This design comes from an exercise in tuning for small area and a short achievable clock period on the open sky130 flow, not from production work. In this exercise RTL edits were held to simulation tests only and were not proved equivalent to the original. Some runs may be left out. An edit can pass the tests and still lose a function that they never use.

`flow/design.v`:
```
`timescale 1ns / 1ps
module sec2bcd(seconds,h1,h2,m1,m2,s1,s2);
    input [16:0] seconds;
    output [3:0] h1,h2,m1,m2,s1,s2;
    wire[31:0] s=seconds%60;
    wire[31:0] m=(seconds/60)%60;
    wire[31:0] h=(seconds/3600)%24;
    assign h1=h/10;
    assign h2=h%10;
    assign m1=m/10;
    assign m2=m%10;
    assign s1=s/10;
    assign s2=s%10;
endmodule
`timescale 1ns / 1ps
module bin2dec8(bin,q7,q6,q5,q4,q3,q2,q1,q0);
input [25:0] bin;
output reg [3:0] q7,q6,q5,q4,q3,q2,q1,q0;
reg [5:0] i;
always @(*)
begin
    q7=0;
    q6=0;
    q5=0;
    q4=0;
    q3=0;
    q2=0;
    q1=0;
    q0=0;
    for(i=26;i>0;i=i-1)
    begin
        if(q7>=5)
            q7 = q7+3;
        if(q6>=5)
            q6 = q6+3;
        if(q5>=5)
            q5 = q5+3;
        if(q4>=5)
            q4 = q4+3;
        if(q3>=5)
            q3 = q3+3;
        if(q2>=5)
            q2 = q2+3;
        if(q1>=5)
            q1 = q1+3;
        if(q0>=5)
            q0 = q0+3;
        q7=q7<<1;
        q7[0]=q6[3];
        q6=q6<<1;
        q6[0]=q5[3];
        q5=q5<<1;
        q5[0]=q4[3];
        q4=q4<<1;
        q4[0]=q3[3];
        q3=q3<<1;
        q3[0]=q2[3];
        q2=q2<<1;
        q2[0]=q1[3];
        q1=q1<<1;
        q1[0]=q0[3];
        q0=q0<<1;
        q0[0]=bin[i-1];            
    end
end
endmodule
`timescale 1ns / 1ps
module disp_content(clk,
cur_mode, clk_status, hour_check_en, onehz,
main_seconds, sw_timerec,
alr_cur_set, alr_cur_set_mode, alr_music_cur, alr_len_cur, alr_sec_cur,
cd_seconds,
digits, disp_en);
input clk;
input [1:0] cur_mode;
input [1:0] clk_status;
input hour_check_en;
input onehz;
input [16:0] main_seconds;
input [25:0] sw_timerec;
input [1:0] alr_cur_set;
input [1:0] alr_cur_set_mode;
input [1:0] alr_music_cur;
input [1:0] alr_len_cur;
input [16:0] alr_sec_cur;
input [16:0] cd_seconds;
output [31:0] digits;
output reg [7:0] disp_en;
reg [3:0] d7,d6,d5,d4,d3,d2,d1,d0;
assign digits = {d7,d6,d5,d4,d3,d2,d1,d0};
wire [4:0] hour_chk_en_show;
assign hour_chk_en_show = {3'b0,hour_check_en};  
wire [3:0] ch1,ch2,cm1,cm2,cs1,cs2;
sec2bcd clock_conv(main_seconds,ch1,ch2,cm1,cm2,cs1,cs2);
wire [16:0] sw_seconds;
wire [6:0] sw_mms;
assign sw_seconds = sw_timerec / 100;
assign sw_mms = sw_timerec % 100;
wire [3:0] tmp1, tmp2, tmp3, tmp4, tmp5, tmp6;
wire [3:0] swd7,swd6,swd5,swd4,swd3,swd2,swd1,swd0;
bin2dec8 convmm({19'd0,sw_mms},tmp1,tmp2,tmp3,tmp4,tmp5,tmp6,swd1,swd0);
sec2bcd convsec(sw_seconds,swd7,swd6,swd5,swd4,swd3,swd2);
wire [3:0] alr_cur_num_disp = {2'b00,alr_cur_set};
wire [3:0] alr_music_num_disp = {2'b00,alr_music_cur};
reg [5:0] alr_len_disp_dec;
wire [3:0] alr_len_disp_full1,alr_len_disp_full2;
always @(posedge clk) begin
    case(alr_len_cur)
        0: alr_len_disp_dec <= 15;
        1: alr_len_disp_dec <= 30;
        2: alr_len_disp_dec <= 45;
        3: alr_len_disp_dec <= 60;
    endcase
end
wire tmpn1,tmpn2,tmpn3,tmpn4,tmpn5,tmpn6;
bin2dec8 alr_len_disp_conv({20'b0,alr_len_disp_dec},tmpn1,tmpn2,tmpn3,tmpn4,tmpn5,tmpn6,alr_len_disp_full1,alr_len_disp_full2);
wire [3:0] alr_time_disp1, alr_time_disp2,alr_time_disp3,alr_time_disp4;
wire tmpq1,tmpq2;
sec2bcd alr_time_conv(alr_sec_cur,alr_time_disp1, alr_time_disp2,alr_time_disp3,alr_time_disp4,tmpq1,tmpq2);
wire [3:0] cd1,cd2,cd3,cd4,cd5,cd6;
sec2bcd cd_disp_conv(cd_seconds,cd1,cd2,cd3,cd4,cd5,cd6);
always @(posedge clk) begin
    if(cur_mode==0) begin
        if(clk_status==0) begin
            {d7,d6,d5,d4,d3,d2,d1,d0} <= {hour_chk_en_show,4'b0,ch1,ch2,cm1,cm2,cs1,cs2};
            disp_en <= 8'b10111111;
        end else if (clk_status==1) begin 
            {d7,d6,d5,d4,d3,d2,d1,d0} <= {{3'b0,hour_check_en},4'b0,ch1,ch2,cm1,cm2,cs1,cs2};
            disp_en <= 8'b10111111;
        end else begin
            {d7,d6,d5,d4,d3,d2,d1,d0} <= {hour_chk_en_show,4'b0,ch1,ch2,cm1,cm2,cs1,cs2};
            if(onehz)
                disp_en <= 8'b00111111;
            else
                disp_en <= 8'b10111111;
        end
    end else if(cur_mode==1) begin
        {d7,d6,d5,d4,d3,d2,d1,d0} <= {swd7,swd6,swd5,swd4,swd3,swd2,swd1,swd0};
        disp_en <= 8'hff;
    end else if(cur_mode==2) begin
        {d7,d6,d5,d4,d3,d2,d1,d0} <= {alr_cur_num_disp,alr_music_num_disp,alr_len_disp_full1,alr_len_disp_full2,
                    alr_time_disp1, alr_time_disp2,alr_time_disp3,alr_time_disp4};
        if(!onehz) begin
            disp_en <= 8'b11111111;
        end else begin
            case (alr_cur_set_mode)
                0: disp_en <= 8'b01111111;
                1: disp_en <= 8'b10111111;
                2: disp_en <= 8'b11001111;
                3: disp_en <= 8'b11110000;
            endcase
        end
    end else if (cur_mode==3) begin
        {d7,d6,d5,d4,d3,d2,d1,d0} <= {4'b0,4'b0,cd1,cd2,cd3,cd4,cd5,cd6};
        disp_en <= 8'b00111111;
    end
end
endmodule
```
`flow/run.sh`:
```
#!/bin/bash
# synth_recipe.tcl (not shown) runs the flow's synth.tcl, then flattens the netlist and writes it again
# the make line also repeats each setting of config.mk as NAME=value (left out here)
make -C /OpenROAD-flow-scripts/flow DESIGN_CONFIG=/design/flow/config.mk WORK_HOME=/design/flow/orfs CLKGATE_MAP_FILE= SYNTH_SCRIPT=/design/flow/synth_recipe.tcl finish
```
`flow/config.mk`:
```
export PLATFORM = sky130hd
export DESIGN_NAME = disp_content
export DESIGN_NICKNAME = disp_content
export VERILOG_FILES = /design/flow/design.v
export SDC_FILE = /design/flow/constraint.sdc
export NUM_CORES = 4
export LEC_CHECK = 0
export CAP_MARGIN = 20
export CORE_MARGIN = 2
export CORE_UTILIZATION = 40
export SLEW_MARGIN = 20
```
`flow/constraint.sdc`:
```
create_clock -name core_clock -period 25.0 [get_ports {clk}]
set_input_delay 5.0000 -clock core_clock [delete_from_list [all_inputs] [get_ports {clk}]]
set_output_delay 5.0000 -clock core_clock [all_outputs]
set_load 0.01 [all_outputs]
```
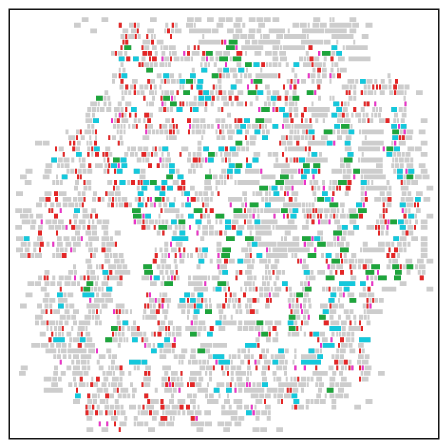
*Selected gate families, run 1*
colour	family	cells
green	fa/ha/maj cells	94
magenta	inv cells	125
red	nand cells	416
cyan	xor and xnor cells	180

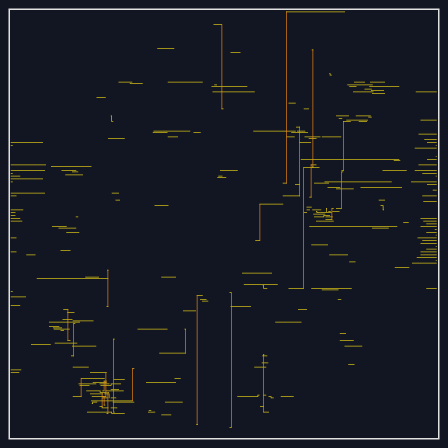
*Metal layers overlaid, run 1*
Two of the layers only.
colour	layer	wire length
orange	metal 4	664 um
yellow	metal 3	1620 um
Total Wirelength: 46730 um
wire per inst: 15.41 um
Total GRT Usage: 0.2042
Vias: 18089

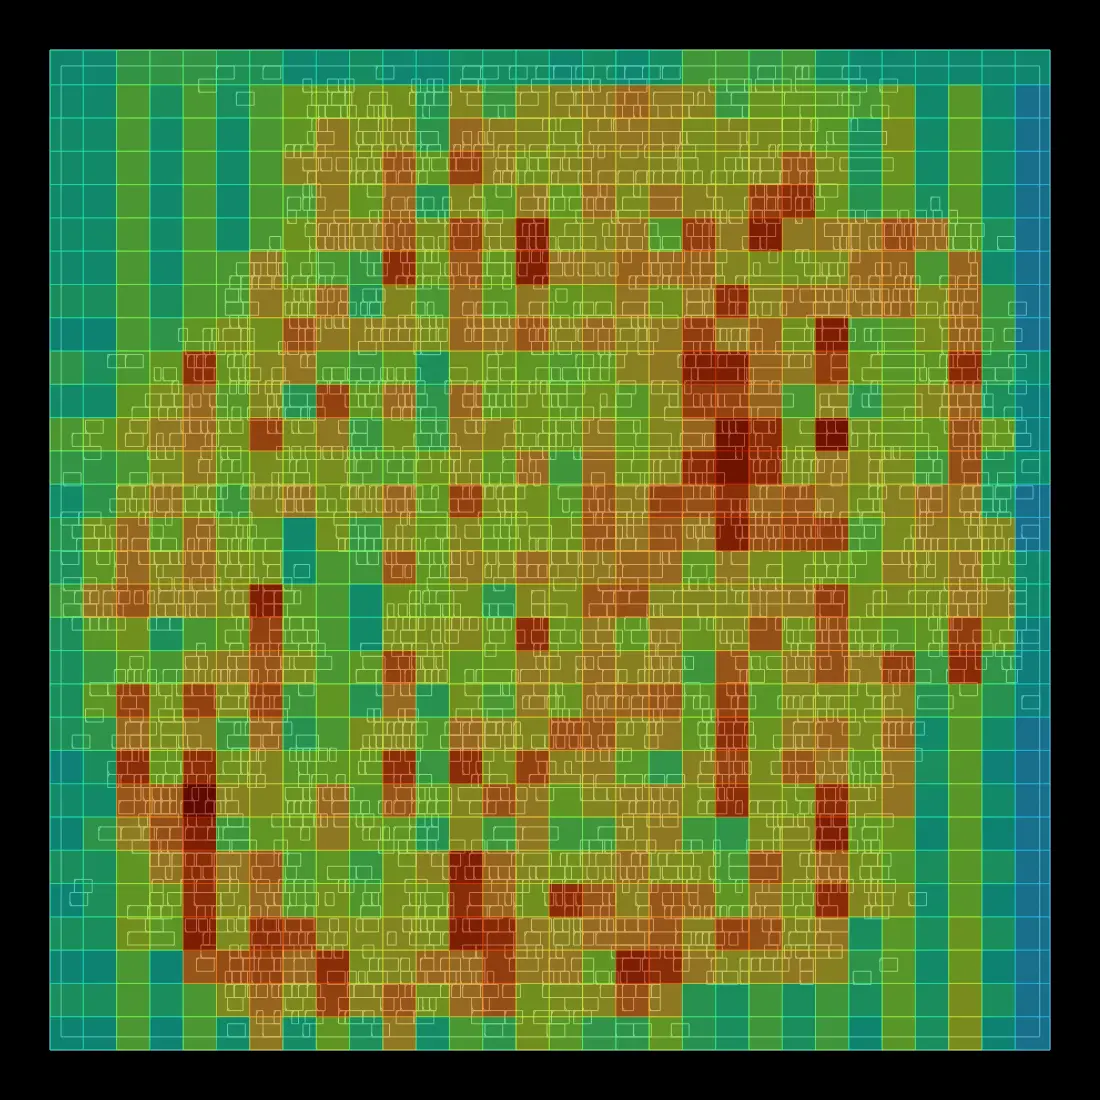
*Routing congestion, run 1*
met3 track demand over resource: 0.009985
GRT busiest layer: met2
Final Util: 0.4502
M1 GR Usage: 0.2901
grt met2 use: 0.3454

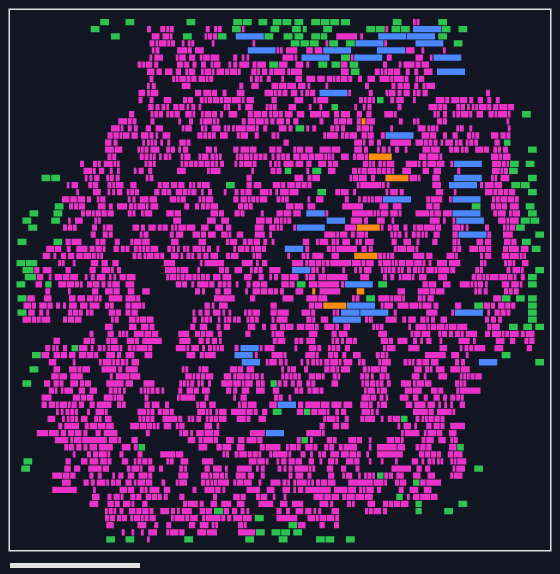
*Cells coloured by class, run 1*
The bar under the picture is 50 um long.
colour	class	cells	share of their area
orange	clock drivers and dummy loads	8	0.81%
blue	sequential cells	40	6.2%
magenta	combinational and other logic	2306	85%
green	remaining buffers and delay cells	146	8.0%
core area: 40830 um^2
Final Instance Area: 18380 um^2
fraction of area in registers: 0.05935
row cnt: 74

==> impl_metrics.env, run 1 <==
export IMPL_outcome="complete, no violations"
export IMPL_avgSynthCellArea_um2=6.731
export IMPL_yosys_area_top_type="xnor2_1"
export IMPL_startpoint_type="input pin"
export IMPL_io_pins=132
export IMPL_crit_buf_inv=4
export IMPL_register_area_um2=1091
export IMPL_dp_cells=3021
export IMPL_path_max_fanout=19
export IMPL_path_depth=69
export IMPL_final_net_count=2635
export IMPL_grt_pass1_vias=15940
export IMPL_yosysSeqAreaShare=0.06600
export IMPL_synthAdderAreaFrac=0.06365
export IMPL_dpl_hpwl_um=36580
export IMPL_hp_class="reg -> reg"
export IMPL_crit_slowest_cell="clkdlybuf4s50_1"
export IMPL_overflow=0
export IMPL_tap_cells=532
export IMPL_synth_flop_cell="edfxtp_1"
export IMPL_n_antenna_cell=0
export IMPL_synth_xor_xnor_area_share=0.09930
export IMPL_end_kind="flip-flop"
export IMPL_cts_setup_buffers=0
export IMPL_max_freq_ghz=0.04258
export IMPL_clockBufferCount=5
export IMPL_yosys_area_share_simple=0.2662
export IMPL_ys_async_sr_fraction=0
export IMPL_synth_top_family_by_area="compound AO/OA/AOI/OAI gates"
export IMPL_path_class="in -> reg"
export IMPL_seq_cell_count=40
export IMPL_r2r_end="d4[3]"
export IMPL_grt_pass1_wl_um=77760
export IMPL_wl_met1_um=22820
export IMPL_syn_cell_area_um2=16530
export IMPL_synth_compound_area_frac=0.3627
export IMPL_worstPathArrival_ps=23580
export IMPL_dr_wl_met3_um=1618
export IMPL_final_hold_violation_count=0
export IMPL_multi_input_cells=2181
export IMPL_crit_top_cell="ha_1"
export IMPL_worst_slew_pin_slew_ps=1027
export IMPL_ctsResizeCount=0
export IMPL_drc=0
export IMPL_synth_edf_count=29
export IMPL_finalWeightedCongestion=0.9159
export IMPL_syn_to_final_growth_pct=11.19
export IMPL_numPortBuffers=128
export IMPL_highest_layer="met4"
export IMPL_relSlewSlack=0.3118
export IMPL_area_dominant_class="multi-input gates"
export IMPL_crit_path_start="sw_timerec[21]"
export IMPL_fp_dieW_um=207.3
export IMPL_synthTopCellsByArea="xnor2_1, nand2_1, a21oi_1"
export IMPL_finalNonFillerCells=3032
export IMPL_cts_root_buffer="clkbuf_16"
export IMPL_whs_ps=661.5
export IMPL_layout_common_cells="nand2_1, nor2_1, a21oi_1"
export IMPL_buffers=146
export IMPL_crit_end="d1[1]"
export IMPL_clock_latency_ps=290
export IMPL_cts_sinks=40
export IMPL_synth_warnings=10
export IMPL_cts_inserted_buffers=5
export IMPL_critPathTopFamily="compound AO/OA/AOI/OAI gates"
export IMPL_maxCapViolations=0
export IMPL_clock_skew_ps=6.644
export IMPL_pre_cts_ws_ps=524.5
export IMPL_worstReg2RegStart="alr_len_disp_dec[4]"
export IMPL_clockBufferDepth=2
export IMPL_dr_first_iter_drc_count=1355
export IMPL_nFillCells=4130
export IMPL_multi_input_area_um2=14600
export IMPL_setup_tns_ps=0
export IMPL_layout_commonest_cell="nand2_1"
### Routed metal per tile, run 1

The die is cut into 21 by 21 equal tiles; dark blue is low, red is high, scaled to the fullest tile. Values are wire area over tile area, all layers added.
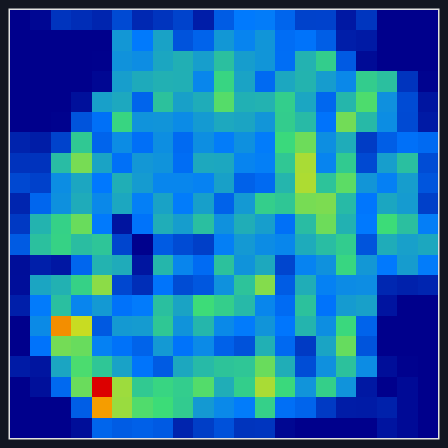

==> run 2: a larger rewrite; changed files in full <==
removed: flow/run.sh
==> flow/design.v <==
`timescale 1ns / 1ps
module disp_content(clk,
cur_mode, clk_status, hour_check_en, onehz,
main_seconds, sw_timerec,
alr_cur_set, alr_cur_set_mode, alr_music_cur, alr_len_cur, alr_sec_cur,
cd_seconds,
digits, disp_en);
input clk;
input [1:0] cur_mode;
input [1:0] clk_status;
input hour_check_en;
input onehz;
input [16:0] main_seconds;
input [25:0] sw_timerec;
input [1:0] alr_cur_set;
input [1:0] alr_cur_set_mode;
input [1:0] alr_music_cur;
input [1:0] alr_len_cur;
input [16:0] alr_sec_cur;
input [16:0] cd_seconds;
output [31:0] digits;
output [7:0] disp_en;
localparam K = 14;    
function [3:0] fix10;
    input [3:0] a;
    begin
        fix10[3] = a[3] | (a[2] & a[0]) | (a[2] & a[1]);
        fix10[2] = (a[3] & a[0]) | (a[2] & ~a[1] & ~a[0]);
        fix10[1] = (a[3] & ~a[0]) | (~a[2] & a[1]) | (a[1] & a[0]);
        fix10[0] = (a[3] & ~a[0]) | (~a[3] & ~a[2] & a[0]) | (a[2] & a[1] & ~a[0]);
    end
endfunction
function [2:0] fix6;
    input [2:0] a;
    begin
        fix6[2] = a[2] | (a[1] & a[0]);
        fix6[1] = (a[1] & ~a[0]) | (a[2] & a[0]);
        fix6[0] = (~a[2] & ~a[1] & a[0]) | (a[2] & ~a[0]);
    end
endfunction
function [27:0] step;
    input [27:0] s;
    input sw;
    input b;
    reg [3:0] q0, q1, q2, q4, q6, c0, c1, c2, c4, c6;
    reg [2:0] q3, q5, c3, c5;
    reg [1:0] q7;
    begin
        {q7, q6, q5, q4, q3, q2, q1, q0} = s;
        c0 = fix10(q0);
        c1 = sw ? fix10(q1) : {1'b0, fix6(q1[2:0])};
        c2 = fix10(q2);
        c3 = fix6(q3);
        c4 = fix10(q4);
        c5 = sw ? fix6(q5) : q5;
        c6 = fix10(q6);
        q7 = {q7[0], c6[3]};
        q6 = {c6[2:0], c5[2]};
        q5 = {c5[1:0], c4[3]};
        q4 = {c4[2:0], c3[2]};
        q3 = {c3[1:0], c2[3]};
        q2 = {c2[2:0], sw ? c1[3] : c1[2]};
        q1 = sw ? {c1[2:0], c0[3]} : {1'b0, c1[1:0], c0[3]};
        q0 = {c0[2:0], b};
        step = {q7, q6, q5, q4, q3, q2, q1, q0};
    end
endfunction
wire sw = (cur_mode == 2'd1);
wire al = (cur_mode == 2'd2);
reg [23:0] x;
always @(*) begin
    case (cur_mode)
        2'd0: x = {7'd0, main_seconds};
        2'd1: x = sw_timerec[23:0];
        2'd2: x = {7'd0, alr_sec_cur};
        default: x = {7'd0, cd_seconds};
    endcase
end
reg [27:0] sa;
integer i;
always @(*) begin
    sa = 28'd0;
    for (i = 23; i >= 24 - K; i = i - 1)
        sa = step(sa, sw, x[i]);
end
reg [27:0] st;           
reg [23-K:0] xl;         
reg st_sw, st_al;
reg [1:0] a7, a6;        
reg [1:0] len_q, len_d;  
reg en7, en6, en5, en3;
always @(posedge clk) begin
    st <= sa;
    xl <= x[23-K:0];
    st_sw <= sw;
    st_al <= al;
    a7 <= cur_mode == 2'd0 ? {1'b0, hour_check_en} : al ? alr_cur_set : 2'd0;
    a6 <= al ? alr_music_cur : 2'd0;
    len_q <= alr_len_cur;
    len_d <= len_q;
    en7 <= cur_mode == 2'd0 ? ~(clk_status[1] & onehz) : sw | (al & ~(onehz & alr_cur_set_mode == 2'd0));
    en6 <= sw | (al & ~(onehz & alr_cur_set_mode == 2'd1));
    en5 <= ~(al & onehz & alr_cur_set_mode == 2'd2);
    en3 <= ~(al & onehz & alr_cur_set_mode == 2'd3);
end
reg [27:0] sb;
always @(*) begin
    sb = st;
    for (i = 23 - K; i >= 0; i = i - 1)
        sb = step(sb, st_sw, xl[i]);
end
wire [3:0] q0 = sb[3:0];
wire [3:0] q1 = sb[7:4];
wire [3:0] q2 = sb[11:8];
wire [2:0] q3 = sb[14:12];
wire [3:0] q4 = sb[18:15];
wire [2:0] q5 = sb[21:19];
wire [3:0] q6 = sb[25:22];
wire [1:0] q7 = sb[27:26];
wire [1:0] h7 = {q7[1] & ~q6[2], q7[0]};
wire [3:0] h6 = {q6[3], q6[2] & ~q7[1], q6[1:0]};
wire z5 = ~st_sw & q5[1] & q4[2];
wire [2:0] h5 = {q5[2], q5[1] & ~z5, q5[0]};
wire [3:0] h4 = {q4[3], q4[2] & ~z5, q4[1:0]};
wire [2:0] len_t = len_d == 2'd0 ? 3'd1 : len_d == 2'd1 ? 3'd3 : len_d == 2'd2 ? 3'd4 : 3'd6;
wire [3:0] len_u = len_d[0] ? 4'd0 : 4'd5;
wire [1:0] r7 = h7 | a7;
wire [3:0] r6 = h6 | {2'b00, a6};
wire [2:0] r5 = st_al ? len_t : h5;
wire [3:0] r4 = st_al ? len_u : h4;
wire [2:0] r3 = st_al ? h5 : q3;
wire [3:0] r2 = st_al ? h4 : q2;
wire [3:0] r1 = st_al ? {1'b0, q3} : q1;
wire [3:0] r0 = st_al ? q2 : q0;
assign digits = {2'b00, r7, r6, 1'b0, r5, r4, 1'b0, r3, r2, r1, r0};
assign disp_en = {en7, en6, en5, en5, en3, en3, en3, en3};
endmodule
==> flow/flow/run.sh <==
#!/bin/bash
# Layout flow: ORFS synthesis without the full/half-adder extraction step
# (so ABC sees all of the logic) and with an area-oriented ABC script;
# every other step is the standard flow.
set -euo pipefail
here=$(pwd)
fdir=$here/flow
# synthesis script: the standard flow's own, with abc calls pointed at our ABC script
{
  echo "proc abc {args} {"
  echo "  set i [lsearch -exact \$args -script]"
  echo "  if {\$i >= 0} { lset args [expr {\$i + 1}] $fdir/abc_deep.script }"
  echo "  yosys abc {*}\$args"
  echo "}"
  cat $here/synth_recipe.tcl
} > $here/my_synth.tcl
# the make command standard.sh runs, with our synthesis script and no adder mapping
cmd=$(grep '^make ' $here/standard.sh | sed -e "s#SYNTH_SCRIPT=[^ ]*#SYNTH_SCRIPT=$here/my_synth.tcl ADDER_MAP_FILE=#" -e 's#"\${@:-finish}"##')
eval "$cmd synth" > $here/synth.log 2>&1
bash $here/standard.sh > $here/layout.log 2>&1
==> flow/flow/abc_deep.script <==
strash
&get -n
&deepsyn -T 40
&put
dch -f
map -a
topo
stime -c
buffer -c
upsize -c
dnsize -c
==> flow/standard.sh <==
#!/bin/bash
# synth_recipe.tcl (not shown) runs the flow's synth.tcl, then flattens the netlist and writes it again
# the make line also repeats each setting of config.mk as NAME=value (left out here)
make -C /OpenROAD-flow-scripts/flow DESIGN_CONFIG=/design/flow/config.mk WORK_HOME=/design/flow/orfs CLKGATE_MAP_FILE= SYNTH_SCRIPT=/design/flow/synth_recipe.tcl "${@:-finish}"
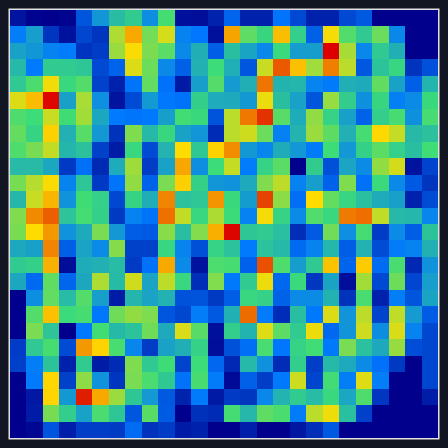
*Routed metal per tile, run 2*
The die is cut into 26 by 26 equal tiles; dark blue is low, red is high, scaled to the fullest tile. Values are wire area over tile area, all layers added.
fullest tile	0.41
mean over tiles	0.15
nearly empty tiles	6.1%

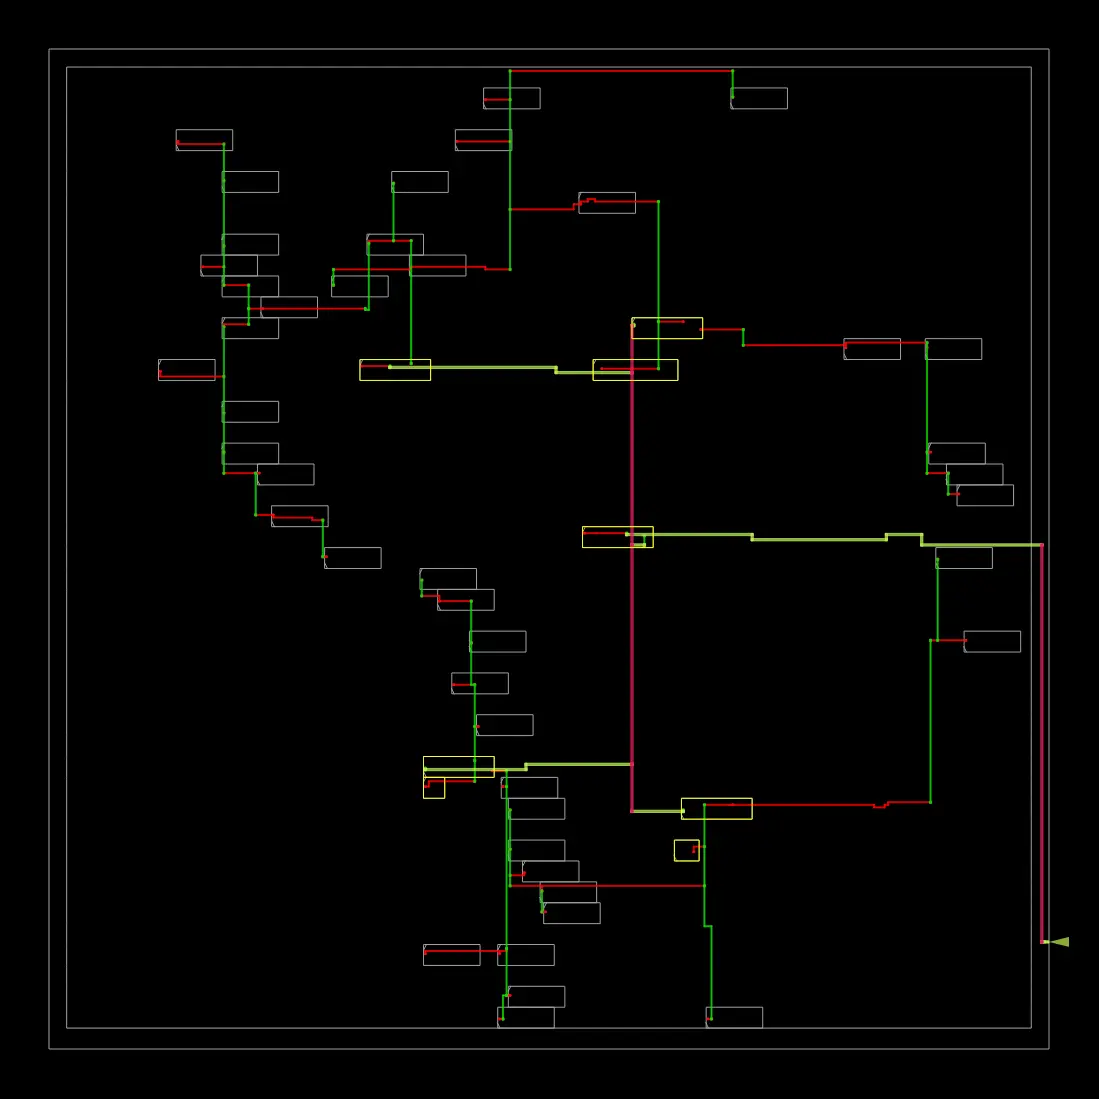
*Clock nets, run 2*
Clock Latency Late Sink: 300 ps
worst-case clock skew: 0.1701 ps

==> impl_metrics.env, run 2 <==
export IMPL_synth_cell_types=50
export IMPL_ys_async_sr_fraction=0
export IMPL_layout_commonest_cell="nand2_1"
export IMPL_top_usage_layer="met2"
export IMPL_numPortBuffers=124
export IMPL_synth_edf_count=0
export IMPL_setup_ws_ps=11990
export IMPL_multi_input_cells=930
export IMPL_wire_per_inst_um=10.27
export IMPL_synth_warnings=1
export IMPL_fp_dieW_um=130.2
export IMPL_register_area_um2=880.8
export IMPL_overflow=0
export IMPL_sh_seq_area=0.1104
export IMPL_crit_slowest_cell="clkdlybuf4s50_1"
export IMPL_buffers=130
export IMPL_relSlewSlack=0.5239
export IMPL_seq_cell_count=44
export IMPL_grt_pass1_wl_um=27150
export IMPL_path_class="reg -> out"
export IMPL_cts_sinks=44
export IMPL_cts_root_buffer="clkbuf_16"
export IMPL_clockBufferCount=5
export IMPL_final_net_count=1437
export IMPL_cts_setup_buffers=0
export IMPL_outcome="complete, no violations"
export IMPL_layout_common_cells="nand2_1, nor2_1, inv_1"
export IMPL_end_kind="output pin"
export IMPL_crit_path_start="st_sw"
export IMPL_final_hold_violation_count=0
export IMPL_crit_buf_inv=11
export IMPL_wl_met1_um=7894
export IMPL_max_freq_ghz=0.07689
export IMPL_dr_first_iter_drc_count=364
export IMPL_hp_class="reg -> reg"
export IMPL_worst_slew_pin_slew_ps=713.2
export IMPL_row_count=46
export IMPL_whs_ps=335.2
export IMPL_fp_coreArea_um2=15710
export IMPL_r2r_end="len_d[1]"
export IMPL_io_pins=132
export IMPL_r2r_slack_ps=24590
export IMPL_grt_use_total=0.1903
export IMPL_path_depth=45
export IMPL_grtUsageMet2=0.3249
export IMPL_final_area_um2=7976
export IMPL_grtUsageMet3=0.03157
export IMPL_vias=7573
export IMPL_maxCapViolations=0
export IMPL_area_dominant_class="multi-input gates"
export IMPL_dpl_hpwl_um=13340
export IMPL_setup_tns_ps=0
export IMPL_cts_inserted_buffers=5
export IMPL_crit_end="digits[5]"
export IMPL_multi_input_area_um2=4489
export IMPL_avgSynthCellArea_um2=5.187
export IMPL_ctsResizeCount=0
export IMPL_n_antenna_cell=0
export IMPL_synth_xor_xnor_area_share=0.03300
export IMPL_finalWeightedCongestion=0.8093
export IMPL_slowest_delay_ps=550
export IMPL_nFillCells=1672
export IMPL_crit_top_cell="nand2_1"
export IMPL_worstReg2RegStart="len_q[1]"
export IMPL_clockBufferDepth=2
export IMPL_worstPathArrival_ps=8010
export IMPL_yosys_area_top_type="nand2_1"
export IMPL_synth_compound_area_frac=0.3029
export IMPL_drc=0
export IMPL_yosysSeqAreaShare=0.1383
export IMPL_critPathTopFamily="simple AND/OR/NAND/NOR gates"
export IMPL_yosys_area_share_simple=0.3630
export IMPL_path_max_fanout=23
export IMPL_grtUsageMet1=0.2540
export IMPL_pre_cts_ws_ps=12340
export IMPL_synthAdderAreaFrac=0
export IMPL_drt_total_wl_um=16050
export IMPL_syn_to_final_growth_pct=25.22
export IMPL_synth_top_family_by_area="simple AND/OR/NAND/NOR gates"
export IMPL_synth_flop_cell="dfxtp_1"
export IMPL_synthTopCellsByArea="nand2_1, dfxtp_1, nor2_1"
export IMPL_final_core_util=0.5076
export IMPL_finalNonFillerCells=1562
export IMPL_dr_wl_met3_um=852
export IMPL_highest_layer="met4"
### Routing congestion, run 2

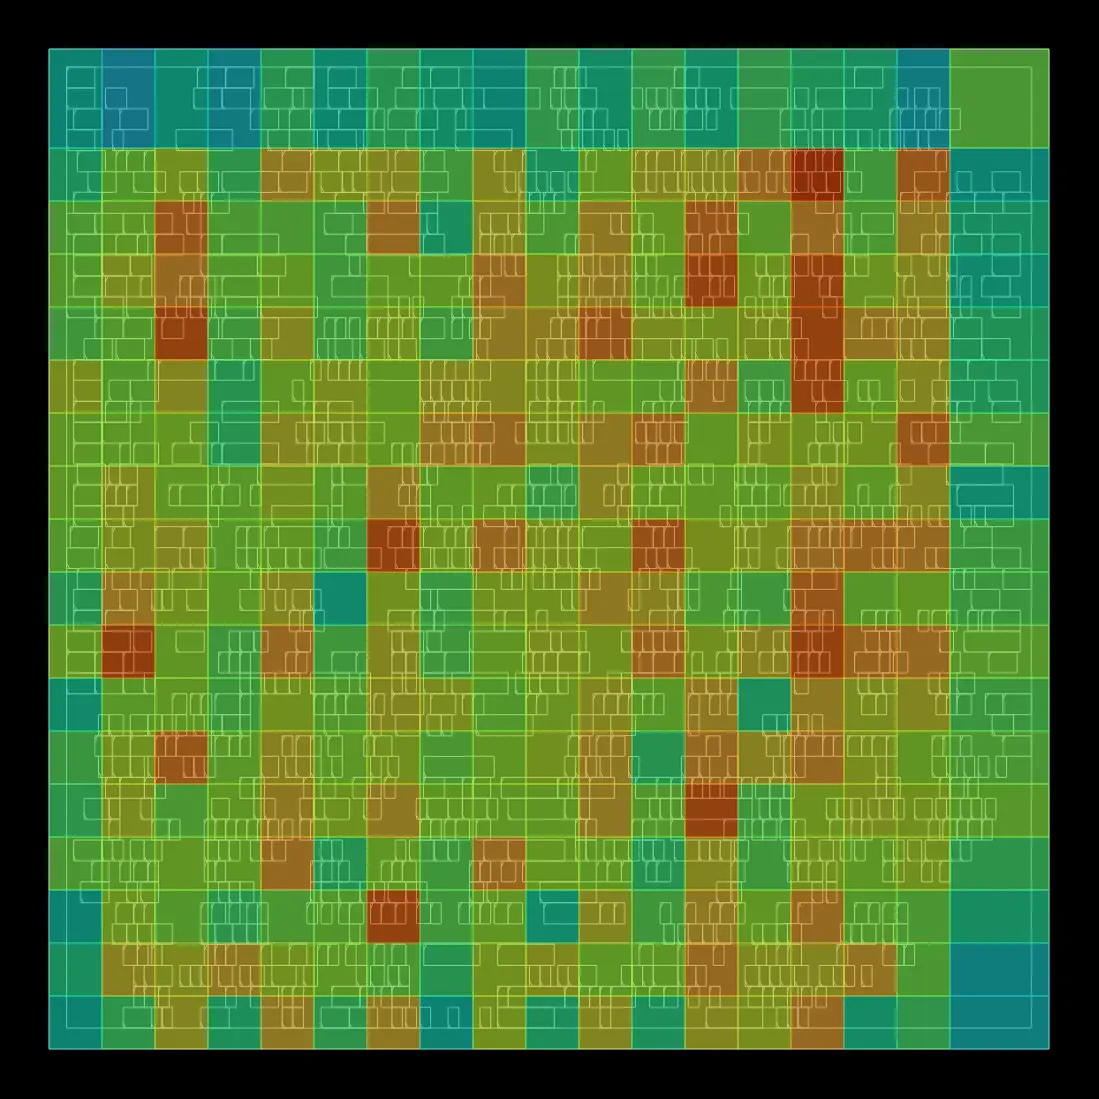

==> run 3, diff against run 2 <==
==> flow/flow/abc_deep.script (replaced) <==
strash
&get -n
&deepsyn -T 40
&put
dch -f
map
topo
stime -c
buffer -c
upsize -c
dnsize -c
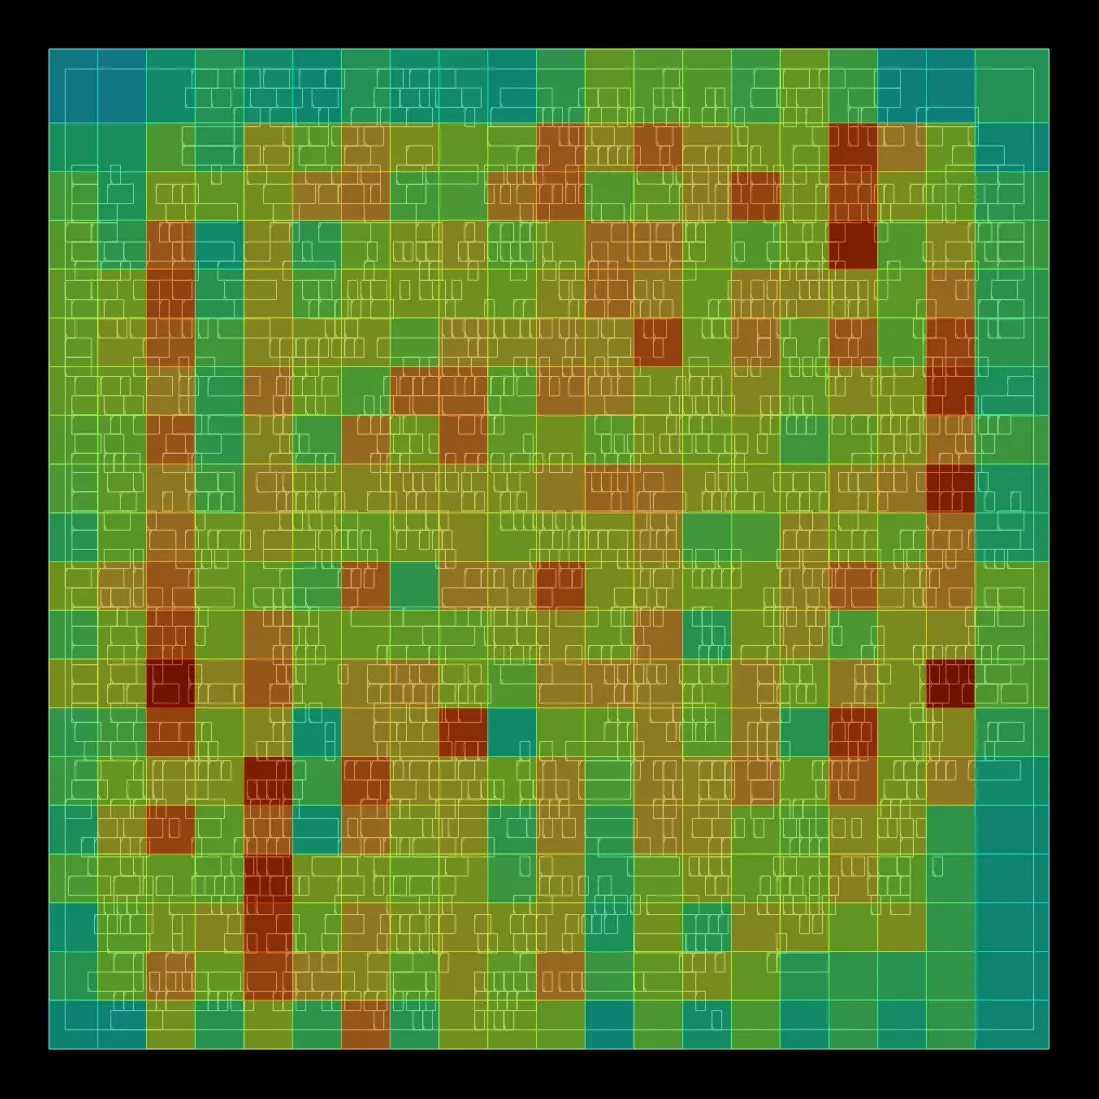
*Routing congestion, run 3*
grt met2 use: 0.3551
Total GRT Usage: 0.2063
M1 GR Usage: 0.2756

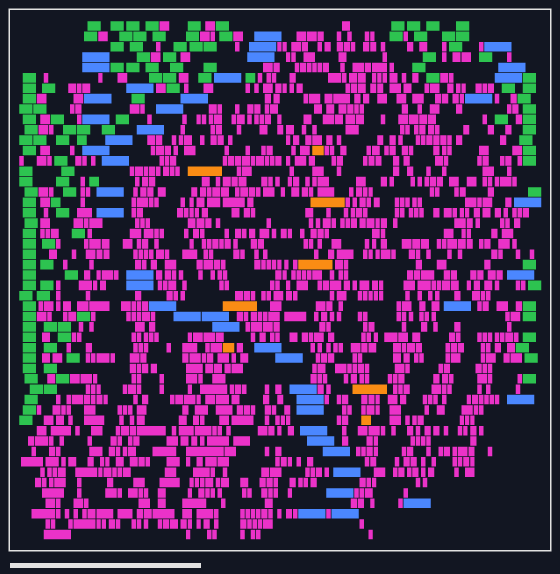
*Cells coloured by class, run 3*
The bar under the picture is 50 um long.
colour	class	cells	share of their area
blue	sequential cells	44	10%
magenta	combinational and other logic	1265	74%
orange	clock drivers and dummy loads	8	1.7%
green	remaining buffers and delay cells	128	14%
fraction of area in registers: 0.09635
row cnt: 50

==> impl_metrics.env, run 3 <==
export IMPL_clock_skew_ps=0.06820
export IMPL_syn_cell_area_um2=7569
export IMPL_layout_common_cells="nand2_1, inv_1, nor2_1"
export IMPL_slowest_delay_ps=610
export IMPL_outcome="complete, no violations"
export IMPL_cts_root_buffer="clkbuf_16"
export IMPL_tap_cells=234
export IMPL_dr_first_iter_drc_count=466
export IMPL_synth_xor_xnor_area_share=0.01141
export IMPL_synth_edf_count=0
export IMPL_crit_path_start="st_sw"
export IMPL_dpl_hpwl_um=16980
export IMPL_dr_wl_met3_um=910
export IMPL_crit_top_cell="nand3_1"
export IMPL_path_depth=28
export IMPL_synth_flop_cell="dfxtp_1"
export IMPL_grt_pass1_vias=8238
export IMPL_setup_ws_ps=13230
export IMPL_fp_coreArea_um2=18640
export IMPL_synth_compound_area_frac=0.3796
export IMPL_final_area_um2=9143
export IMPL_finalWeightedCongestion=0.8469
export IMPL_fp_dieW_um=141.6
export IMPL_worstReg2RegStart="len_q[0]"
export IMPL_setup_tns_ps=0
export IMPL_cts_inserted_buffers=5
export IMPL_crit_slowest_cell="inv_2"
export IMPL_relSlewSlack=0.4672
export IMPL_path_max_fanout=46
export IMPL_top_usage_layer="met2"
export IMPL_path_class="reg -> out"
export IMPL_ys_async_sr_fraction=0
export IMPL_startpoint_type="flip-flop"
export IMPL_max_freq_ghz=0.08497
export IMPL_register_area_um2=880.8
export IMPL_yosysSeqAreaShare=0.1164
export IMPL_crit_buf_inv=4
export IMPL_final_core_util=0.4904
export IMPL_worstPathArrival_ps=6770
export IMPL_multi_input_cells=1090
export IMPL_critPathTopFamily="compound AO/OA/AOI/OAI gates"
export IMPL_finalNonFillerCells=1679
export IMPL_grt_pass1_wl_um=35640
export IMPL_end_kind="output pin"
export IMPL_dp_cells=1671
export IMPL_maxCapViolations=0
export IMPL_seq_cell_count=44
export IMPL_r2r_end="len_d[0]"
export IMPL_layout_commonest_cell="nand2_1"
export IMPL_yosys_area_top_type="nand2_1"
export IMPL_nFillCells=2035
export IMPL_yosys_area_share_simple=0.3839
export IMPL_highest_layer="met4"
export IMPL_io_pins=132
export IMPL_clock_latency_ps=300
export IMPL_final_hold_violation_count=0
export IMPL_area_dominant_class="multi-input gates"
export IMPL_synth_cell_types=77
export IMPL_wire_per_inst_um=12.28
export IMPL_wl_met1_um=10160
export IMPL_numPortBuffers=124
export IMPL_ctsResizeCount=0
export IMPL_synthTopCellsByArea="nand2_1, dfxtp_1, inv_1"
export IMPL_hp_class="reg -> reg"
### Clock nets, run 3

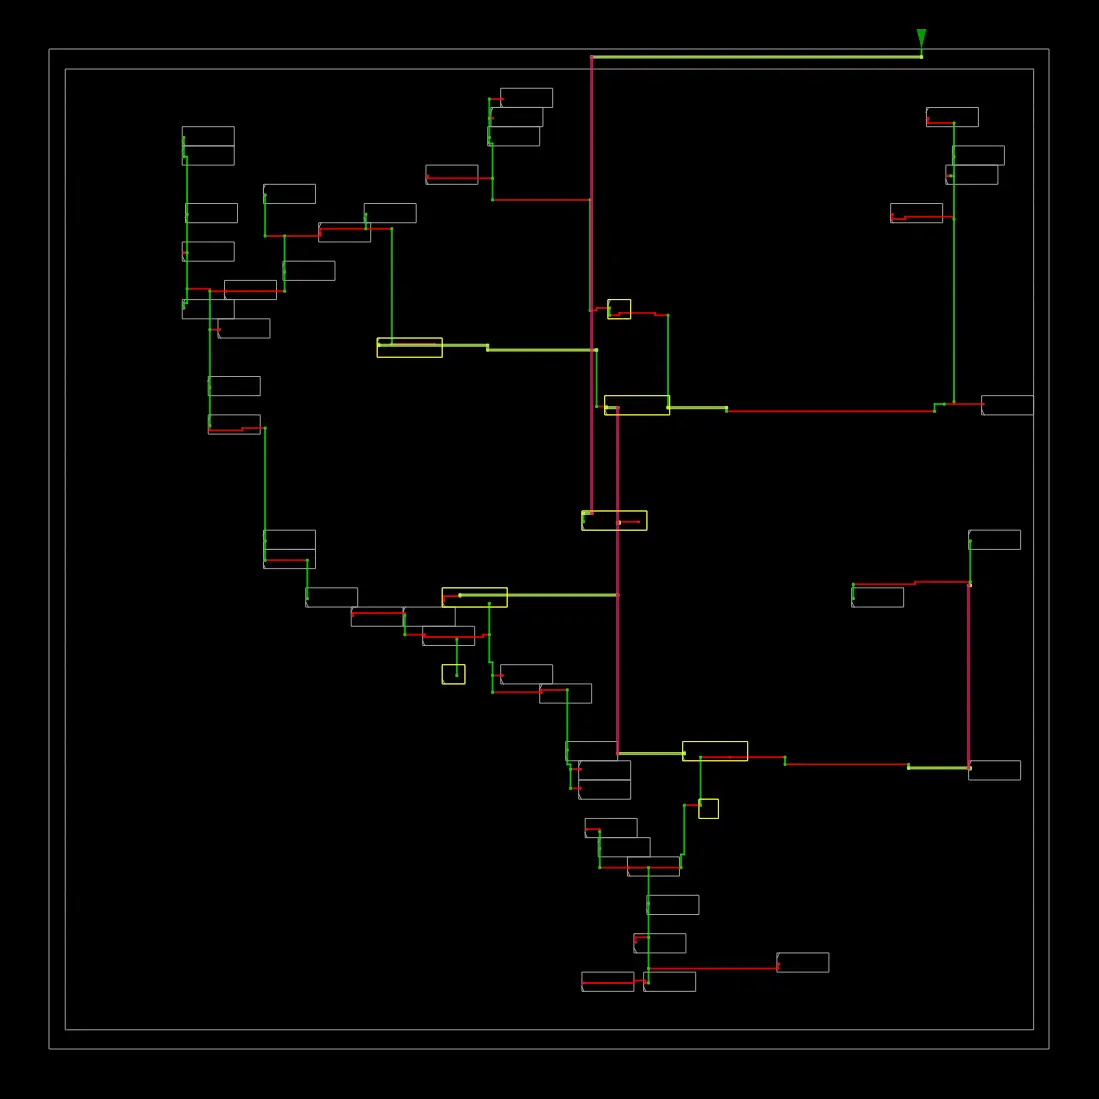

==> run 4, diff against run 3 <==
==> flow/flow/run.sh (replaced) <==
#!/bin/bash
# Layout flow: the standard flow (standard.sh) with three changes:
#  - synthesis skips the full/half-adder extraction step, so ABC sees all
#    of the logic, and maps it with an area-oriented ABC script;
#  - input and output ports get sky130_fd_sc_hd__buf_1 buffers.
set -euo pipefail
here=$(pwd)
fdir=$here/flow
# synthesis script: the standard flow's own, with abc calls pointed at our ABC script
{
  echo "proc abc {args} {"
  echo "  set i [lsearch -exact \$args -script]"
  echo "  if {\$i >= 0} { lset args [expr {\$i + 1}] $fdir/abc_deep.script }"
  echo "  yosys abc {*}\$args"
  echo "}"
  cat $here/synth_recipe.tcl
} > $here/my_synth.tcl
sed -e "s#SYNTH_SCRIPT=[^ ]*#SYNTH_SCRIPT=$here/my_synth.tcl ADDER_MAP_FILE= 'BUFFER_PORTS_ARGS=-buffer_cell sky130_fd_sc_hd__buf_1'#" \
    $here/standard.sh > $here/my_flow.sh
bash $here/my_flow.sh synth > $here/synth.log 2>&1
bash $here/my_flow.sh > $here/layout.log 2>&1
==> flow/flow/abc_deep.script (replaced) <==
strash
&get -n
&deepsyn -T 40
&dch -f
&nf -p -R 1000 -E 100
&put
topo
stime -c
--- a/flow/config.mk
+++ b/flow/config.mk
@@ -7,5 +7,6 @@
 export LEC_CHECK = 0
 export CAP_MARGIN = 20
 export CORE_MARGIN = 2
-export CORE_UTILIZATION = 40
+export CORE_UTILIZATION = 55
+export CTS_BUF_LIST = sky130_fd_sc_hd__clkbuf_4 sky130_fd_sc_hd__clkbuf_8
 export SLEW_MARGIN = 20
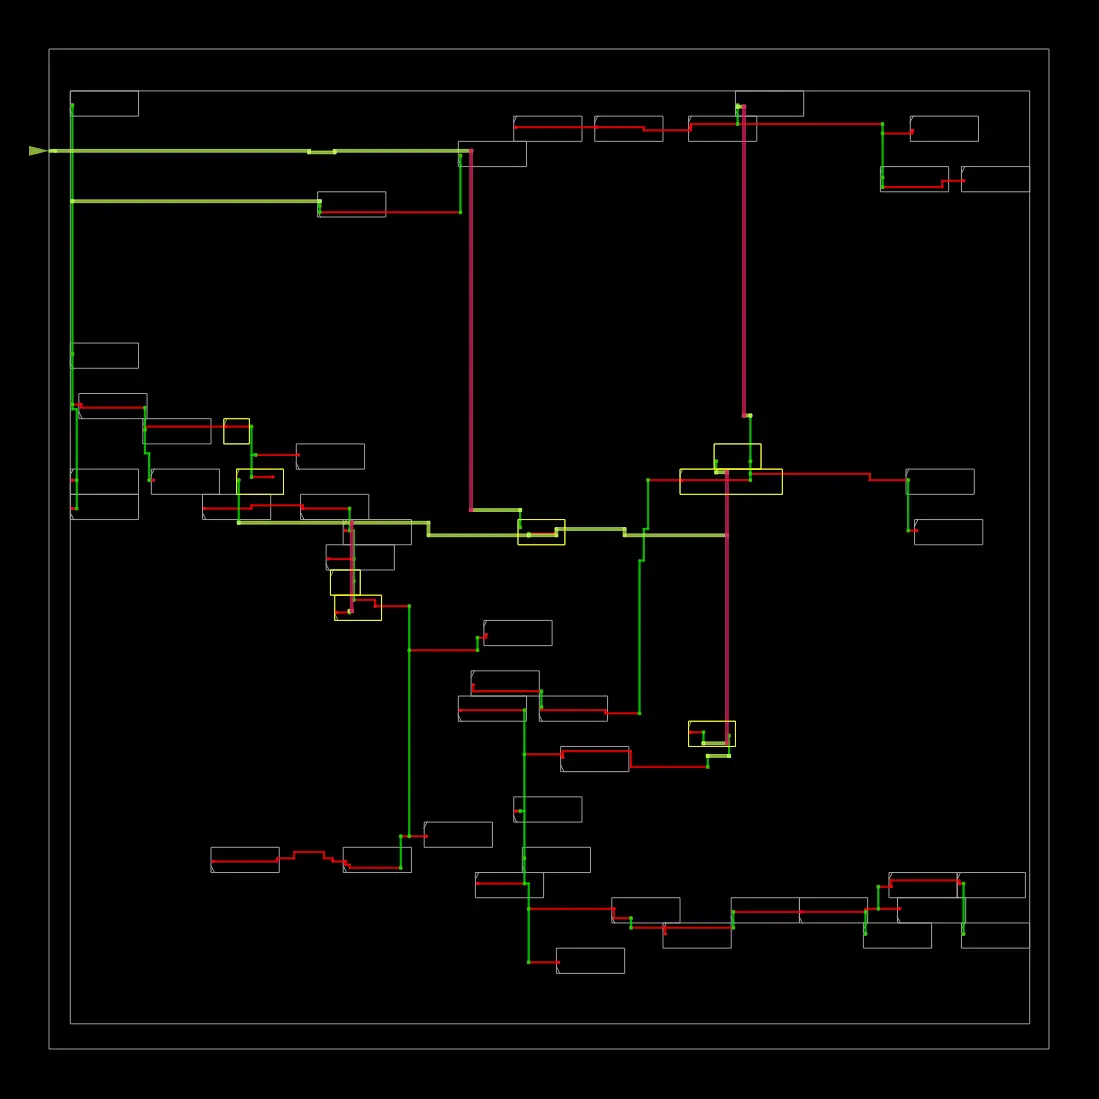
*Clock nets, run 4*
CTS sink count: 44
cts bufs inserted: 5
clkbuf count: 5

==> impl_metrics.env, run 4 <==
export IMPL_outcome="complete, no violations"
export IMPL_avgSynthCellArea_um2=6.222
export IMPL_setup_tns_ps=0
export IMPL_yosysSeqAreaShare=0.1484
export IMPL_clock_skew_ps=0.1865
export IMPL_synthTopCellsByArea="dfxtp_1, nand2_1, a21oi_1"
export IMPL_max_freq_ghz=0.06895
export IMPL_whs_ps=338.0
export IMPL_sh_seq_area=0.1326
export IMPL_worst_slew_pin_slew_ps=923.7
export IMPL_yosys_area_share_simple=0.3200
export IMPL_io_pins=132
export IMPL_drt_total_wl_um=14020
export IMPL_die_area_um2=11640
export IMPL_layout_common_cells="nand2_1, buf_1, nor2_1, a21oi_1, o21ai_0"
export IMPL_final_area_um2=6641
export IMPL_synth_flop_cell="dfxtp_1"
export IMPL_path_depth=44
export IMPL_dpl_hpwl_um=11200
export IMPL_nFillCells=1070
export IMPL_clockBufferDepth=2
export IMPL_grtUsageMet3=0.02966
export IMPL_ys_async_sr_fraction=0
export IMPL_grtUsageMet2=0.4668
export IMPL_crit_end="st[6]"
export IMPL_dp_cells=1211
export IMPL_crit_buf_inv=4
export IMPL_grtUsageMet1=0.3053
export IMPL_wire_per_inst_um=11.50
export IMPL_register_area_um2=880.8
export IMPL_r2r_slack_ps=24600
export IMPL_syn_cell_area_um2=5936
export IMPL_slowest_delay_ps=710
export IMPL_grt_pass1_vias=5897
export IMPL_finalWeightedCongestion=0.8489
export IMPL_path_max_fanout=27
export IMPL_yosys_area_top_type="dfxtp_1"
export IMPL_layout_commonest_cell="nand2_1"
export IMPL_synth_edf_count=0
export IMPL_path_class="in -> reg"
export IMPL_synth_cell_types=50
export IMPL_crit_path_start="cur_mode[1]"
export IMPL_cts_setup_buffers=0
export IMPL_area_dominant_class="multi-input gates"
export IMPL_dr_wl_met3_um=441
export IMPL_multi_input_cells=839
export IMPL_n_antenna_cell=0
export IMPL_buffers=127
export IMPL_synth_compound_area_frac=0.3699
export IMPL_r2r_end="len_d[0]"
export IMPL_maxCapViolations=0
export IMPL_drc=0
export IMPL_multi_input_area_um2=4743
export IMPL_worstReg2RegStart="len_q[0]"
export IMPL_startpoint_type="input pin"
export IMPL_synth_warnings=1
export IMPL_syn_to_final_growth_pct=11.89
export IMPL_final_hold_violation_count=0
export IMPL_grt_use_total=0.2511
export IMPL_final_core_util=0.6376
export IMPL_fp_coreArea_um2=10420
export IMPL_relSlewSlack=0.3777
export IMPL_pre_cts_ws_ps=10200
export IMPL_clk_pin_slew_ps=110
export IMPL_clk_share=0.01733
export IMPL_numPortBuffers=124
export IMPL_grt_pass1_wl_um=24720
export IMPL_vias=6805
export IMPL_tap_cells=136
export IMPL_hp_class="reg -> reg"
export IMPL_ctsResizeCount=0
export IMPL_end_kind="flip-flop"
export IMPL_vias_per_cell=5.582
export IMPL_cts_root_buffer="clkbuf_8"
export IMPL_critPathTopFamily="compound AO/OA/AOI/OAI gates"
export IMPL_finalNonFillerCells=1219
export IMPL_setup_ws_ps=10500
export IMPL_period_needed_ps=14500
export IMPL_dr_first_iter_drc_count=315
export IMPL_clock_latency_ps=320
export IMPL_highest_layer="met4"
export IMPL_row_count=37
export IMPL_synth_top_family_by_area="compound AO/OA/AOI/OAI gates"
export IMPL_worstPathArrival_ps=14720
export IMPL_crit_slowest_cell="clkinv_1"
export IMPL_synth_xor_xnor_area_share=0.06345
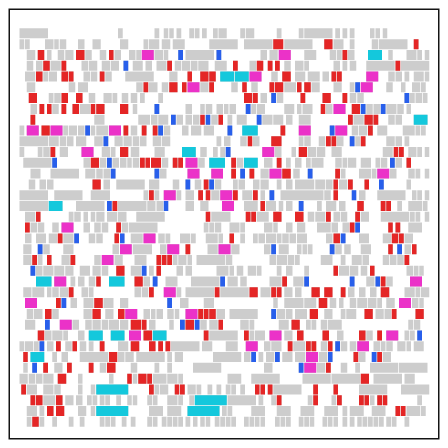
*Selected gate families, run 4*
colour	family	cells
cyan	mux cells	19
red	nand cells	224
blue	inv cells	65
magenta	xor and xnor cells	43

### Routed metal per tile, run 4

The die is cut into 22 by 22 equal tiles; dark blue is low, red is high, scaled to the fullest tile. Values are wire area over tile area, all layers added.
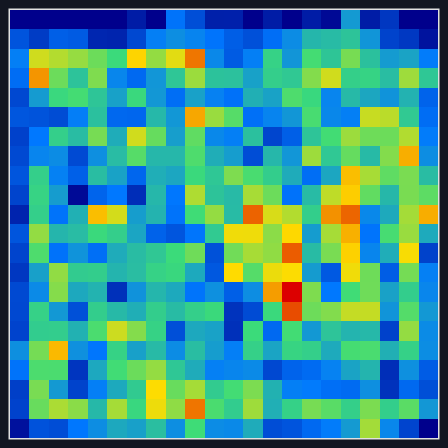

==> run 5, diff against run 4 <==
--- a/flow/flow/run.sh
+++ b/flow/flow/run.sh
@@ -1,7 +1,7 @@
 #!/bin/bash
 # Layout flow: the standard flow (standard.sh) with three changes:
 #  - synthesis skips the full/half-adder extraction step, so ABC sees all
-#    of the logic, and maps it with an area-oriented ABC script;
+#    of the logic, and maps it with an ABC script of its own;
 #  - input and output ports get sky130_fd_sc_hd__buf_1 buffers.
 set -euo pipefail
 here=$(pwd)
==> flow/flow/abc_deep.script (replaced) <==
strash
&get -n
&deepsyn -T 40
&put
dch -f
map -a
topo
stime -c
buffer -c
upsize -c
dnsize -c
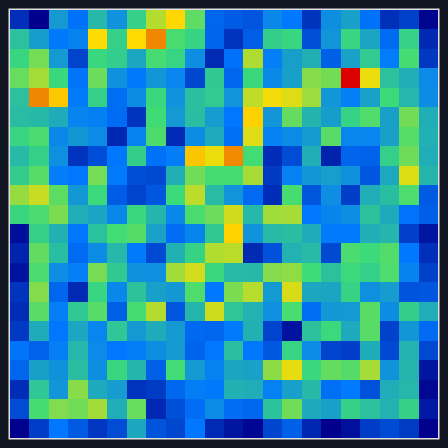
*Routed metal per tile, run 5*
The die is cut into 22 by 22 equal tiles; dark blue is low, red is high, scaled to the fullest tile. Values are wire area over tile area, all layers added.
mean over tiles	0.19
nearly empty tiles	1.4%
densest ninth of the die	centre
tiles over half the peak	21%
fullest tile	0.53
Total Wirelength: 14720 um
wire per inst: 9.909 um
Vias: 7494
Total GRT Usage: 0.2364

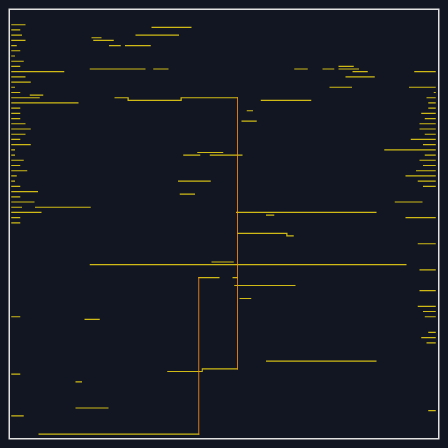
*Metal layers overlaid, run 5*
Two of the layers only.
colour	layer	wire length
yellow	metal 3	730 um
orange	metal 4	112 um

==> impl_metrics.env, run 5 <==
export IMPL_final_area_um2=7023
export IMPL_wl_met1_um=7143
export IMPL_r2r_end="len_d[1]"
export IMPL_fp_dieW_um=111.6
export IMPL_top_usage_layer="met2"
export IMPL_die_area_um2=12460
export IMPL_maxCapViolations=0
export IMPL_grtUsageMet3=0.03702
export IMPL_register_area_um2=880.8
export IMPL_multi_input_cells=930
export IMPL_synth_top_family_by_area="simple AND/OR/NAND/NOR gates"
export IMPL_sh_seq_area=0.1254
export IMPL_layout_common_cells="nand2_1, nor2_1, inv_1"
export IMPL_seq_cell_count=44
export IMPL_worst_slew_pin_slew_ps=990.0
export IMPL_yosys_area_share_simple=0.3630
export IMPL_path_depth=45
export IMPL_crit_end="digits[5]"
export IMPL_setup_tns_ps=0
export IMPL_grtUsageMet1=0.2992
export IMPL_yosys_area_top_type="nand2_1"
export IMPL_synth_cell_types=50
export IMPL_finalNonFillerCells=1485
export IMPL_worstPathArrival_ps=7690
export IMPL_syn_to_final_growth_pct=10.25
export IMPL_path_class="reg -> out"
export IMPL_crit_buf_inv=11
export IMPL_dr_wl_met3_um=729
export IMPL_buffers=126
export IMPL_final_net_count=1433
export IMPL_synth_compound_area_frac=0.3029
export IMPL_synth_flop_cell="dfxtp_1"
export IMPL_ys_async_sr_fraction=0
export IMPL_cts_inserted_buffers=5
export IMPL_ctsResizeCount=0
export IMPL_synth_edf_count=0
export IMPL_final_core_util=0.6177
export IMPL_numPortBuffers=124
export IMPL_relSlewSlack=0.3391
export IMPL_setup_ws_ps=12310
export IMPL_cts_sinks=44
export IMPL_whs_ps=338.0
export IMPL_avgSynthCellArea_um2=5.187
export IMPL_hp_class="reg -> reg"
export IMPL_r2r_slack_ps=24600
export IMPL_cts_root_buffer="clkbuf_8"
export IMPL_synth_warnings=1
export IMPL_clock_latency_ps=330
export IMPL_path_max_fanout=31
export IMPL_clk_pin_slew_ps=110
export IMPL_n_antenna_cell=0
export IMPL_row_count=39
export IMPL_fp_coreArea_um2=11370
export IMPL_cts_setup_buffers=0
export IMPL_cts_htree_levels=2
export IMPL_area_dominant_class="multi-input gates"
export IMPL_synth_xor_xnor_area_share=0.03300
export IMPL_clk_share=0.01639
export IMPL_crit_top_cell="nand2_1"
export IMPL_grtUsageMet2=0.4289
export IMPL_finalWeightedCongestion=0.8425
export IMPL_io_pins=132
export IMPL_pre_cts_ws_ps=12650
export IMPL_nFillCells=1202
export IMPL_highest_layer="met4"
export IMPL_period_needed_ps=12690
export IMPL_grt_pass1_wl_um=25760
export IMPL_buffer_area_frac=0.06841
export IMPL_synthTopCellsByArea="nand2_1, dfxtp_1, nor2_1"
export IMPL_dr_first_iter_drc_count=346
export IMPL_crit_path_start="st_sw"
export IMPL_syn_cell_area_um2=6370
export IMPL_drc=0
export IMPL_outcome="complete, no violations"
export IMPL_clock_skew_ps=4.277
export IMPL_overflow=0
export IMPL_yosysSeqAreaShare=0.1383
### Routing congestion, run 5

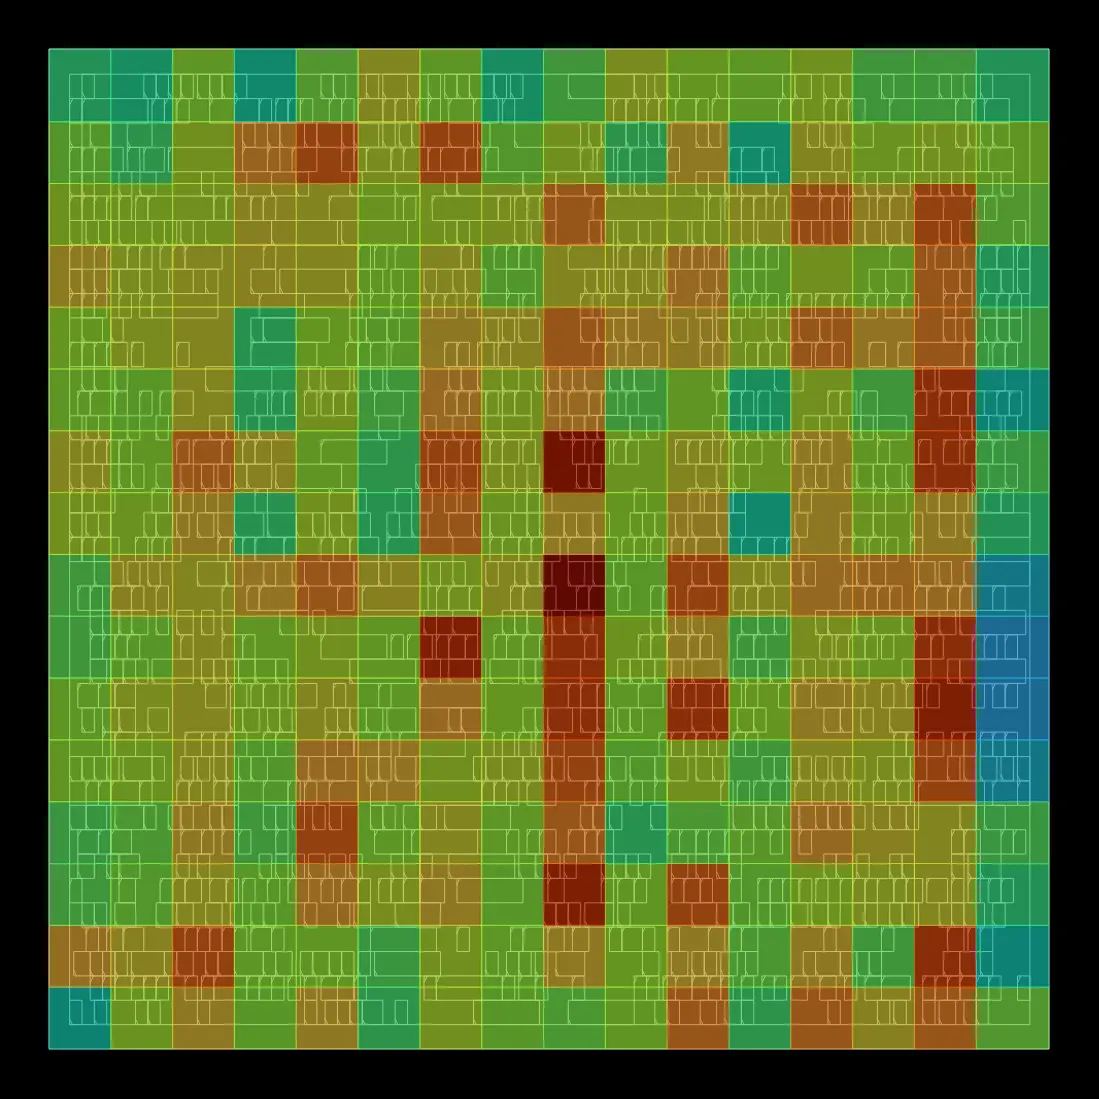

==> run 6, diff against run 5 <==
==> flow/design.v (replaced) <==
`timescale 1ns / 1ps
module disp_content(clk,
cur_mode, clk_status, hour_check_en, onehz,
main_seconds, sw_timerec,
alr_cur_set, alr_cur_set_mode, alr_music_cur, alr_len_cur, alr_sec_cur,
cd_seconds,
digits, disp_en);
input clk;
input [1:0] cur_mode;
input [1:0] clk_status;
input hour_check_en;
input onehz;
input [16:0] main_seconds;
input [25:0] sw_timerec;
input [1:0] alr_cur_set;
input [1:0] alr_cur_set_mode;
input [1:0] alr_music_cur;
input [1:0] alr_len_cur;
input [16:0] alr_sec_cur;
input [16:0] cd_seconds;
output [31:0] digits;
output [7:0] disp_en;
localparam K = 17;    
function [3:0] fix10;
    input [3:0] a;
    begin
        fix10[3] = a[3] | (a[2] & a[0]) | (a[2] & a[1]);
        fix10[2] = (a[3] & a[0]) | (a[2] & ~a[1] & ~a[0]);
        fix10[1] = (a[3] & ~a[0]) | (~a[2] & a[1]) | (a[1] & a[0]);
        fix10[0] = (a[3] & ~a[0]) | (~a[3] & ~a[2] & a[0]) | (a[2] & a[1] & ~a[0]);
    end
endfunction
function [5:0] fix60;
    input [5:0] a;
    begin
        fix60 = (a >= 6'd30) ? a + 6'd2 : a;
    end
endfunction
function [24:0] step;
    input [24:0] st;
    input a;
    input b;
    reg [3:0] c0, c1;
    reg [5:0] s, m;
    reg [4:0] h;
    begin
        {h, m, s, c1, c0} = st;
        c0 = fix10(c0);
        c1 = fix10(c1);
        s = fix60(s);
        m = fix60(m);
        h = {h[3:0], m[5]};
        m = {m[4:0], s[5]};
        s = {s[4:0], c1[3] | b};
        c1 = {c1[2:0], c0[3]};
        c0 = {c0[2:0], a};
        step = {h, m, s, c1, c0};
    end
endfunction
function [6:0] dec60;
    input [5:0] v;
    reg [2:0] t;
    reg [5:0] u;
    begin
        t = v / 10;
        u = v - t * 10;
        dec60 = {t, u[3:0]};
    end
endfunction
wire sw = (cur_mode == 2'd1);
wire al = (cur_mode == 2'd2);
wire [23:0] xa = sw ? sw_timerec[23:0] : 24'd0;
reg [16:0] xb;
always @(*) begin
    case (cur_mode)
        2'd0: xb = main_seconds;
        2'd2: xb = alr_sec_cur;
        2'd3: xb = cd_seconds;
        default: xb = 17'd0;
    endcase
end
reg [24:0] sa;
integer i;
always @(*) begin
    sa = 25'd0;
    for (i = 23; i >= 24 - K; i = i - 1)
        sa = step(sa, xa[i], (i <= 16) ? xb[i] : 1'b0);
end
reg [24:0] st;           
reg [23-K:0] xl;         
reg st_sw, st_al;
reg [1:0] a7, a6;        
reg [1:0] len_q, len_d;  
reg en7, en6, en5, en3;
always @(posedge clk) begin
    st <= sa;
    xl <= xa[23-K:0] | xb[23-K:0];
    st_sw <= sw;
    st_al <= al;
    a7 <= cur_mode == 2'd0 ? {1'b0, hour_check_en} : al ? alr_cur_set : 2'd0;
    a6 <= al ? alr_music_cur : 2'd0;
    len_q <= alr_len_cur;
    len_d <= len_q;
    en7 <= cur_mode == 2'd0 ? ~(clk_status[1] & onehz) : sw | (al & ~(onehz & alr_cur_set_mode == 2'd0));
    en6 <= sw | (al & ~(onehz & alr_cur_set_mode == 2'd1));
    en5 <= ~(al & onehz & alr_cur_set_mode == 2'd2);
    en3 <= ~(al & onehz & alr_cur_set_mode == 2'd3);
end
reg [24:0] sb;
always @(*) begin
    sb = st;
    for (i = 23 - K; i >= 0; i = i - 1)
        sb = step(sb, st_sw & xl[i], ~st_sw & xl[i]);
end
wire [3:0] c0 = sb[3:0];
wire [3:0] c1 = sb[7:4];
wire [5:0] s = sb[13:8];
wire [5:0] m = sb[19:14];
wire [4:0] hr = sb[24:20];
wire [4:0] h = {hr[4] & ~hr[3], hr[3] & ~hr[4], hr[2:0]};
wire [6:0] p01 = dec60(st_al ? m : s);
wire [6:0] p23 = dec60(st_sw ? s : st_al ? {1'b0, h} : m);
wire [6:0] p45 = dec60(st_sw ? m : {1'b0, h});
wire [6:0] p67 = dec60({1'b0, h});
wire [2:0] len_t = len_d == 2'd0 ? 3'd1 : len_d == 2'd1 ? 3'd3 : len_d == 2'd2 ? 3'd4 : 3'd6;
wire [3:0] len_u = len_d[0] ? 4'd0 : 4'd5;
wire [1:0] r7 = st_sw ? p67[5:4] : a7;
wire [3:0] r6 = st_sw ? p67[3:0] : {2'b00, a6};
wire [6:0] r54 = st_al ? {len_t, len_u} : p45;
wire [6:0] r32 = p23;
wire [7:0] r10 = st_sw ? {c1, c0} : {1'b0, p01};
assign digits = {2'b00, r7, r6, 1'b0, r54, 1'b0, r32, r10};
assign disp_en = {en7, en6, en5, en5, en3, en3, en3, en3};
endmodule
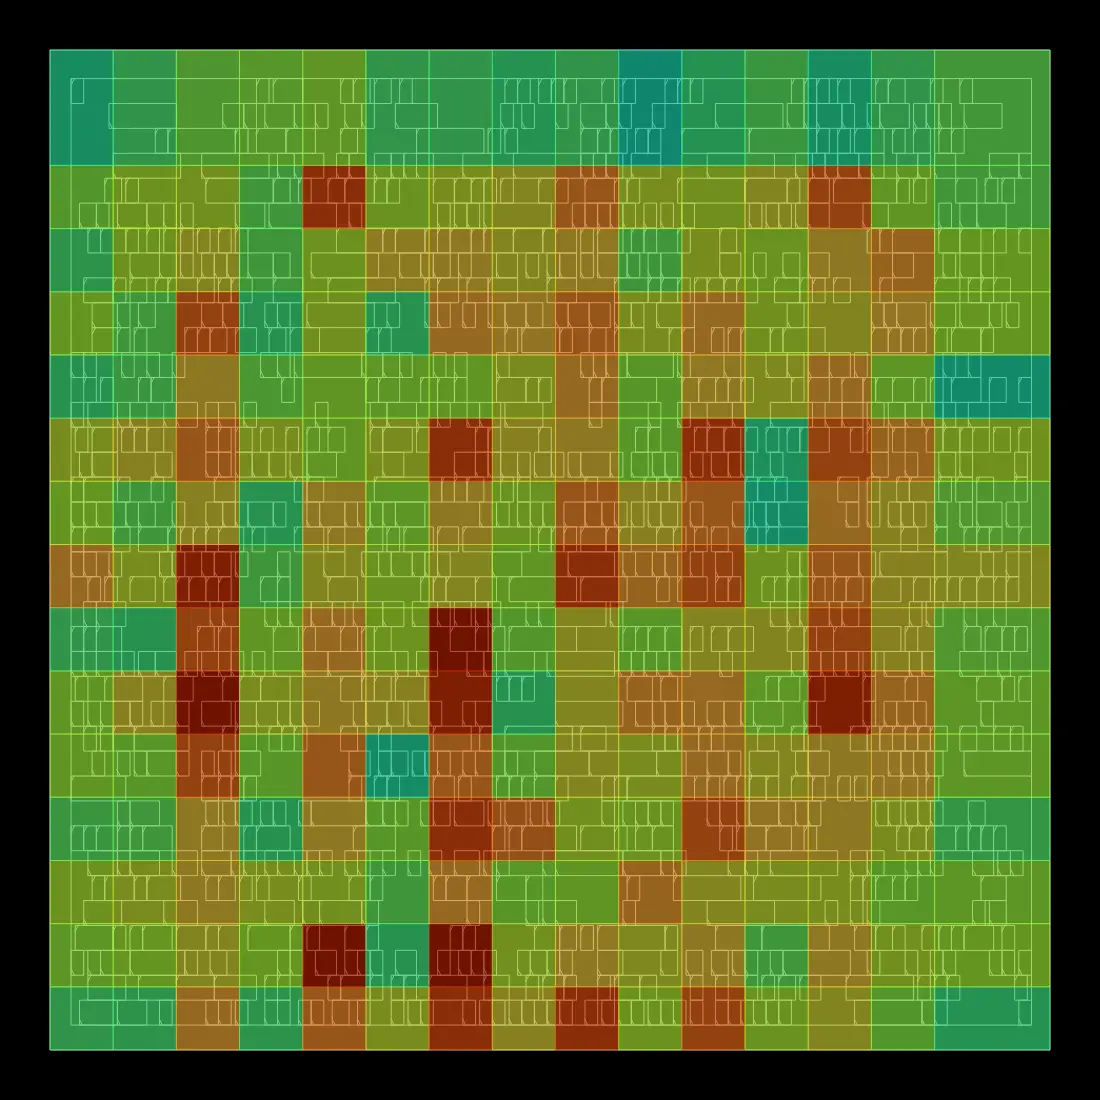
*Routing congestion, run 6*
M1 GR Usage: 0.3097
met3 track demand over resource: 0.02929
Total GRT Usage: 0.2533

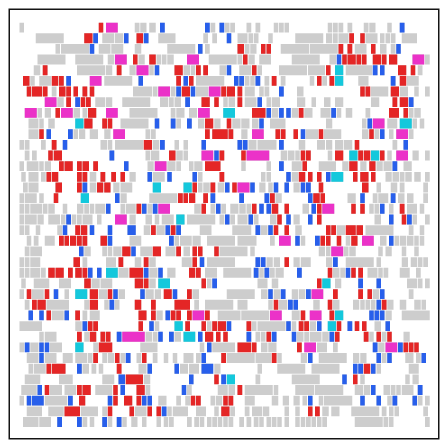
*Selected gate families, run 6*
colour	family	cells
cyan	and/or cells	22
blue	inv cells	198
magenta	xor and xnor cells	35
red	nand cells	289
multi-input combinational area share: 0.6501
commonest non-fill, non-tap cell in the layout: nand2_1
non-filler instance count after layout: 1316

==> impl_metrics.env, run 6 <==
export IMPL_synthTopCellsByArea="dfxtp_1, nand2_1, inv_1"
export IMPL_max_freq_ghz=0.08313
export IMPL_drt_total_wl_um=14380
export IMPL_vias_per_cell=5.076
export IMPL_synth_warnings=1
export IMPL_cts_setup_buffers=0
export IMPL_dpl_hpwl_um=12140
export IMPL_nFillCells=1146
export IMPL_crit_end="digits[3]"
export IMPL_clock_latency_ps=310
export IMPL_crit_slowest_cell="nor4_2"
export IMPL_finalWeightedCongestion=0.8755
export IMPL_row_count=38
export IMPL_worstReg2RegStart="len_q[0]"
export IMPL_top_usage_layer="met2"
export IMPL_r2r_end="len_d[0]"
export IMPL_io_pins=132
export IMPL_final_area_um2=6686
export IMPL_n_antenna_cell=0
export IMPL_synth_xor_xnor_area_share=0.05283
export IMPL_highest_layer="met4"
export IMPL_yosysSeqAreaShare=0.1348
export IMPL_grtUsageMet2=0.4658
export IMPL_clk_share=0.01366
export IMPL_final_core_util=0.6168
export IMPL_yosys_area_top_type="dfxtp_1"
export IMPL_startpoint_type="flip-flop"
export IMPL_critPathTopFamily="simple AND/OR/NAND/NOR gates"
export IMPL_clock_skew_ps=0.1145
export IMPL_synth_flop_cell="dfxtp_1"
export IMPL_r2r_slack_ps=24610
export IMPL_vias=6680
export IMPL_wire_per_inst_um=10.93
export IMPL_yosys_area_share_simple=0.3868
export IMPL_clk_pin_slew_ps=90
export IMPL_dp_cells=1308
export IMPL_register_area_um2=820.8
export IMPL_synth_top_family_by_area="simple AND/OR/NAND/NOR gates"
export IMPL_buffers=128
export IMPL_multi_input_cells=801
export IMPL_path_depth=55
export IMPL_cts_inserted_buffers=5
export IMPL_path_class="reg -> out"
export IMPL_final_hold_violation_count=0
export IMPL_outcome="complete, no violations"
export IMPL_multi_input_area_um2=4347
export IMPL_seq_cell_count=41
export IMPL_synth_compound_area_frac=0.2709
export IMPL_die_area_um2=11920
export IMPL_period_needed_ps=12030
export IMPL_clockBufferCount=6
export IMPL_fp_dieW_um=109.2
export IMPL_drc=0
export IMPL_syn_cell_area_um2=6087
export IMPL_synth_cell_types=69
export IMPL_avgSynthCellArea_um2=5.732
export IMPL_crit_path_start="st[16]"
export IMPL_overflow=0
export IMPL_synth_edf_count=0
### Metal layers overlaid, run 6

Two of the layers only.
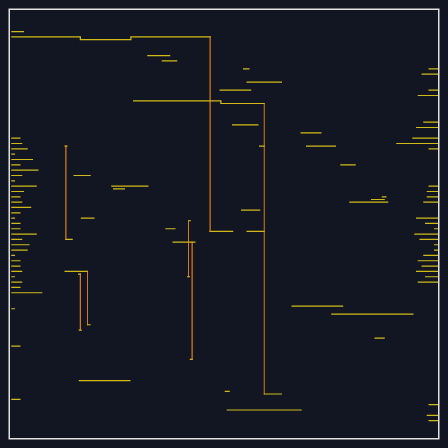

==> run 7, diff against run 6 <==
--- a/flow/design.v
+++ b/flow/design.v
@@ -118,10 +118,13 @@
 wire [5:0] m = sb[19:14];
 wire [4:0] hr = sb[24:20];
 wire [4:0] h = {hr[4] & ~hr[3], hr[3] & ~hr[4], hr[2:0]};
-wire [6:0] p01 = dec60(st_al ? m : s);
-wire [6:0] p23 = dec60(st_sw ? s : st_al ? {1'b0, h} : m);
-wire [6:0] p45 = dec60(st_sw ? m : {1'b0, h});
-wire [6:0] p67 = dec60({1'b0, h});
+wire [6:0] ds = dec60(s);
+wire [6:0] dm = dec60(m);
+wire [6:0] dh = dec60({1'b0, h});
+wire [6:0] p01 = st_al ? dm : ds;
+wire [6:0] p23 = st_sw ? ds : st_al ? dh : dm;
+wire [6:0] p45 = st_sw ? dm : dh;
+wire [6:0] p67 = dh;
 wire [2:0] len_t = len_d == 2'd0 ? 3'd1 : len_d == 2'd1 ? 3'd3 : len_d == 2'd2 ? 3'd4 : 3'd6;
 wire [3:0] len_u = len_d[0] ? 4'd0 : 4'd5;
 wire [1:0] r7 = st_sw ? p67[5:4] : a7;
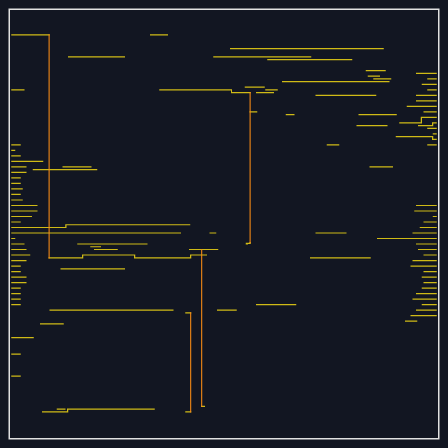
*Metal layers overlaid, run 7*
Two of the layers only.
colour	layer	wire length
yellow	metal 3	792 um
orange	metal 4	155 um

==> impl_metrics.env, run 7 <==
export IMPL_outcome="complete, no violations"
export IMPL_crit_buf_inv=6
export IMPL_end_kind="output pin"
export IMPL_drt_total_wl_um=14200
export IMPL_critPathTopFamily="simple AND/OR/NAND/NOR gates"
export IMPL_layout_common_cells="nand2_1, nor2_1, inv_1"
export IMPL_maxCapViolations=0
export IMPL_drc=0
export IMPL_path_class="reg -> out"
export IMPL_path_max_fanout=27
export IMPL_synth_xor_xnor_area_share=0.05491
export IMPL_yosys_area_top_type="dfxtp_1"
export IMPL_synth_cell_types=61
export IMPL_syn_cell_area_um2=5697
export IMPL_row_count=37
export IMPL_max_freq_ghz=0.08198
export IMPL_relSlewSlack=0.4628
export IMPL_cts_inserted_buffers=5
export IMPL_cts_root_buffer="clkbuf_8"
export IMPL_yosys_area_share_simple=0.3631
export IMPL_fp_dieW_um=105.8
export IMPL_synth_warnings=1
export IMPL_buffers=126
export IMPL_dp_cells=1271
export IMPL_dr_first_iter_drc_count=344
export IMPL_slowest_delay_ps=790
export IMPL_synth_compound_area_frac=0.2761
export IMPL_final_hold_violation_count=0
export IMPL_path_depth=42
export IMPL_crit_top_cell="nor2_1"
export IMPL_grt_pass1_wl_um=24430
export IMPL_worst_slew_pin_slew_ps=804.9
export IMPL_avgSynthCellArea_um2=5.531
export IMPL_dpl_hpwl_um=11710
export IMPL_synthTopCellsByArea="dfxtp_1, nand2_1, nor2_1"
export IMPL_grt_use_total=0.2610
export IMPL_multi_input_cells=767
export IMPL_ys_async_sr_fraction=0
export IMPL_tap_cells=136
export IMPL_whs_ps=336.5
export IMPL_numPortBuffers=124
export IMPL_layout_commonest_cell="nand2_1"
export IMPL_crit_end="digits[2]"
export IMPL_final_area_um2=6289
export IMPL_synth_edf_count=0
export IMPL_clk_share=0.01373
export IMPL_clock_latency_ps=310
export IMPL_synthAdderAreaFrac=0
export IMPL_r2r_slack_ps=24590
export IMPL_top_usage_layer="met2"
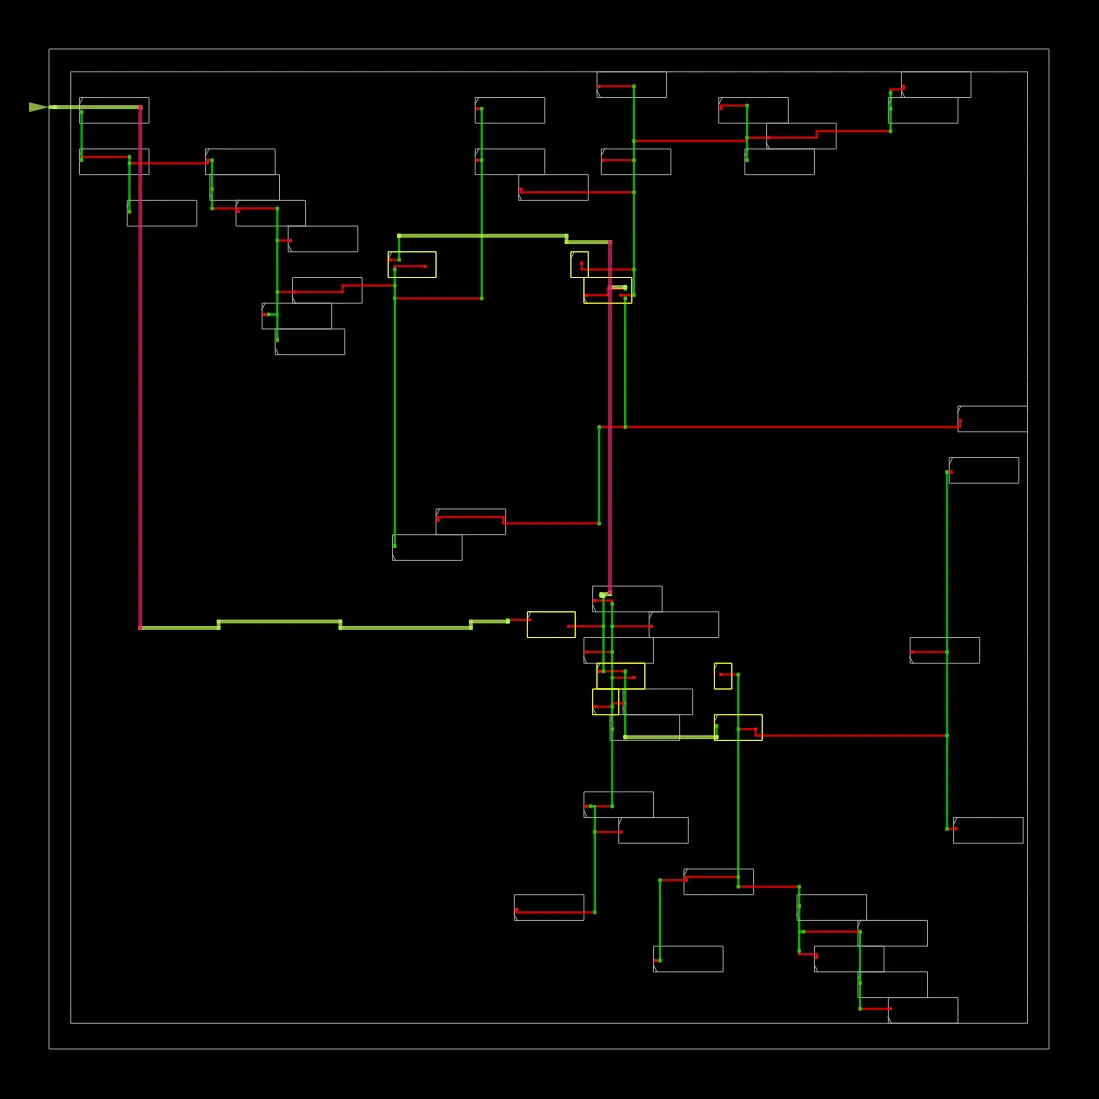
*Clock nets, run 7*
FF+latch count: 41
CTS sink count: 41
worst-case clock skew: 0.03256 ps

### Cells coloured by class, run 7

The bar under the picture is 20 um long.
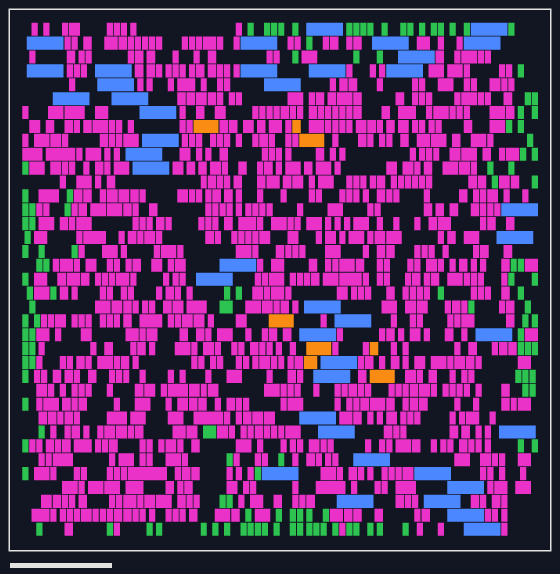

==> run 8, diff against run 7 <==
==> flow/flow/abc_deep.script (replaced) <==
strash
&get -n
&deepsyn -T 40
&dch -f
&nf -p -R 1000 -E 100
&put
topo
stime -c
buffer -c
upsize -c
dnsize -c
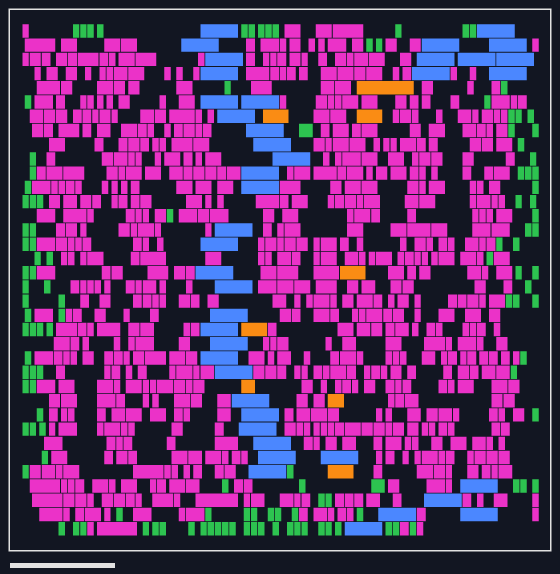
*Cells coloured by class, run 8*
The bar under the picture is 20 um long.
colour	class	cells	share of their area
magenta	combinational and other logic	738	76%
blue	sequential cells	41	14%
orange	clock drivers and dummy loads	8	2.0%
green	remaining buffers and delay cells	126	8.2%

==> impl_metrics.env, run 8 <==
export IMPL_path_class="reg -> out"
export IMPL_register_area_um2=820.8
export IMPL_drt_total_wl_um=14070
export IMPL_synth_top_family_by_area="simple AND/OR/NAND/NOR gates"
export IMPL_grt_pass1_vias=5406
export IMPL_final_net_count=1004
export IMPL_hp_class="reg -> reg"
export IMPL_layout_commonest_cell="buf_1"
export IMPL_grt_pass1_wl_um=22670
export IMPL_vias_per_cell=5.654
export IMPL_pre_cts_ws_ps=12570
export IMPL_syn_cell_area_um2=5421
export IMPL_yosys_area_top_type="dfxtp_1"
export IMPL_clockBufferCount=6
export IMPL_clockBufferDepth=2
export IMPL_syn_inst=802
export IMPL_die_area_um2=10670
export IMPL_hold_depth=0
export IMPL_max_freq_ghz=0.07986
export IMPL_drc=0
export IMPL_synth_warnings=1
export IMPL_dpl_hpwl_um=11790
export IMPL_finalNonFillerCells=1046
export IMPL_path_max_fanout=6
export IMPL_grt_use_total=0.2611
export IMPL_yosysSeqAreaShare=0.1514
export IMPL_startpoint_type="flip-flop"
export IMPL_dr_first_iter_drc_count=215
export IMPL_synth_xor_xnor_area_share=0.09647
export IMPL_cts_root_buffer="clkbuf_8"
export IMPL_dr_wl_met3_um=699
export IMPL_synth_flop_cell="dfxtp_1"
export IMPL_area_dominant_class="multi-input gates"
export IMPL_synth_cell_types=89
export IMPL_sh_seq_area=0.1356
export IMPL_wl_met1_um=5883
export IMPL_end_kind="output pin"
export IMPL_path_depth=42
export IMPL_buffers=126
export IMPL_crit_slowest_cell="o32ai_1"
export IMPL_numPortBuffers=124
export IMPL_clock_skew_ps=0.1308
export IMPL_yosys_area_share_simple=0.3455
export IMPL_nFillCells=949
export IMPL_buffer_area_frac=0.07937
export IMPL_vias=5914
export IMPL_cts_sinks=41
export IMPL_slowest_delay_ps=360
export IMPL_synth_compound_area_frac=0.3339
export IMPL_multi_input_area_share=0.7094
export IMPL_row_count=36
export IMPL_worst_slew_pin_slew_ps=845.3
export IMPL_worstReg2RegStart="len_q[0]"
export IMPL_worstPathArrival_ps=7520
export IMPL_ctsResizeCount=0
export IMPL_dp_cells=1038
export IMPL_cts_htree_levels=2
export IMPL_whs_ps=330.3
export IMPL_finalWeightedCongestion=0.8714
export IMPL_multi_input_area_um2=4294
export IMPL_drive_gt1_frac=0.1205
export IMPL_seq_cell_count=41
export IMPL_setup_tns_ps=0
export IMPL_ys_async_sr_fraction=0
export IMPL_final_hold_violation_count=0
export IMPL_overflow=0
export IMPL_top_usage_layer="met2"
export IMPL_clk_share=0.01902
export IMPL_r2r_slack_ps=24600
export IMPL_period_needed_ps=12520
export IMPL_multi_input_cells=691
export IMPL_n_antenna_cell=0
export IMPL_avgSynthCellArea_um2=6.760
export IMPL_crit_end="digits[11]"
export IMPL_setup_ws_ps=12480
export IMPL_outcome="complete, no violations"
export IMPL_synthAdderAreaFrac=0
export IMPL_syn_to_final_growth_pct=11.65
export IMPL_synth_edf_count=0
export IMPL_maxCapViolations=0
export IMPL_clk_pin_slew_ps=80
export IMPL_critPathTopFamily="simple AND/OR/NAND/NOR gates"
export IMPL_crit_buf_inv=3
export IMPL_fp_coreArea_um2=9684
export IMPL_crit_path_start="st[15]"
export IMPL_r2r_end="len_d[0]"
export IMPL_layout_common_cells="buf_1, nand2_1, nor2_1"
export IMPL_synthTopCellsByArea="dfxtp_1, nand2_1, xnor2_1"
export IMPL_tap_cells=133
export IMPL_io_pins=132
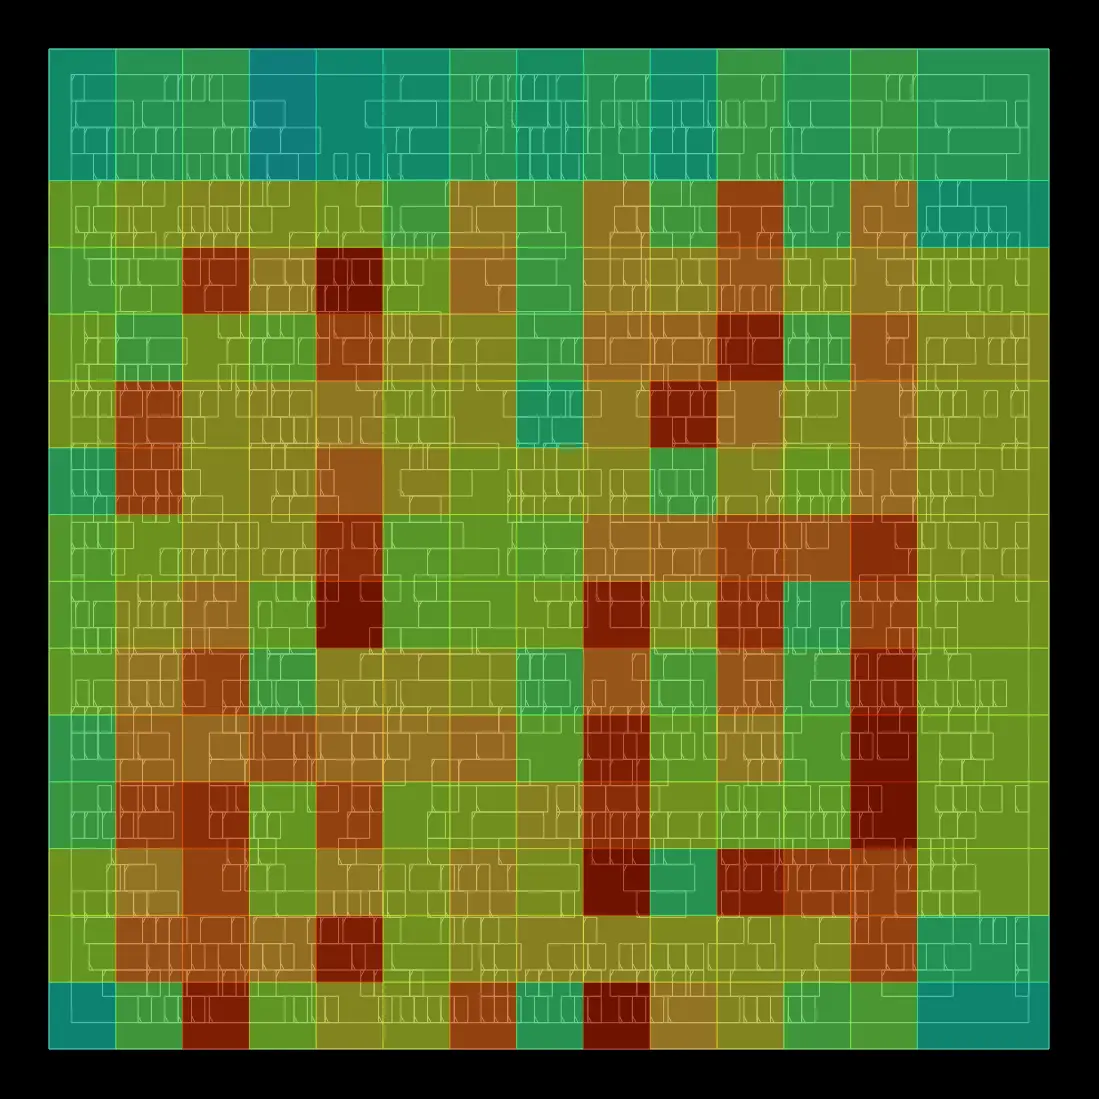
*Routing congestion, run 8*
grt met2 use: 0.5040
wire per inst: 13.45 um
M1 GR Usage: 0.2904
Final Util: 0.6251
met3 track demand over resource: 0.02755

### Routed metal per tile, run 8

The die is cut into 21 by 21 equal tiles; dark blue is low, red is high, scaled to the fullest tile. Values are wire area over tile area, all layers added.
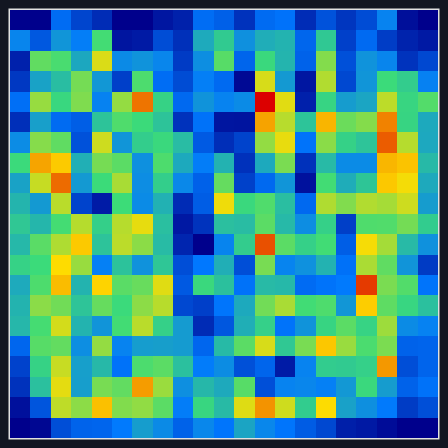

==> run 9, diff against run 8 <==
--- a/flow/config.mk
+++ b/flow/config.mk
@@ -7,6 +7,6 @@
 export LEC_CHECK = 0
 export CAP_MARGIN = 20
 export CORE_MARGIN = 2
-export CORE_UTILIZATION = 55
+export CORE_UTILIZATION = 65
 export CTS_BUF_LIST = sky130_fd_sc_hd__clkbuf_4 sky130_fd_sc_hd__clkbuf_8
 export SLEW_MARGIN = 20
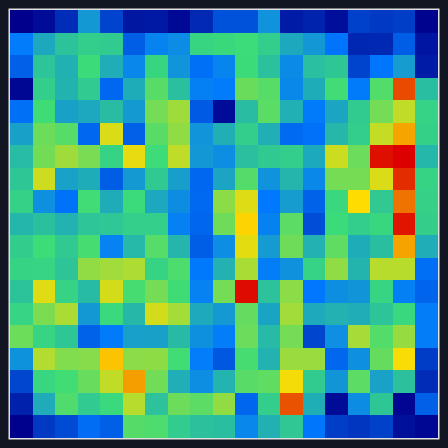
*Routed metal per tile, run 9*
The die is cut into 19 by 19 equal tiles; dark blue is low, red is high, scaled to the fullest tile. Values are wire area over tile area, all layers added.
mean over tiles	0.25
tiles over half the peak	30%
fullest tile	0.60
nearly empty tiles	1.9%
densest ninth of the die	east

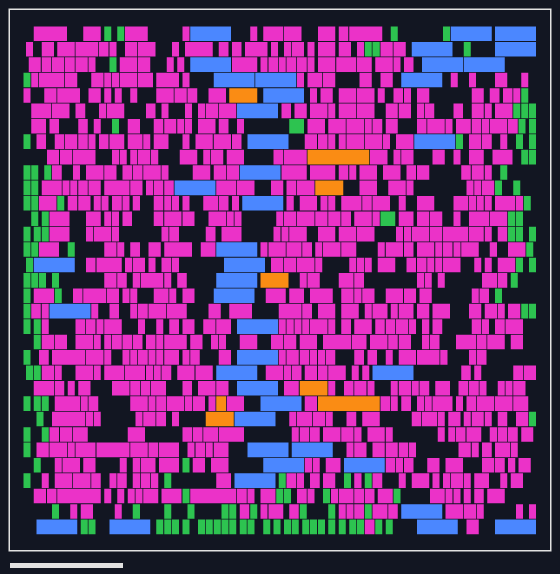
*Cells coloured by class, run 9*
The bar under the picture is 20 um long.
colour	class	cells	share of their area
green	remaining buffers and delay cells	126	8.1%
blue	sequential cells	41	14%
orange	clock drivers and dummy loads	8	2.3%
magenta	combinational and other logic	738	76%

==> impl_metrics.env, run 9 <==
export IMPL_outcome="complete, no violations"
export IMPL_seq_cell_count=41
export IMPL_syn_cell_area_um2=5421
export IMPL_critPathTopFamily="simple AND/OR/NAND/NOR gates"
export IMPL_register_area_um2=820.8
export IMPL_buffers=126
export IMPL_area_dominant_class="multi-input gates"
export IMPL_synth_warnings=1
export IMPL_end_kind="output pin"
export IMPL_yosysSeqAreaShare=0.1514
export IMPL_startpoint_type="flip-flop"
export IMPL_yosys_area_top_type="dfxtp_1"
export IMPL_slowest_delay_ps=400
export IMPL_syn_to_final_growth_pct=11.31
export IMPL_crit_end="digits[11]"
export IMPL_clockBufferDepth=2
export IMPL_clock_latency_ps=300
export IMPL_wl_met1_um=5893
export IMPL_finalWeightedCongestion=0.8836
export IMPL_tap_cells=105
export IMPL_grtUsageMet2=0.5880
export IMPL_relSlewSlack=0.4565
export IMPL_hold_depth=0
export IMPL_finalNonFillerCells=1018
export IMPL_grt_pass1_wl_um=22440
export IMPL_grt_pass1_vias=5328
export IMPL_hp_class="reg -> reg"
export IMPL_crit_slowest_cell="o32ai_1"
export IMPL_synth_compound_area_frac=0.3339
export IMPL_period_needed_ps=12670
export IMPL_dr_wl_met3_um=673
export IMPL_pre_cts_ws_ps=12590
export IMPL_die_area_um2=9087
export IMPL_crit_buf_inv=3
export IMPL_setup_ws_ps=12330
export IMPL_worstPathArrival_ps=7670
export IMPL_dpl_hpwl_um=11380
export IMPL_yosys_area_share_simple=0.3455
export IMPL_cts_setup_buffers=0
export IMPL_row_count=33
export IMPL_top_usage_layer="met2"
export IMPL_max_freq_ghz=0.07892
export IMPL_cts_sinks=41
export IMPL_cts_inserted_buffers=5
export IMPL_io_pins=132
export IMPL_grtUsageMet1=0.3451
export IMPL_multi_input_area_um2=4292
export IMPL_synthTopCellsByArea="dfxtp_1, nand2_1, xnor2_1"
export IMPL_worst_slew_pin_slew_ps=815.2
export IMPL_r2r_slack_ps=24610
export IMPL_crit_path_start="st[15]"
export IMPL_maxCapViolations=0
export IMPL_drt_total_wl_um=14040
export IMPL_setup_tns_ps=0
export IMPL_final_hold_violation_count=0
export IMPL_avgSynthCellArea_um2=6.760
export IMPL_clk_share=0.02219
export IMPL_dr_first_iter_drc_count=304
export IMPL_synthAdderAreaFrac=0
export IMPL_clk_pin_slew_ps=90
export IMPL_path_depth=42
export IMPL_layout_commonest_cell="buf_1"
export IMPL_path_class="reg -> out"
export IMPL_clockBufferCount=5
export IMPL_final_net_count=1004
export IMPL_multi_input_cells=691
export IMPL_drc=0
export IMPL_synth_cell_types=89
export IMPL_final_core_util=0.7419
export IMPL_ctsResizeCount=0
export IMPL_sh_seq_area=0.1360
export IMPL_r2r_end="len_d[1]"
export IMPL_wire_per_inst_um=13.79
export IMPL_synth_top_family_by_area="simple AND/OR/NAND/NOR gates"
export IMPL_numPortBuffers=124
export IMPL_n_antenna_cell=0
export IMPL_vias=6047
export IMPL_synth_edf_count=0
export IMPL_dp_cells=1010
export IMPL_synth_flop_cell="dfxtp_1"
export IMPL_whs_ps=330.5
export IMPL_ys_async_sr_fraction=0
export IMPL_overflow=0
export IMPL_syn_inst=802
### Clock nets, run 9

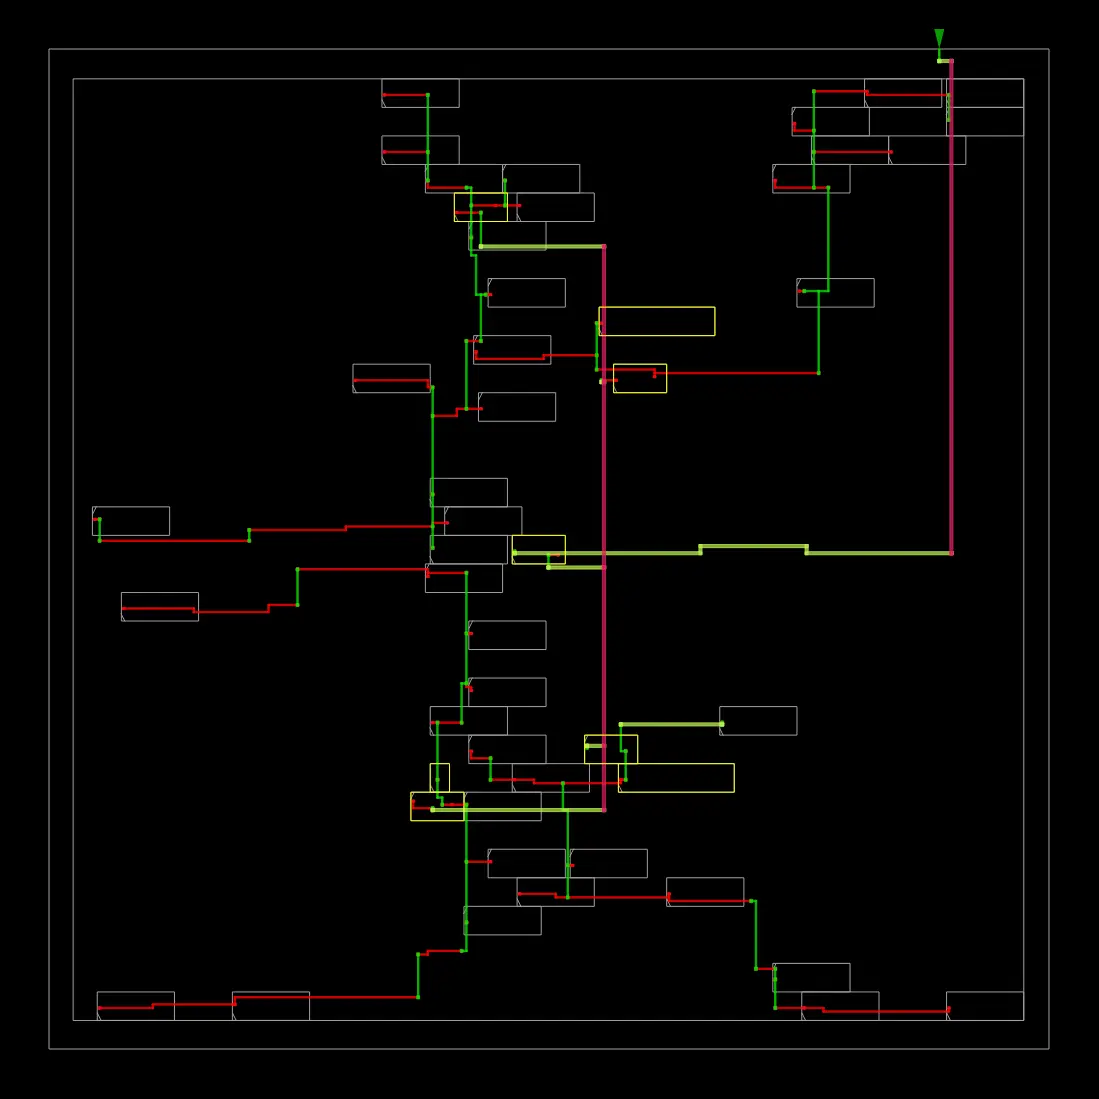

==> run 10, diff against run 9 <==
--- a/flow/design.v
+++ b/flow/design.v
@@ -20,7 +20,7 @@
 input [16:0] cd_seconds;
 output [31:0] digits;
 output [7:0] disp_en;
-localparam K = 17;    
+localparam K = 16;    
 function [3:0] fix10;
     input [3:0] a;
     begin
--- a/flow/config.mk
+++ b/flow/config.mk
@@ -7,6 +7,6 @@
 export LEC_CHECK = 0
 export CAP_MARGIN = 20
 export CORE_MARGIN = 2
-export CORE_UTILIZATION = 65
+export CORE_UTILIZATION = 55
 export CTS_BUF_LIST = sky130_fd_sc_hd__clkbuf_4 sky130_fd_sc_hd__clkbuf_8
 export SLEW_MARGIN = 20
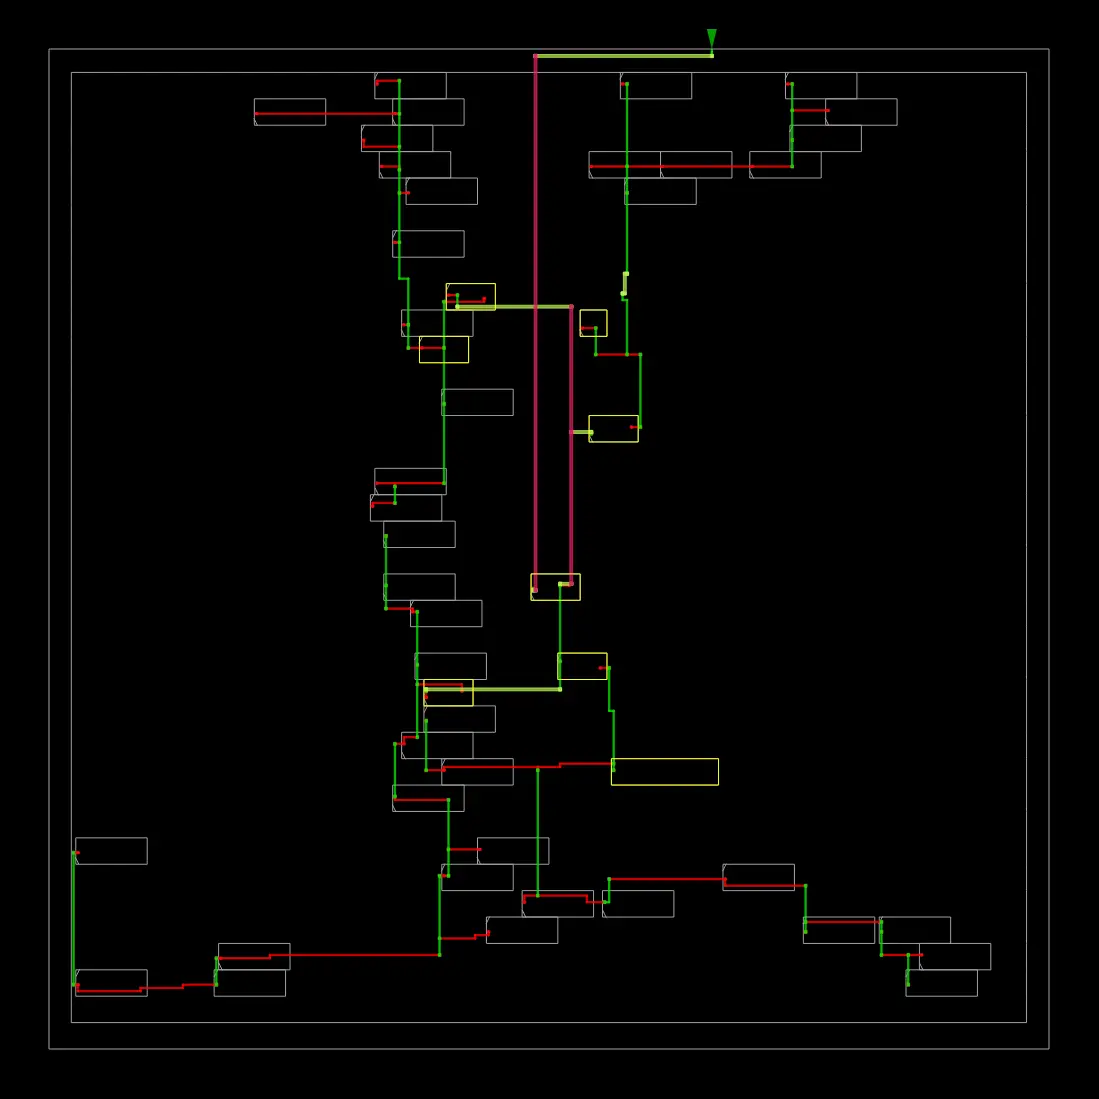
*Clock nets, run 10*
worst-case clock skew: 0.3062 ps
Clock Latency Late Sink: 290 ps
clkbuf count: 6

==> impl_metrics.env, run 10 <==
export IMPL_finalNonFillerCells=1060
export IMPL_dpl_hpwl_um=11280
export IMPL_syn_inst=818
export IMPL_syn_to_final_growth_pct=11.62
export IMPL_buffers=126
export IMPL_max_freq_ghz=0.07760
export IMPL_multi_input_area_share=0.7115
export IMPL_worstPathArrival_ps=7890
export IMPL_seq_cell_count=41
export IMPL_syn_cell_area_um2=5396
export IMPL_dp_cells=1052
export IMPL_synth_compound_area_frac=0.3339
export IMPL_drive_gt1_frac=0.09924
export IMPL_worstReg2RegStart="len_q[1]"
export IMPL_cts_setup_buffers=0
export IMPL_dr_wl_met3_um=479
export IMPL_multi_input_cells=712
export IMPL_clockBufferDepth=2
export IMPL_end_kind="output pin"
export IMPL_whs_ps=344.6
export IMPL_top_usage_layer="met2"
export IMPL_synth_edf_count=0
export IMPL_grt_pass1_wl_um=22610
export IMPL_final_core_util=0.6249
export IMPL_register_area_um2=820.8
export IMPL_area_dominant_class="multi-input gates"
export IMPL_final_net_count=1018
export IMPL_hp_class="reg -> reg"
export IMPL_clk_share=0.01994
export IMPL_io_pins=132
export IMPL_grtUsageMet2=0.4960
export IMPL_cts_sinks=41
export IMPL_crit_path_start="st_sw"
export IMPL_finalWeightedCongestion=0.8326
export IMPL_crit_end="digits[2]"
export IMPL_yosys_area_share_simple=0.3547
export IMPL_period_needed_ps=12890
export IMPL_buffer_area_frac=0.07977
export IMPL_yosys_area_top_type="dfxtp_1"
export IMPL_avgSynthCellArea_um2=6.597
export IMPL_worst_slew_pin_slew_ps=817.5
export IMPL_grt_use_total=0.2557
export IMPL_cts_htree_levels=2
export IMPL_synth_top_family_by_area="simple AND/OR/NAND/NOR gates"
export IMPL_r2r_slack_ps=24590
export IMPL_ys_async_sr_fraction=0
export IMPL_outcome="complete, no violations"
export IMPL_multi_input_area_um2=4285
export IMPL_path_max_fanout=43
export IMPL_vias_per_cell=5.606
export IMPL_hold_depth=0
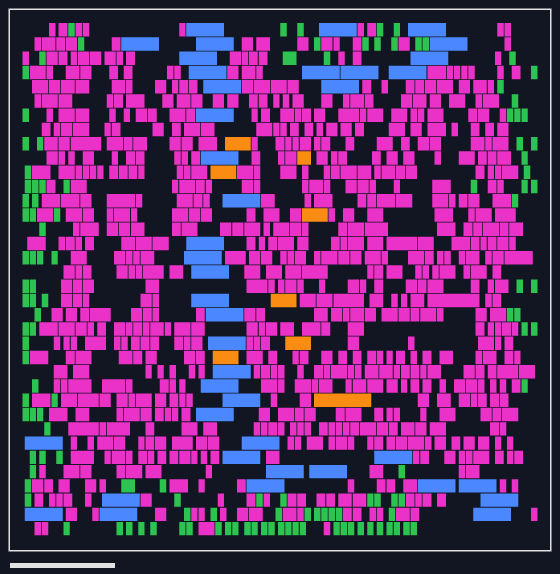
*Cells coloured by class, run 10*
The bar under the picture is 20 um long.
colour	class	cells	share of their area
orange	clock drivers and dummy loads	8	2.1%
blue	sequential cells	41	14%
green	remaining buffers and delay cells	126	8.2%
magenta	combinational and other logic	752	76%

### Routing congestion, run 10

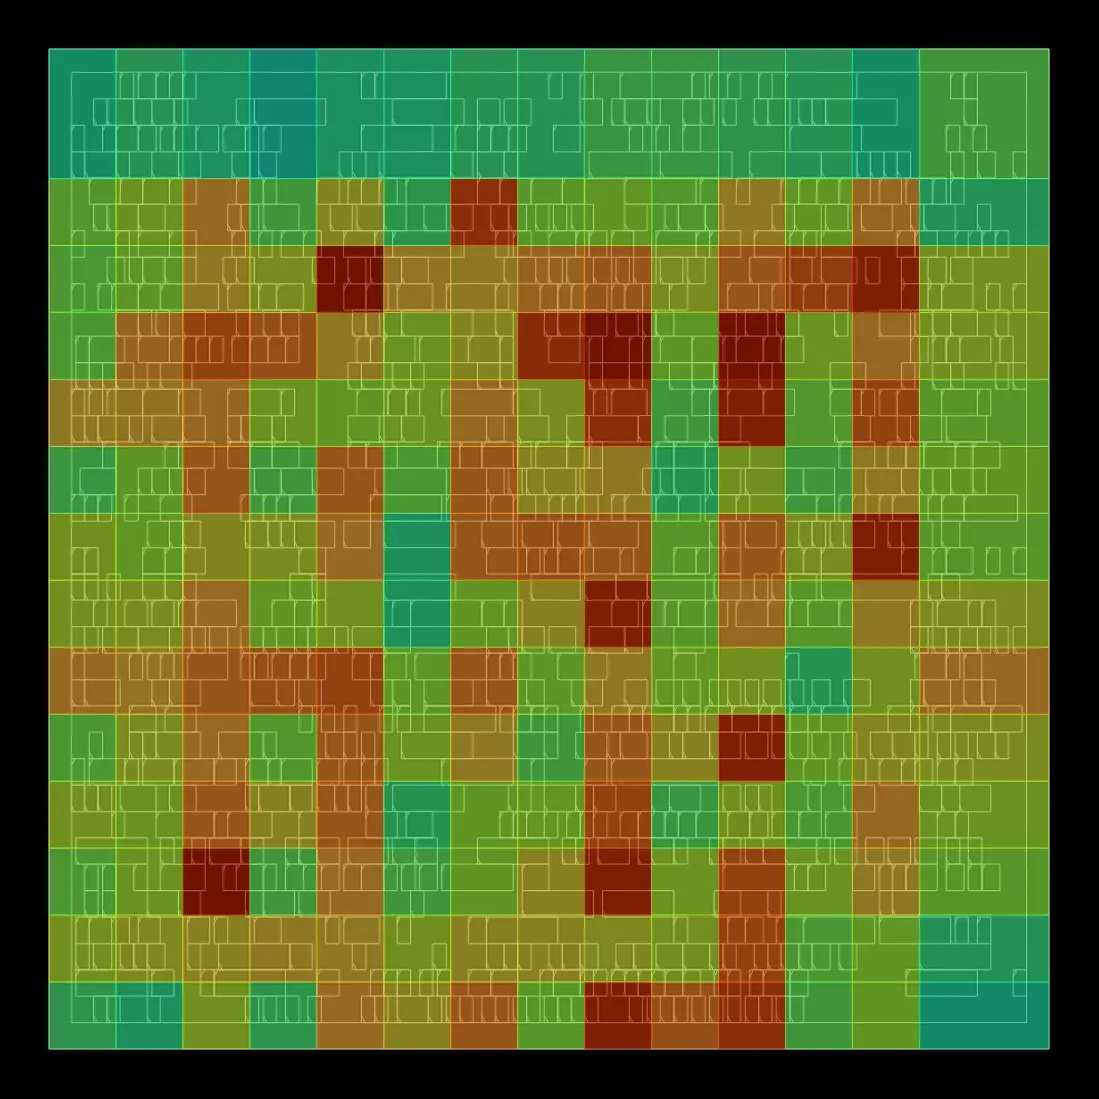

==> run 11, diff against run 10 <==
--- a/flow/design.v
+++ b/flow/design.v
@@ -20,7 +20,7 @@
 input [16:0] cd_seconds;
 output [31:0] digits;
 output [7:0] disp_en;
-localparam K = 16;    
+localparam K = 18;    
 function [3:0] fix10;
     input [3:0] a;
     begin
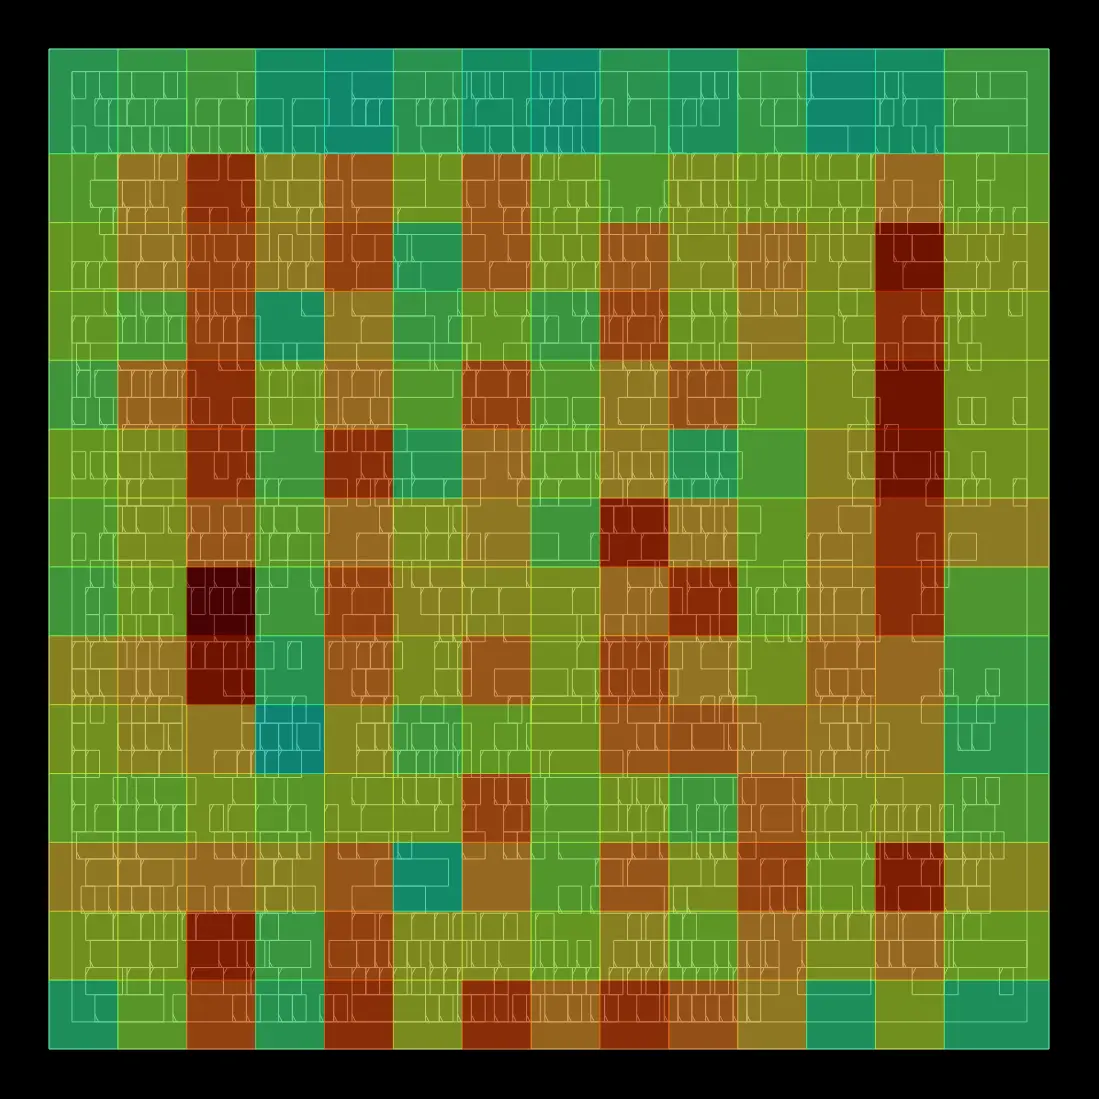
*Routing congestion, run 11*
met3 track demand over resource: 0.02786
M1 GR Usage: 0.2885
wire per inst: 13.48 um
grt met2 use: 0.5147
Final Util: 0.6249

==> impl_metrics.env, run 11 <==
export IMPL_multi_input_cells=675
export IMPL_slowest_delay_ps=500
export IMPL_area_dominant_class="multi-input gates"
export IMPL_cts_inserted_buffers=5
export IMPL_synth_top_family_by_area="simple AND/OR/NAND/NOR gates"
export IMPL_cts_root_buffer="clkbuf_8"
export IMPL_crit_buf_inv=2
export IMPL_overflow=0
export IMPL_dr_first_iter_drc_count=208
export IMPL_dr_wl_met3_um=632
export IMPL_max_freq_ghz=0.07551
export IMPL_outcome="complete, no violations"
export IMPL_final_area_um2=5692
export IMPL_fp_coreArea_um2=9109
export IMPL_r2r_slack_ps=24600
export IMPL_syn_to_final_growth_pct=11.85
export IMPL_synth_cell_types=79
export IMPL_register_area_um2=800.8
export IMPL_final_hold_violation_count=0
export IMPL_highest_layer="met4"
export IMPL_clockBufferDepth=2
export IMPL_crit_path_start="cur_mode[1]"
export IMPL_dpl_hpwl_um=11070
export IMPL_crit_slowest_cell="nand2b_1"
export IMPL_synthTopCellsByArea="dfxtp_1, nor2_1, nand2_1"
export IMPL_buffer_area_frac=0.08310
export IMPL_yosysSeqAreaShare=0.1574
export IMPL_synth_flop_cell="dfxtp_1"
export IMPL_buffers=125
export IMPL_die_area_um2=10040
export IMPL_cts_sinks=40
export IMPL_synth_edf_count=0
export IMPL_cts_htree_levels=2
export IMPL_nFillCells=914
export IMPL_ctsResizeCount=0
export IMPL_layout_common_cells="buf_1, nor2_1, nand2_1"
export IMPL_ys_async_sr_fraction=0
export IMPL_wl_met1_um=5576
export IMPL_path_class="in -> reg"
export IMPL_worstReg2RegStart="len_q[1]"
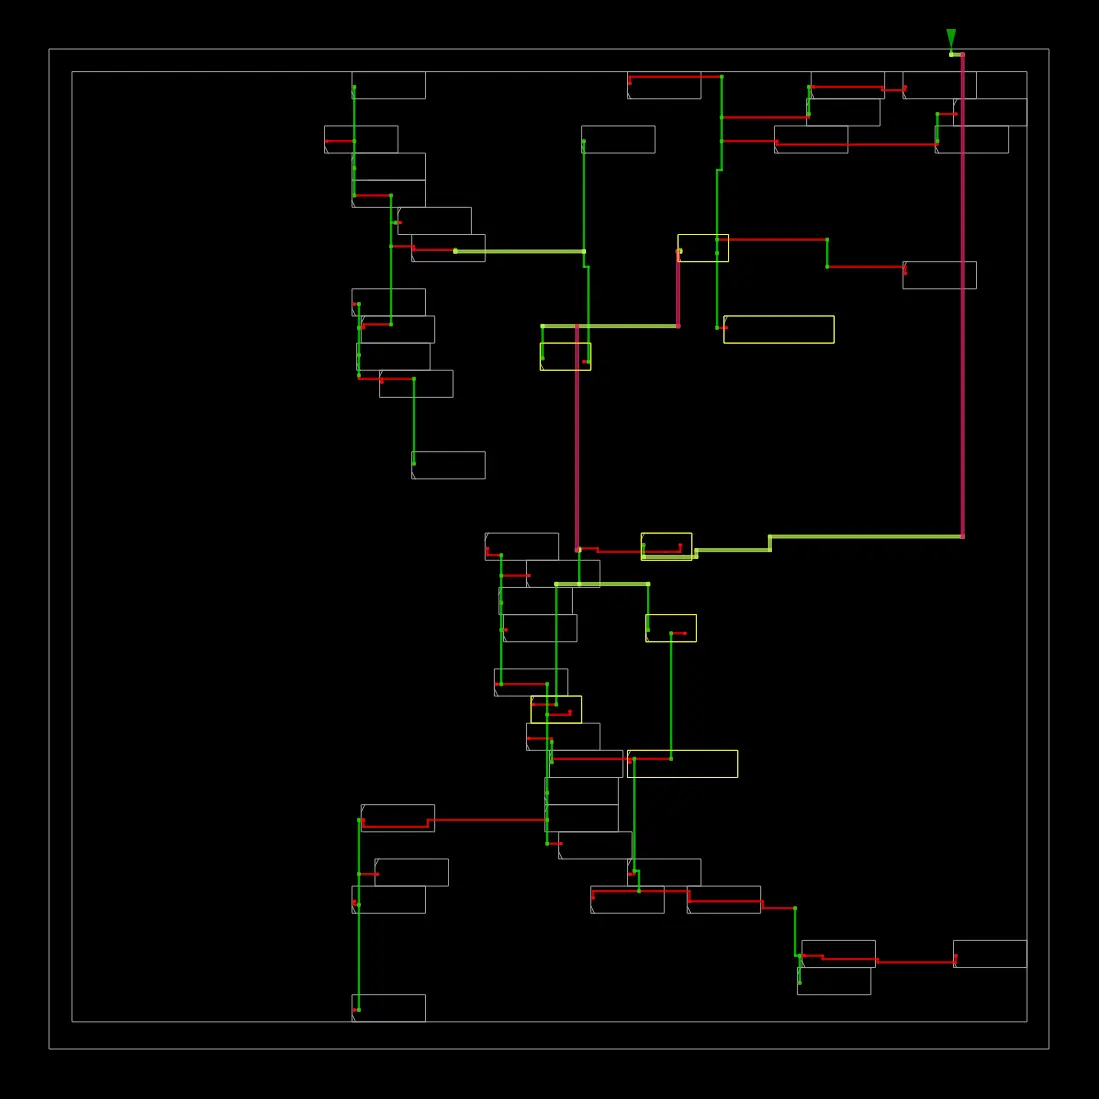
*Clock nets, run 11*
clkbuf count: 5
FF+latch count: 40


==> gallery <==
Routed metal per tile.
Plate I
The die is cut into 28 by 28 equal tiles; dark blue is low, red is high, scaled to the fullest tile. Values are wire area over tile area, all layers added.
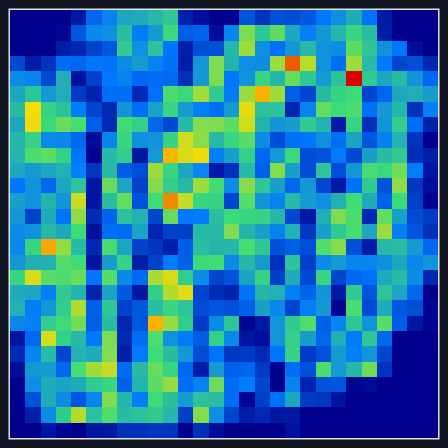
Plate II
The die is cut into 21 by 21 equal tiles; dark blue is low, red is high, scaled to the fullest tile. Values are wire area over tile area, all layers added.
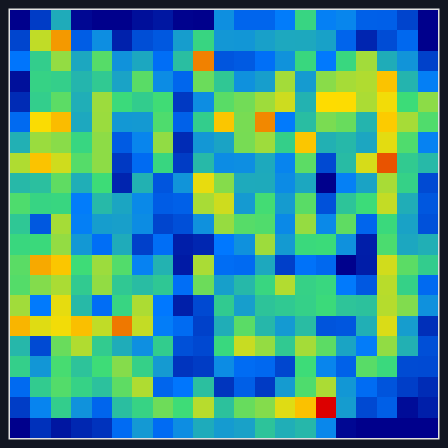
Plate III
The die is cut into 20 by 20 equal tiles; dark blue is low, red is high, scaled to the fullest tile. Values are wire area over tile area, all layers added.
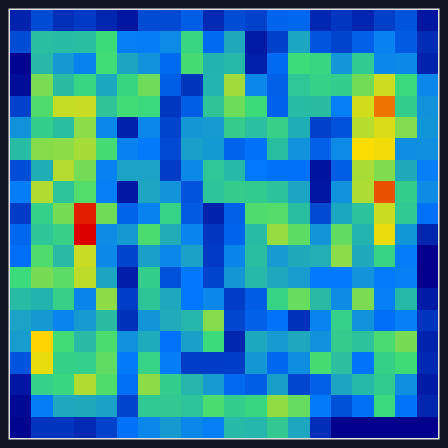
Plate IV
The die is cut into 21 by 21 equal tiles; dark blue is low, red is high, scaled to the fullest tile. Values are wire area over tile area, all layers added.
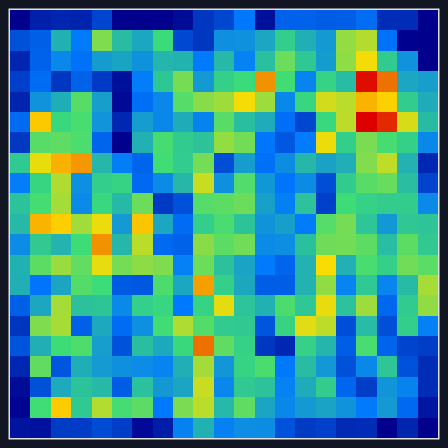
Plate V
The die is cut into 22 by 22 equal tiles; dark blue is low, red is high, scaled to the fullest tile. Values are wire area over tile area, all layers added.
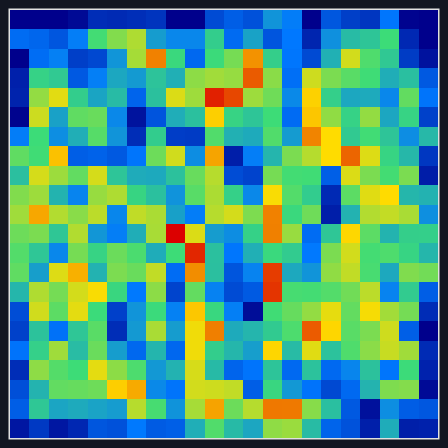
- run 3 = Plate I
- run 6 = Plate V
- run 11 = Plate III
- run 10 = Plate II
- run 7 = Plate IV

Key to Plate V:
mean over tiles	0.19
emptiest ninth of the die	north-west
fullest tile	0.44
tiles over half the peak	41%


==> gallery <==
Cells coloured by class.
picture 1
The bar under the picture is 20 um long.
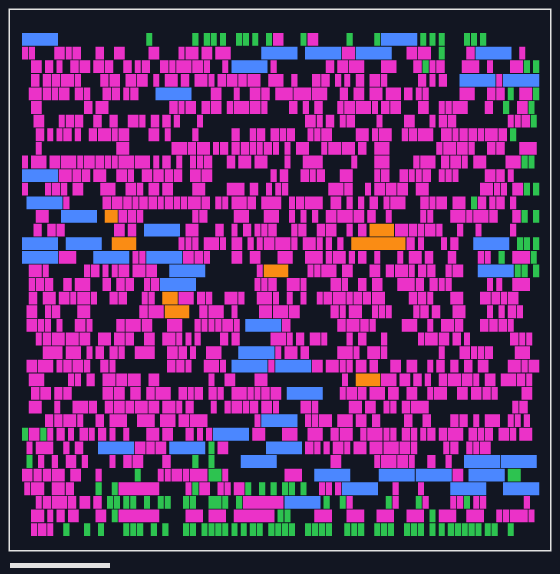
picture 2
The bar under the picture is 50 um long.
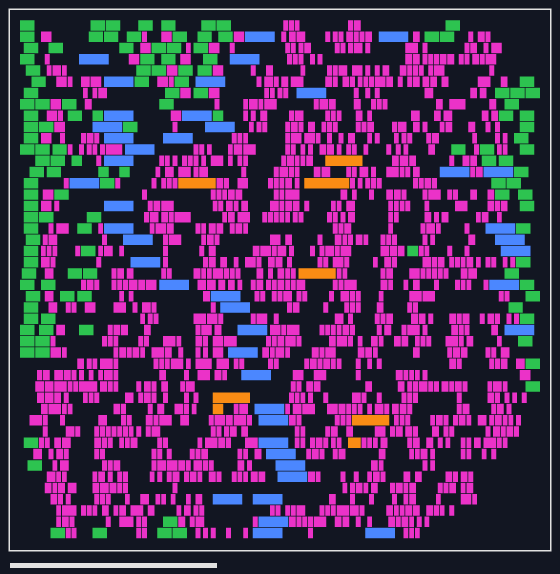
picture 3
The bar under the picture is 20 um long.
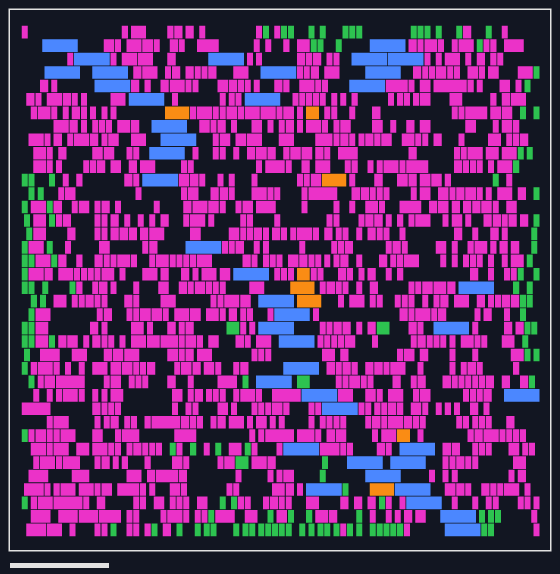
picture 4
The bar under the picture is 20 um long.
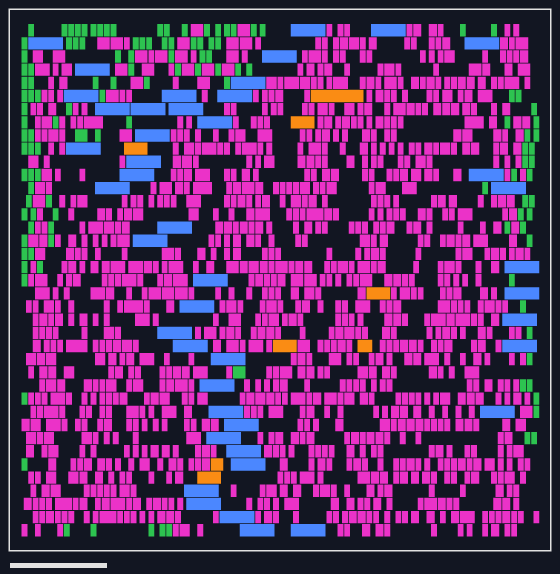
| picture | from |
|---|---|
| picture 4 | run 5 |
| picture 1 | run 4 |
| picture 2 | run 2 |
| picture 3 | run 6 |
The one with the lowest utilization is picture 2.

Key to picture 3:
colour	class	cells	share of their area
magenta	combinational and other logic	999	78%
blue	sequential cells	41	13%
orange	clock drivers and dummy loads	8	1.4%
green	remaining buffers and delay cells	128	7.6%

[static timing again, ports no longer ideal]
The flow's constraints put no driver on any port. The routed layouts listed below were extracted and timed again, unchanged, in two steps.
Step 1 assumes that a clkbuf_16 drives the clock port and a buf_2 every other input.
Step 2 adds t to the input delays and takes it off the output delays; t is the mean of the earliest and latest rising clock arrival at the registers after step 1. Input paths then give back, and output paths get back, about the clock's delay inside the block.
Slacks: ideal / step 1 / step 2; pairs: ideal / step 1.
| run | shift t [ns] | slack for setup (ns) | hold slack, ns | worst register clock-pin slew, ns | worst data-port slew with drivers (ns) |
|---|---|---|---|---|---|
| run 1 | 0.330 | 1.517 / 1.537 / 1.208 | 0.662 / 0.662 / 0.662 | 0.07 / 0.07 | 0.11 |
| run 2 | 0.334 | 11.994 / 11.955 / 12.289 | 0.335 / 0.335 / 0.335 | 0.08 / 0.08 | 0.04 |
| run 3 | 0.336 | 13.230 / 13.190 / 13.525 | 0.334 / 0.334 / 0.334 | 0.08 / 0.08 | 0.05 |
| run 4 | 0.350 | 10.496 / 10.508 / 10.159 | 0.338 / 0.338 / 0.338 | 0.11 / 0.11 | 0.04 |
| run 5 | 0.354 | 12.310 / 12.281 / 12.635 | 0.338 / 0.338 / 0.338 | 0.11 / 0.11 | 0.04 |
| run 6 | 0.345 | 12.971 / 12.934 / 12.899 | 0.333 / 0.333 / 0.333 | 0.09 / 0.09 | 0.05 |
| run 7 | 0.341 | 12.802 / 12.764 / 13.008 | 0.337 / 0.337 / 0.337 | 0.10 / 0.10 | 0.05 |
| run 8 | 0.330 | 12.479 / 12.447 / 12.494 | 0.330 / 0.330 / 0.330 | 0.08 / 0.08 | 0.05 |
| run 9 | 0.338 | 12.329 / 12.293 / 12.531 | 0.331 / 0.331 / 0.331 | 0.09 / 0.09 | 0.04 |
| run 10 | 0.319 | 12.113 / 12.084 / 12.241 | 0.345 / 0.345 / 0.345 | 0.09 / 0.09 | 0.04 |
| run 11 | 0.323 | 11.756 / 11.763 / 11.443 | 0.330 / 0.330 / 0.330 | 0.08 / 0.08 | 0.05 |
After both steps setup and hold are still met in every run listed. For run 4, which loses most, drivers alone change the setup slack by +0.012 ns; drivers and shift together by -0.337 ns.
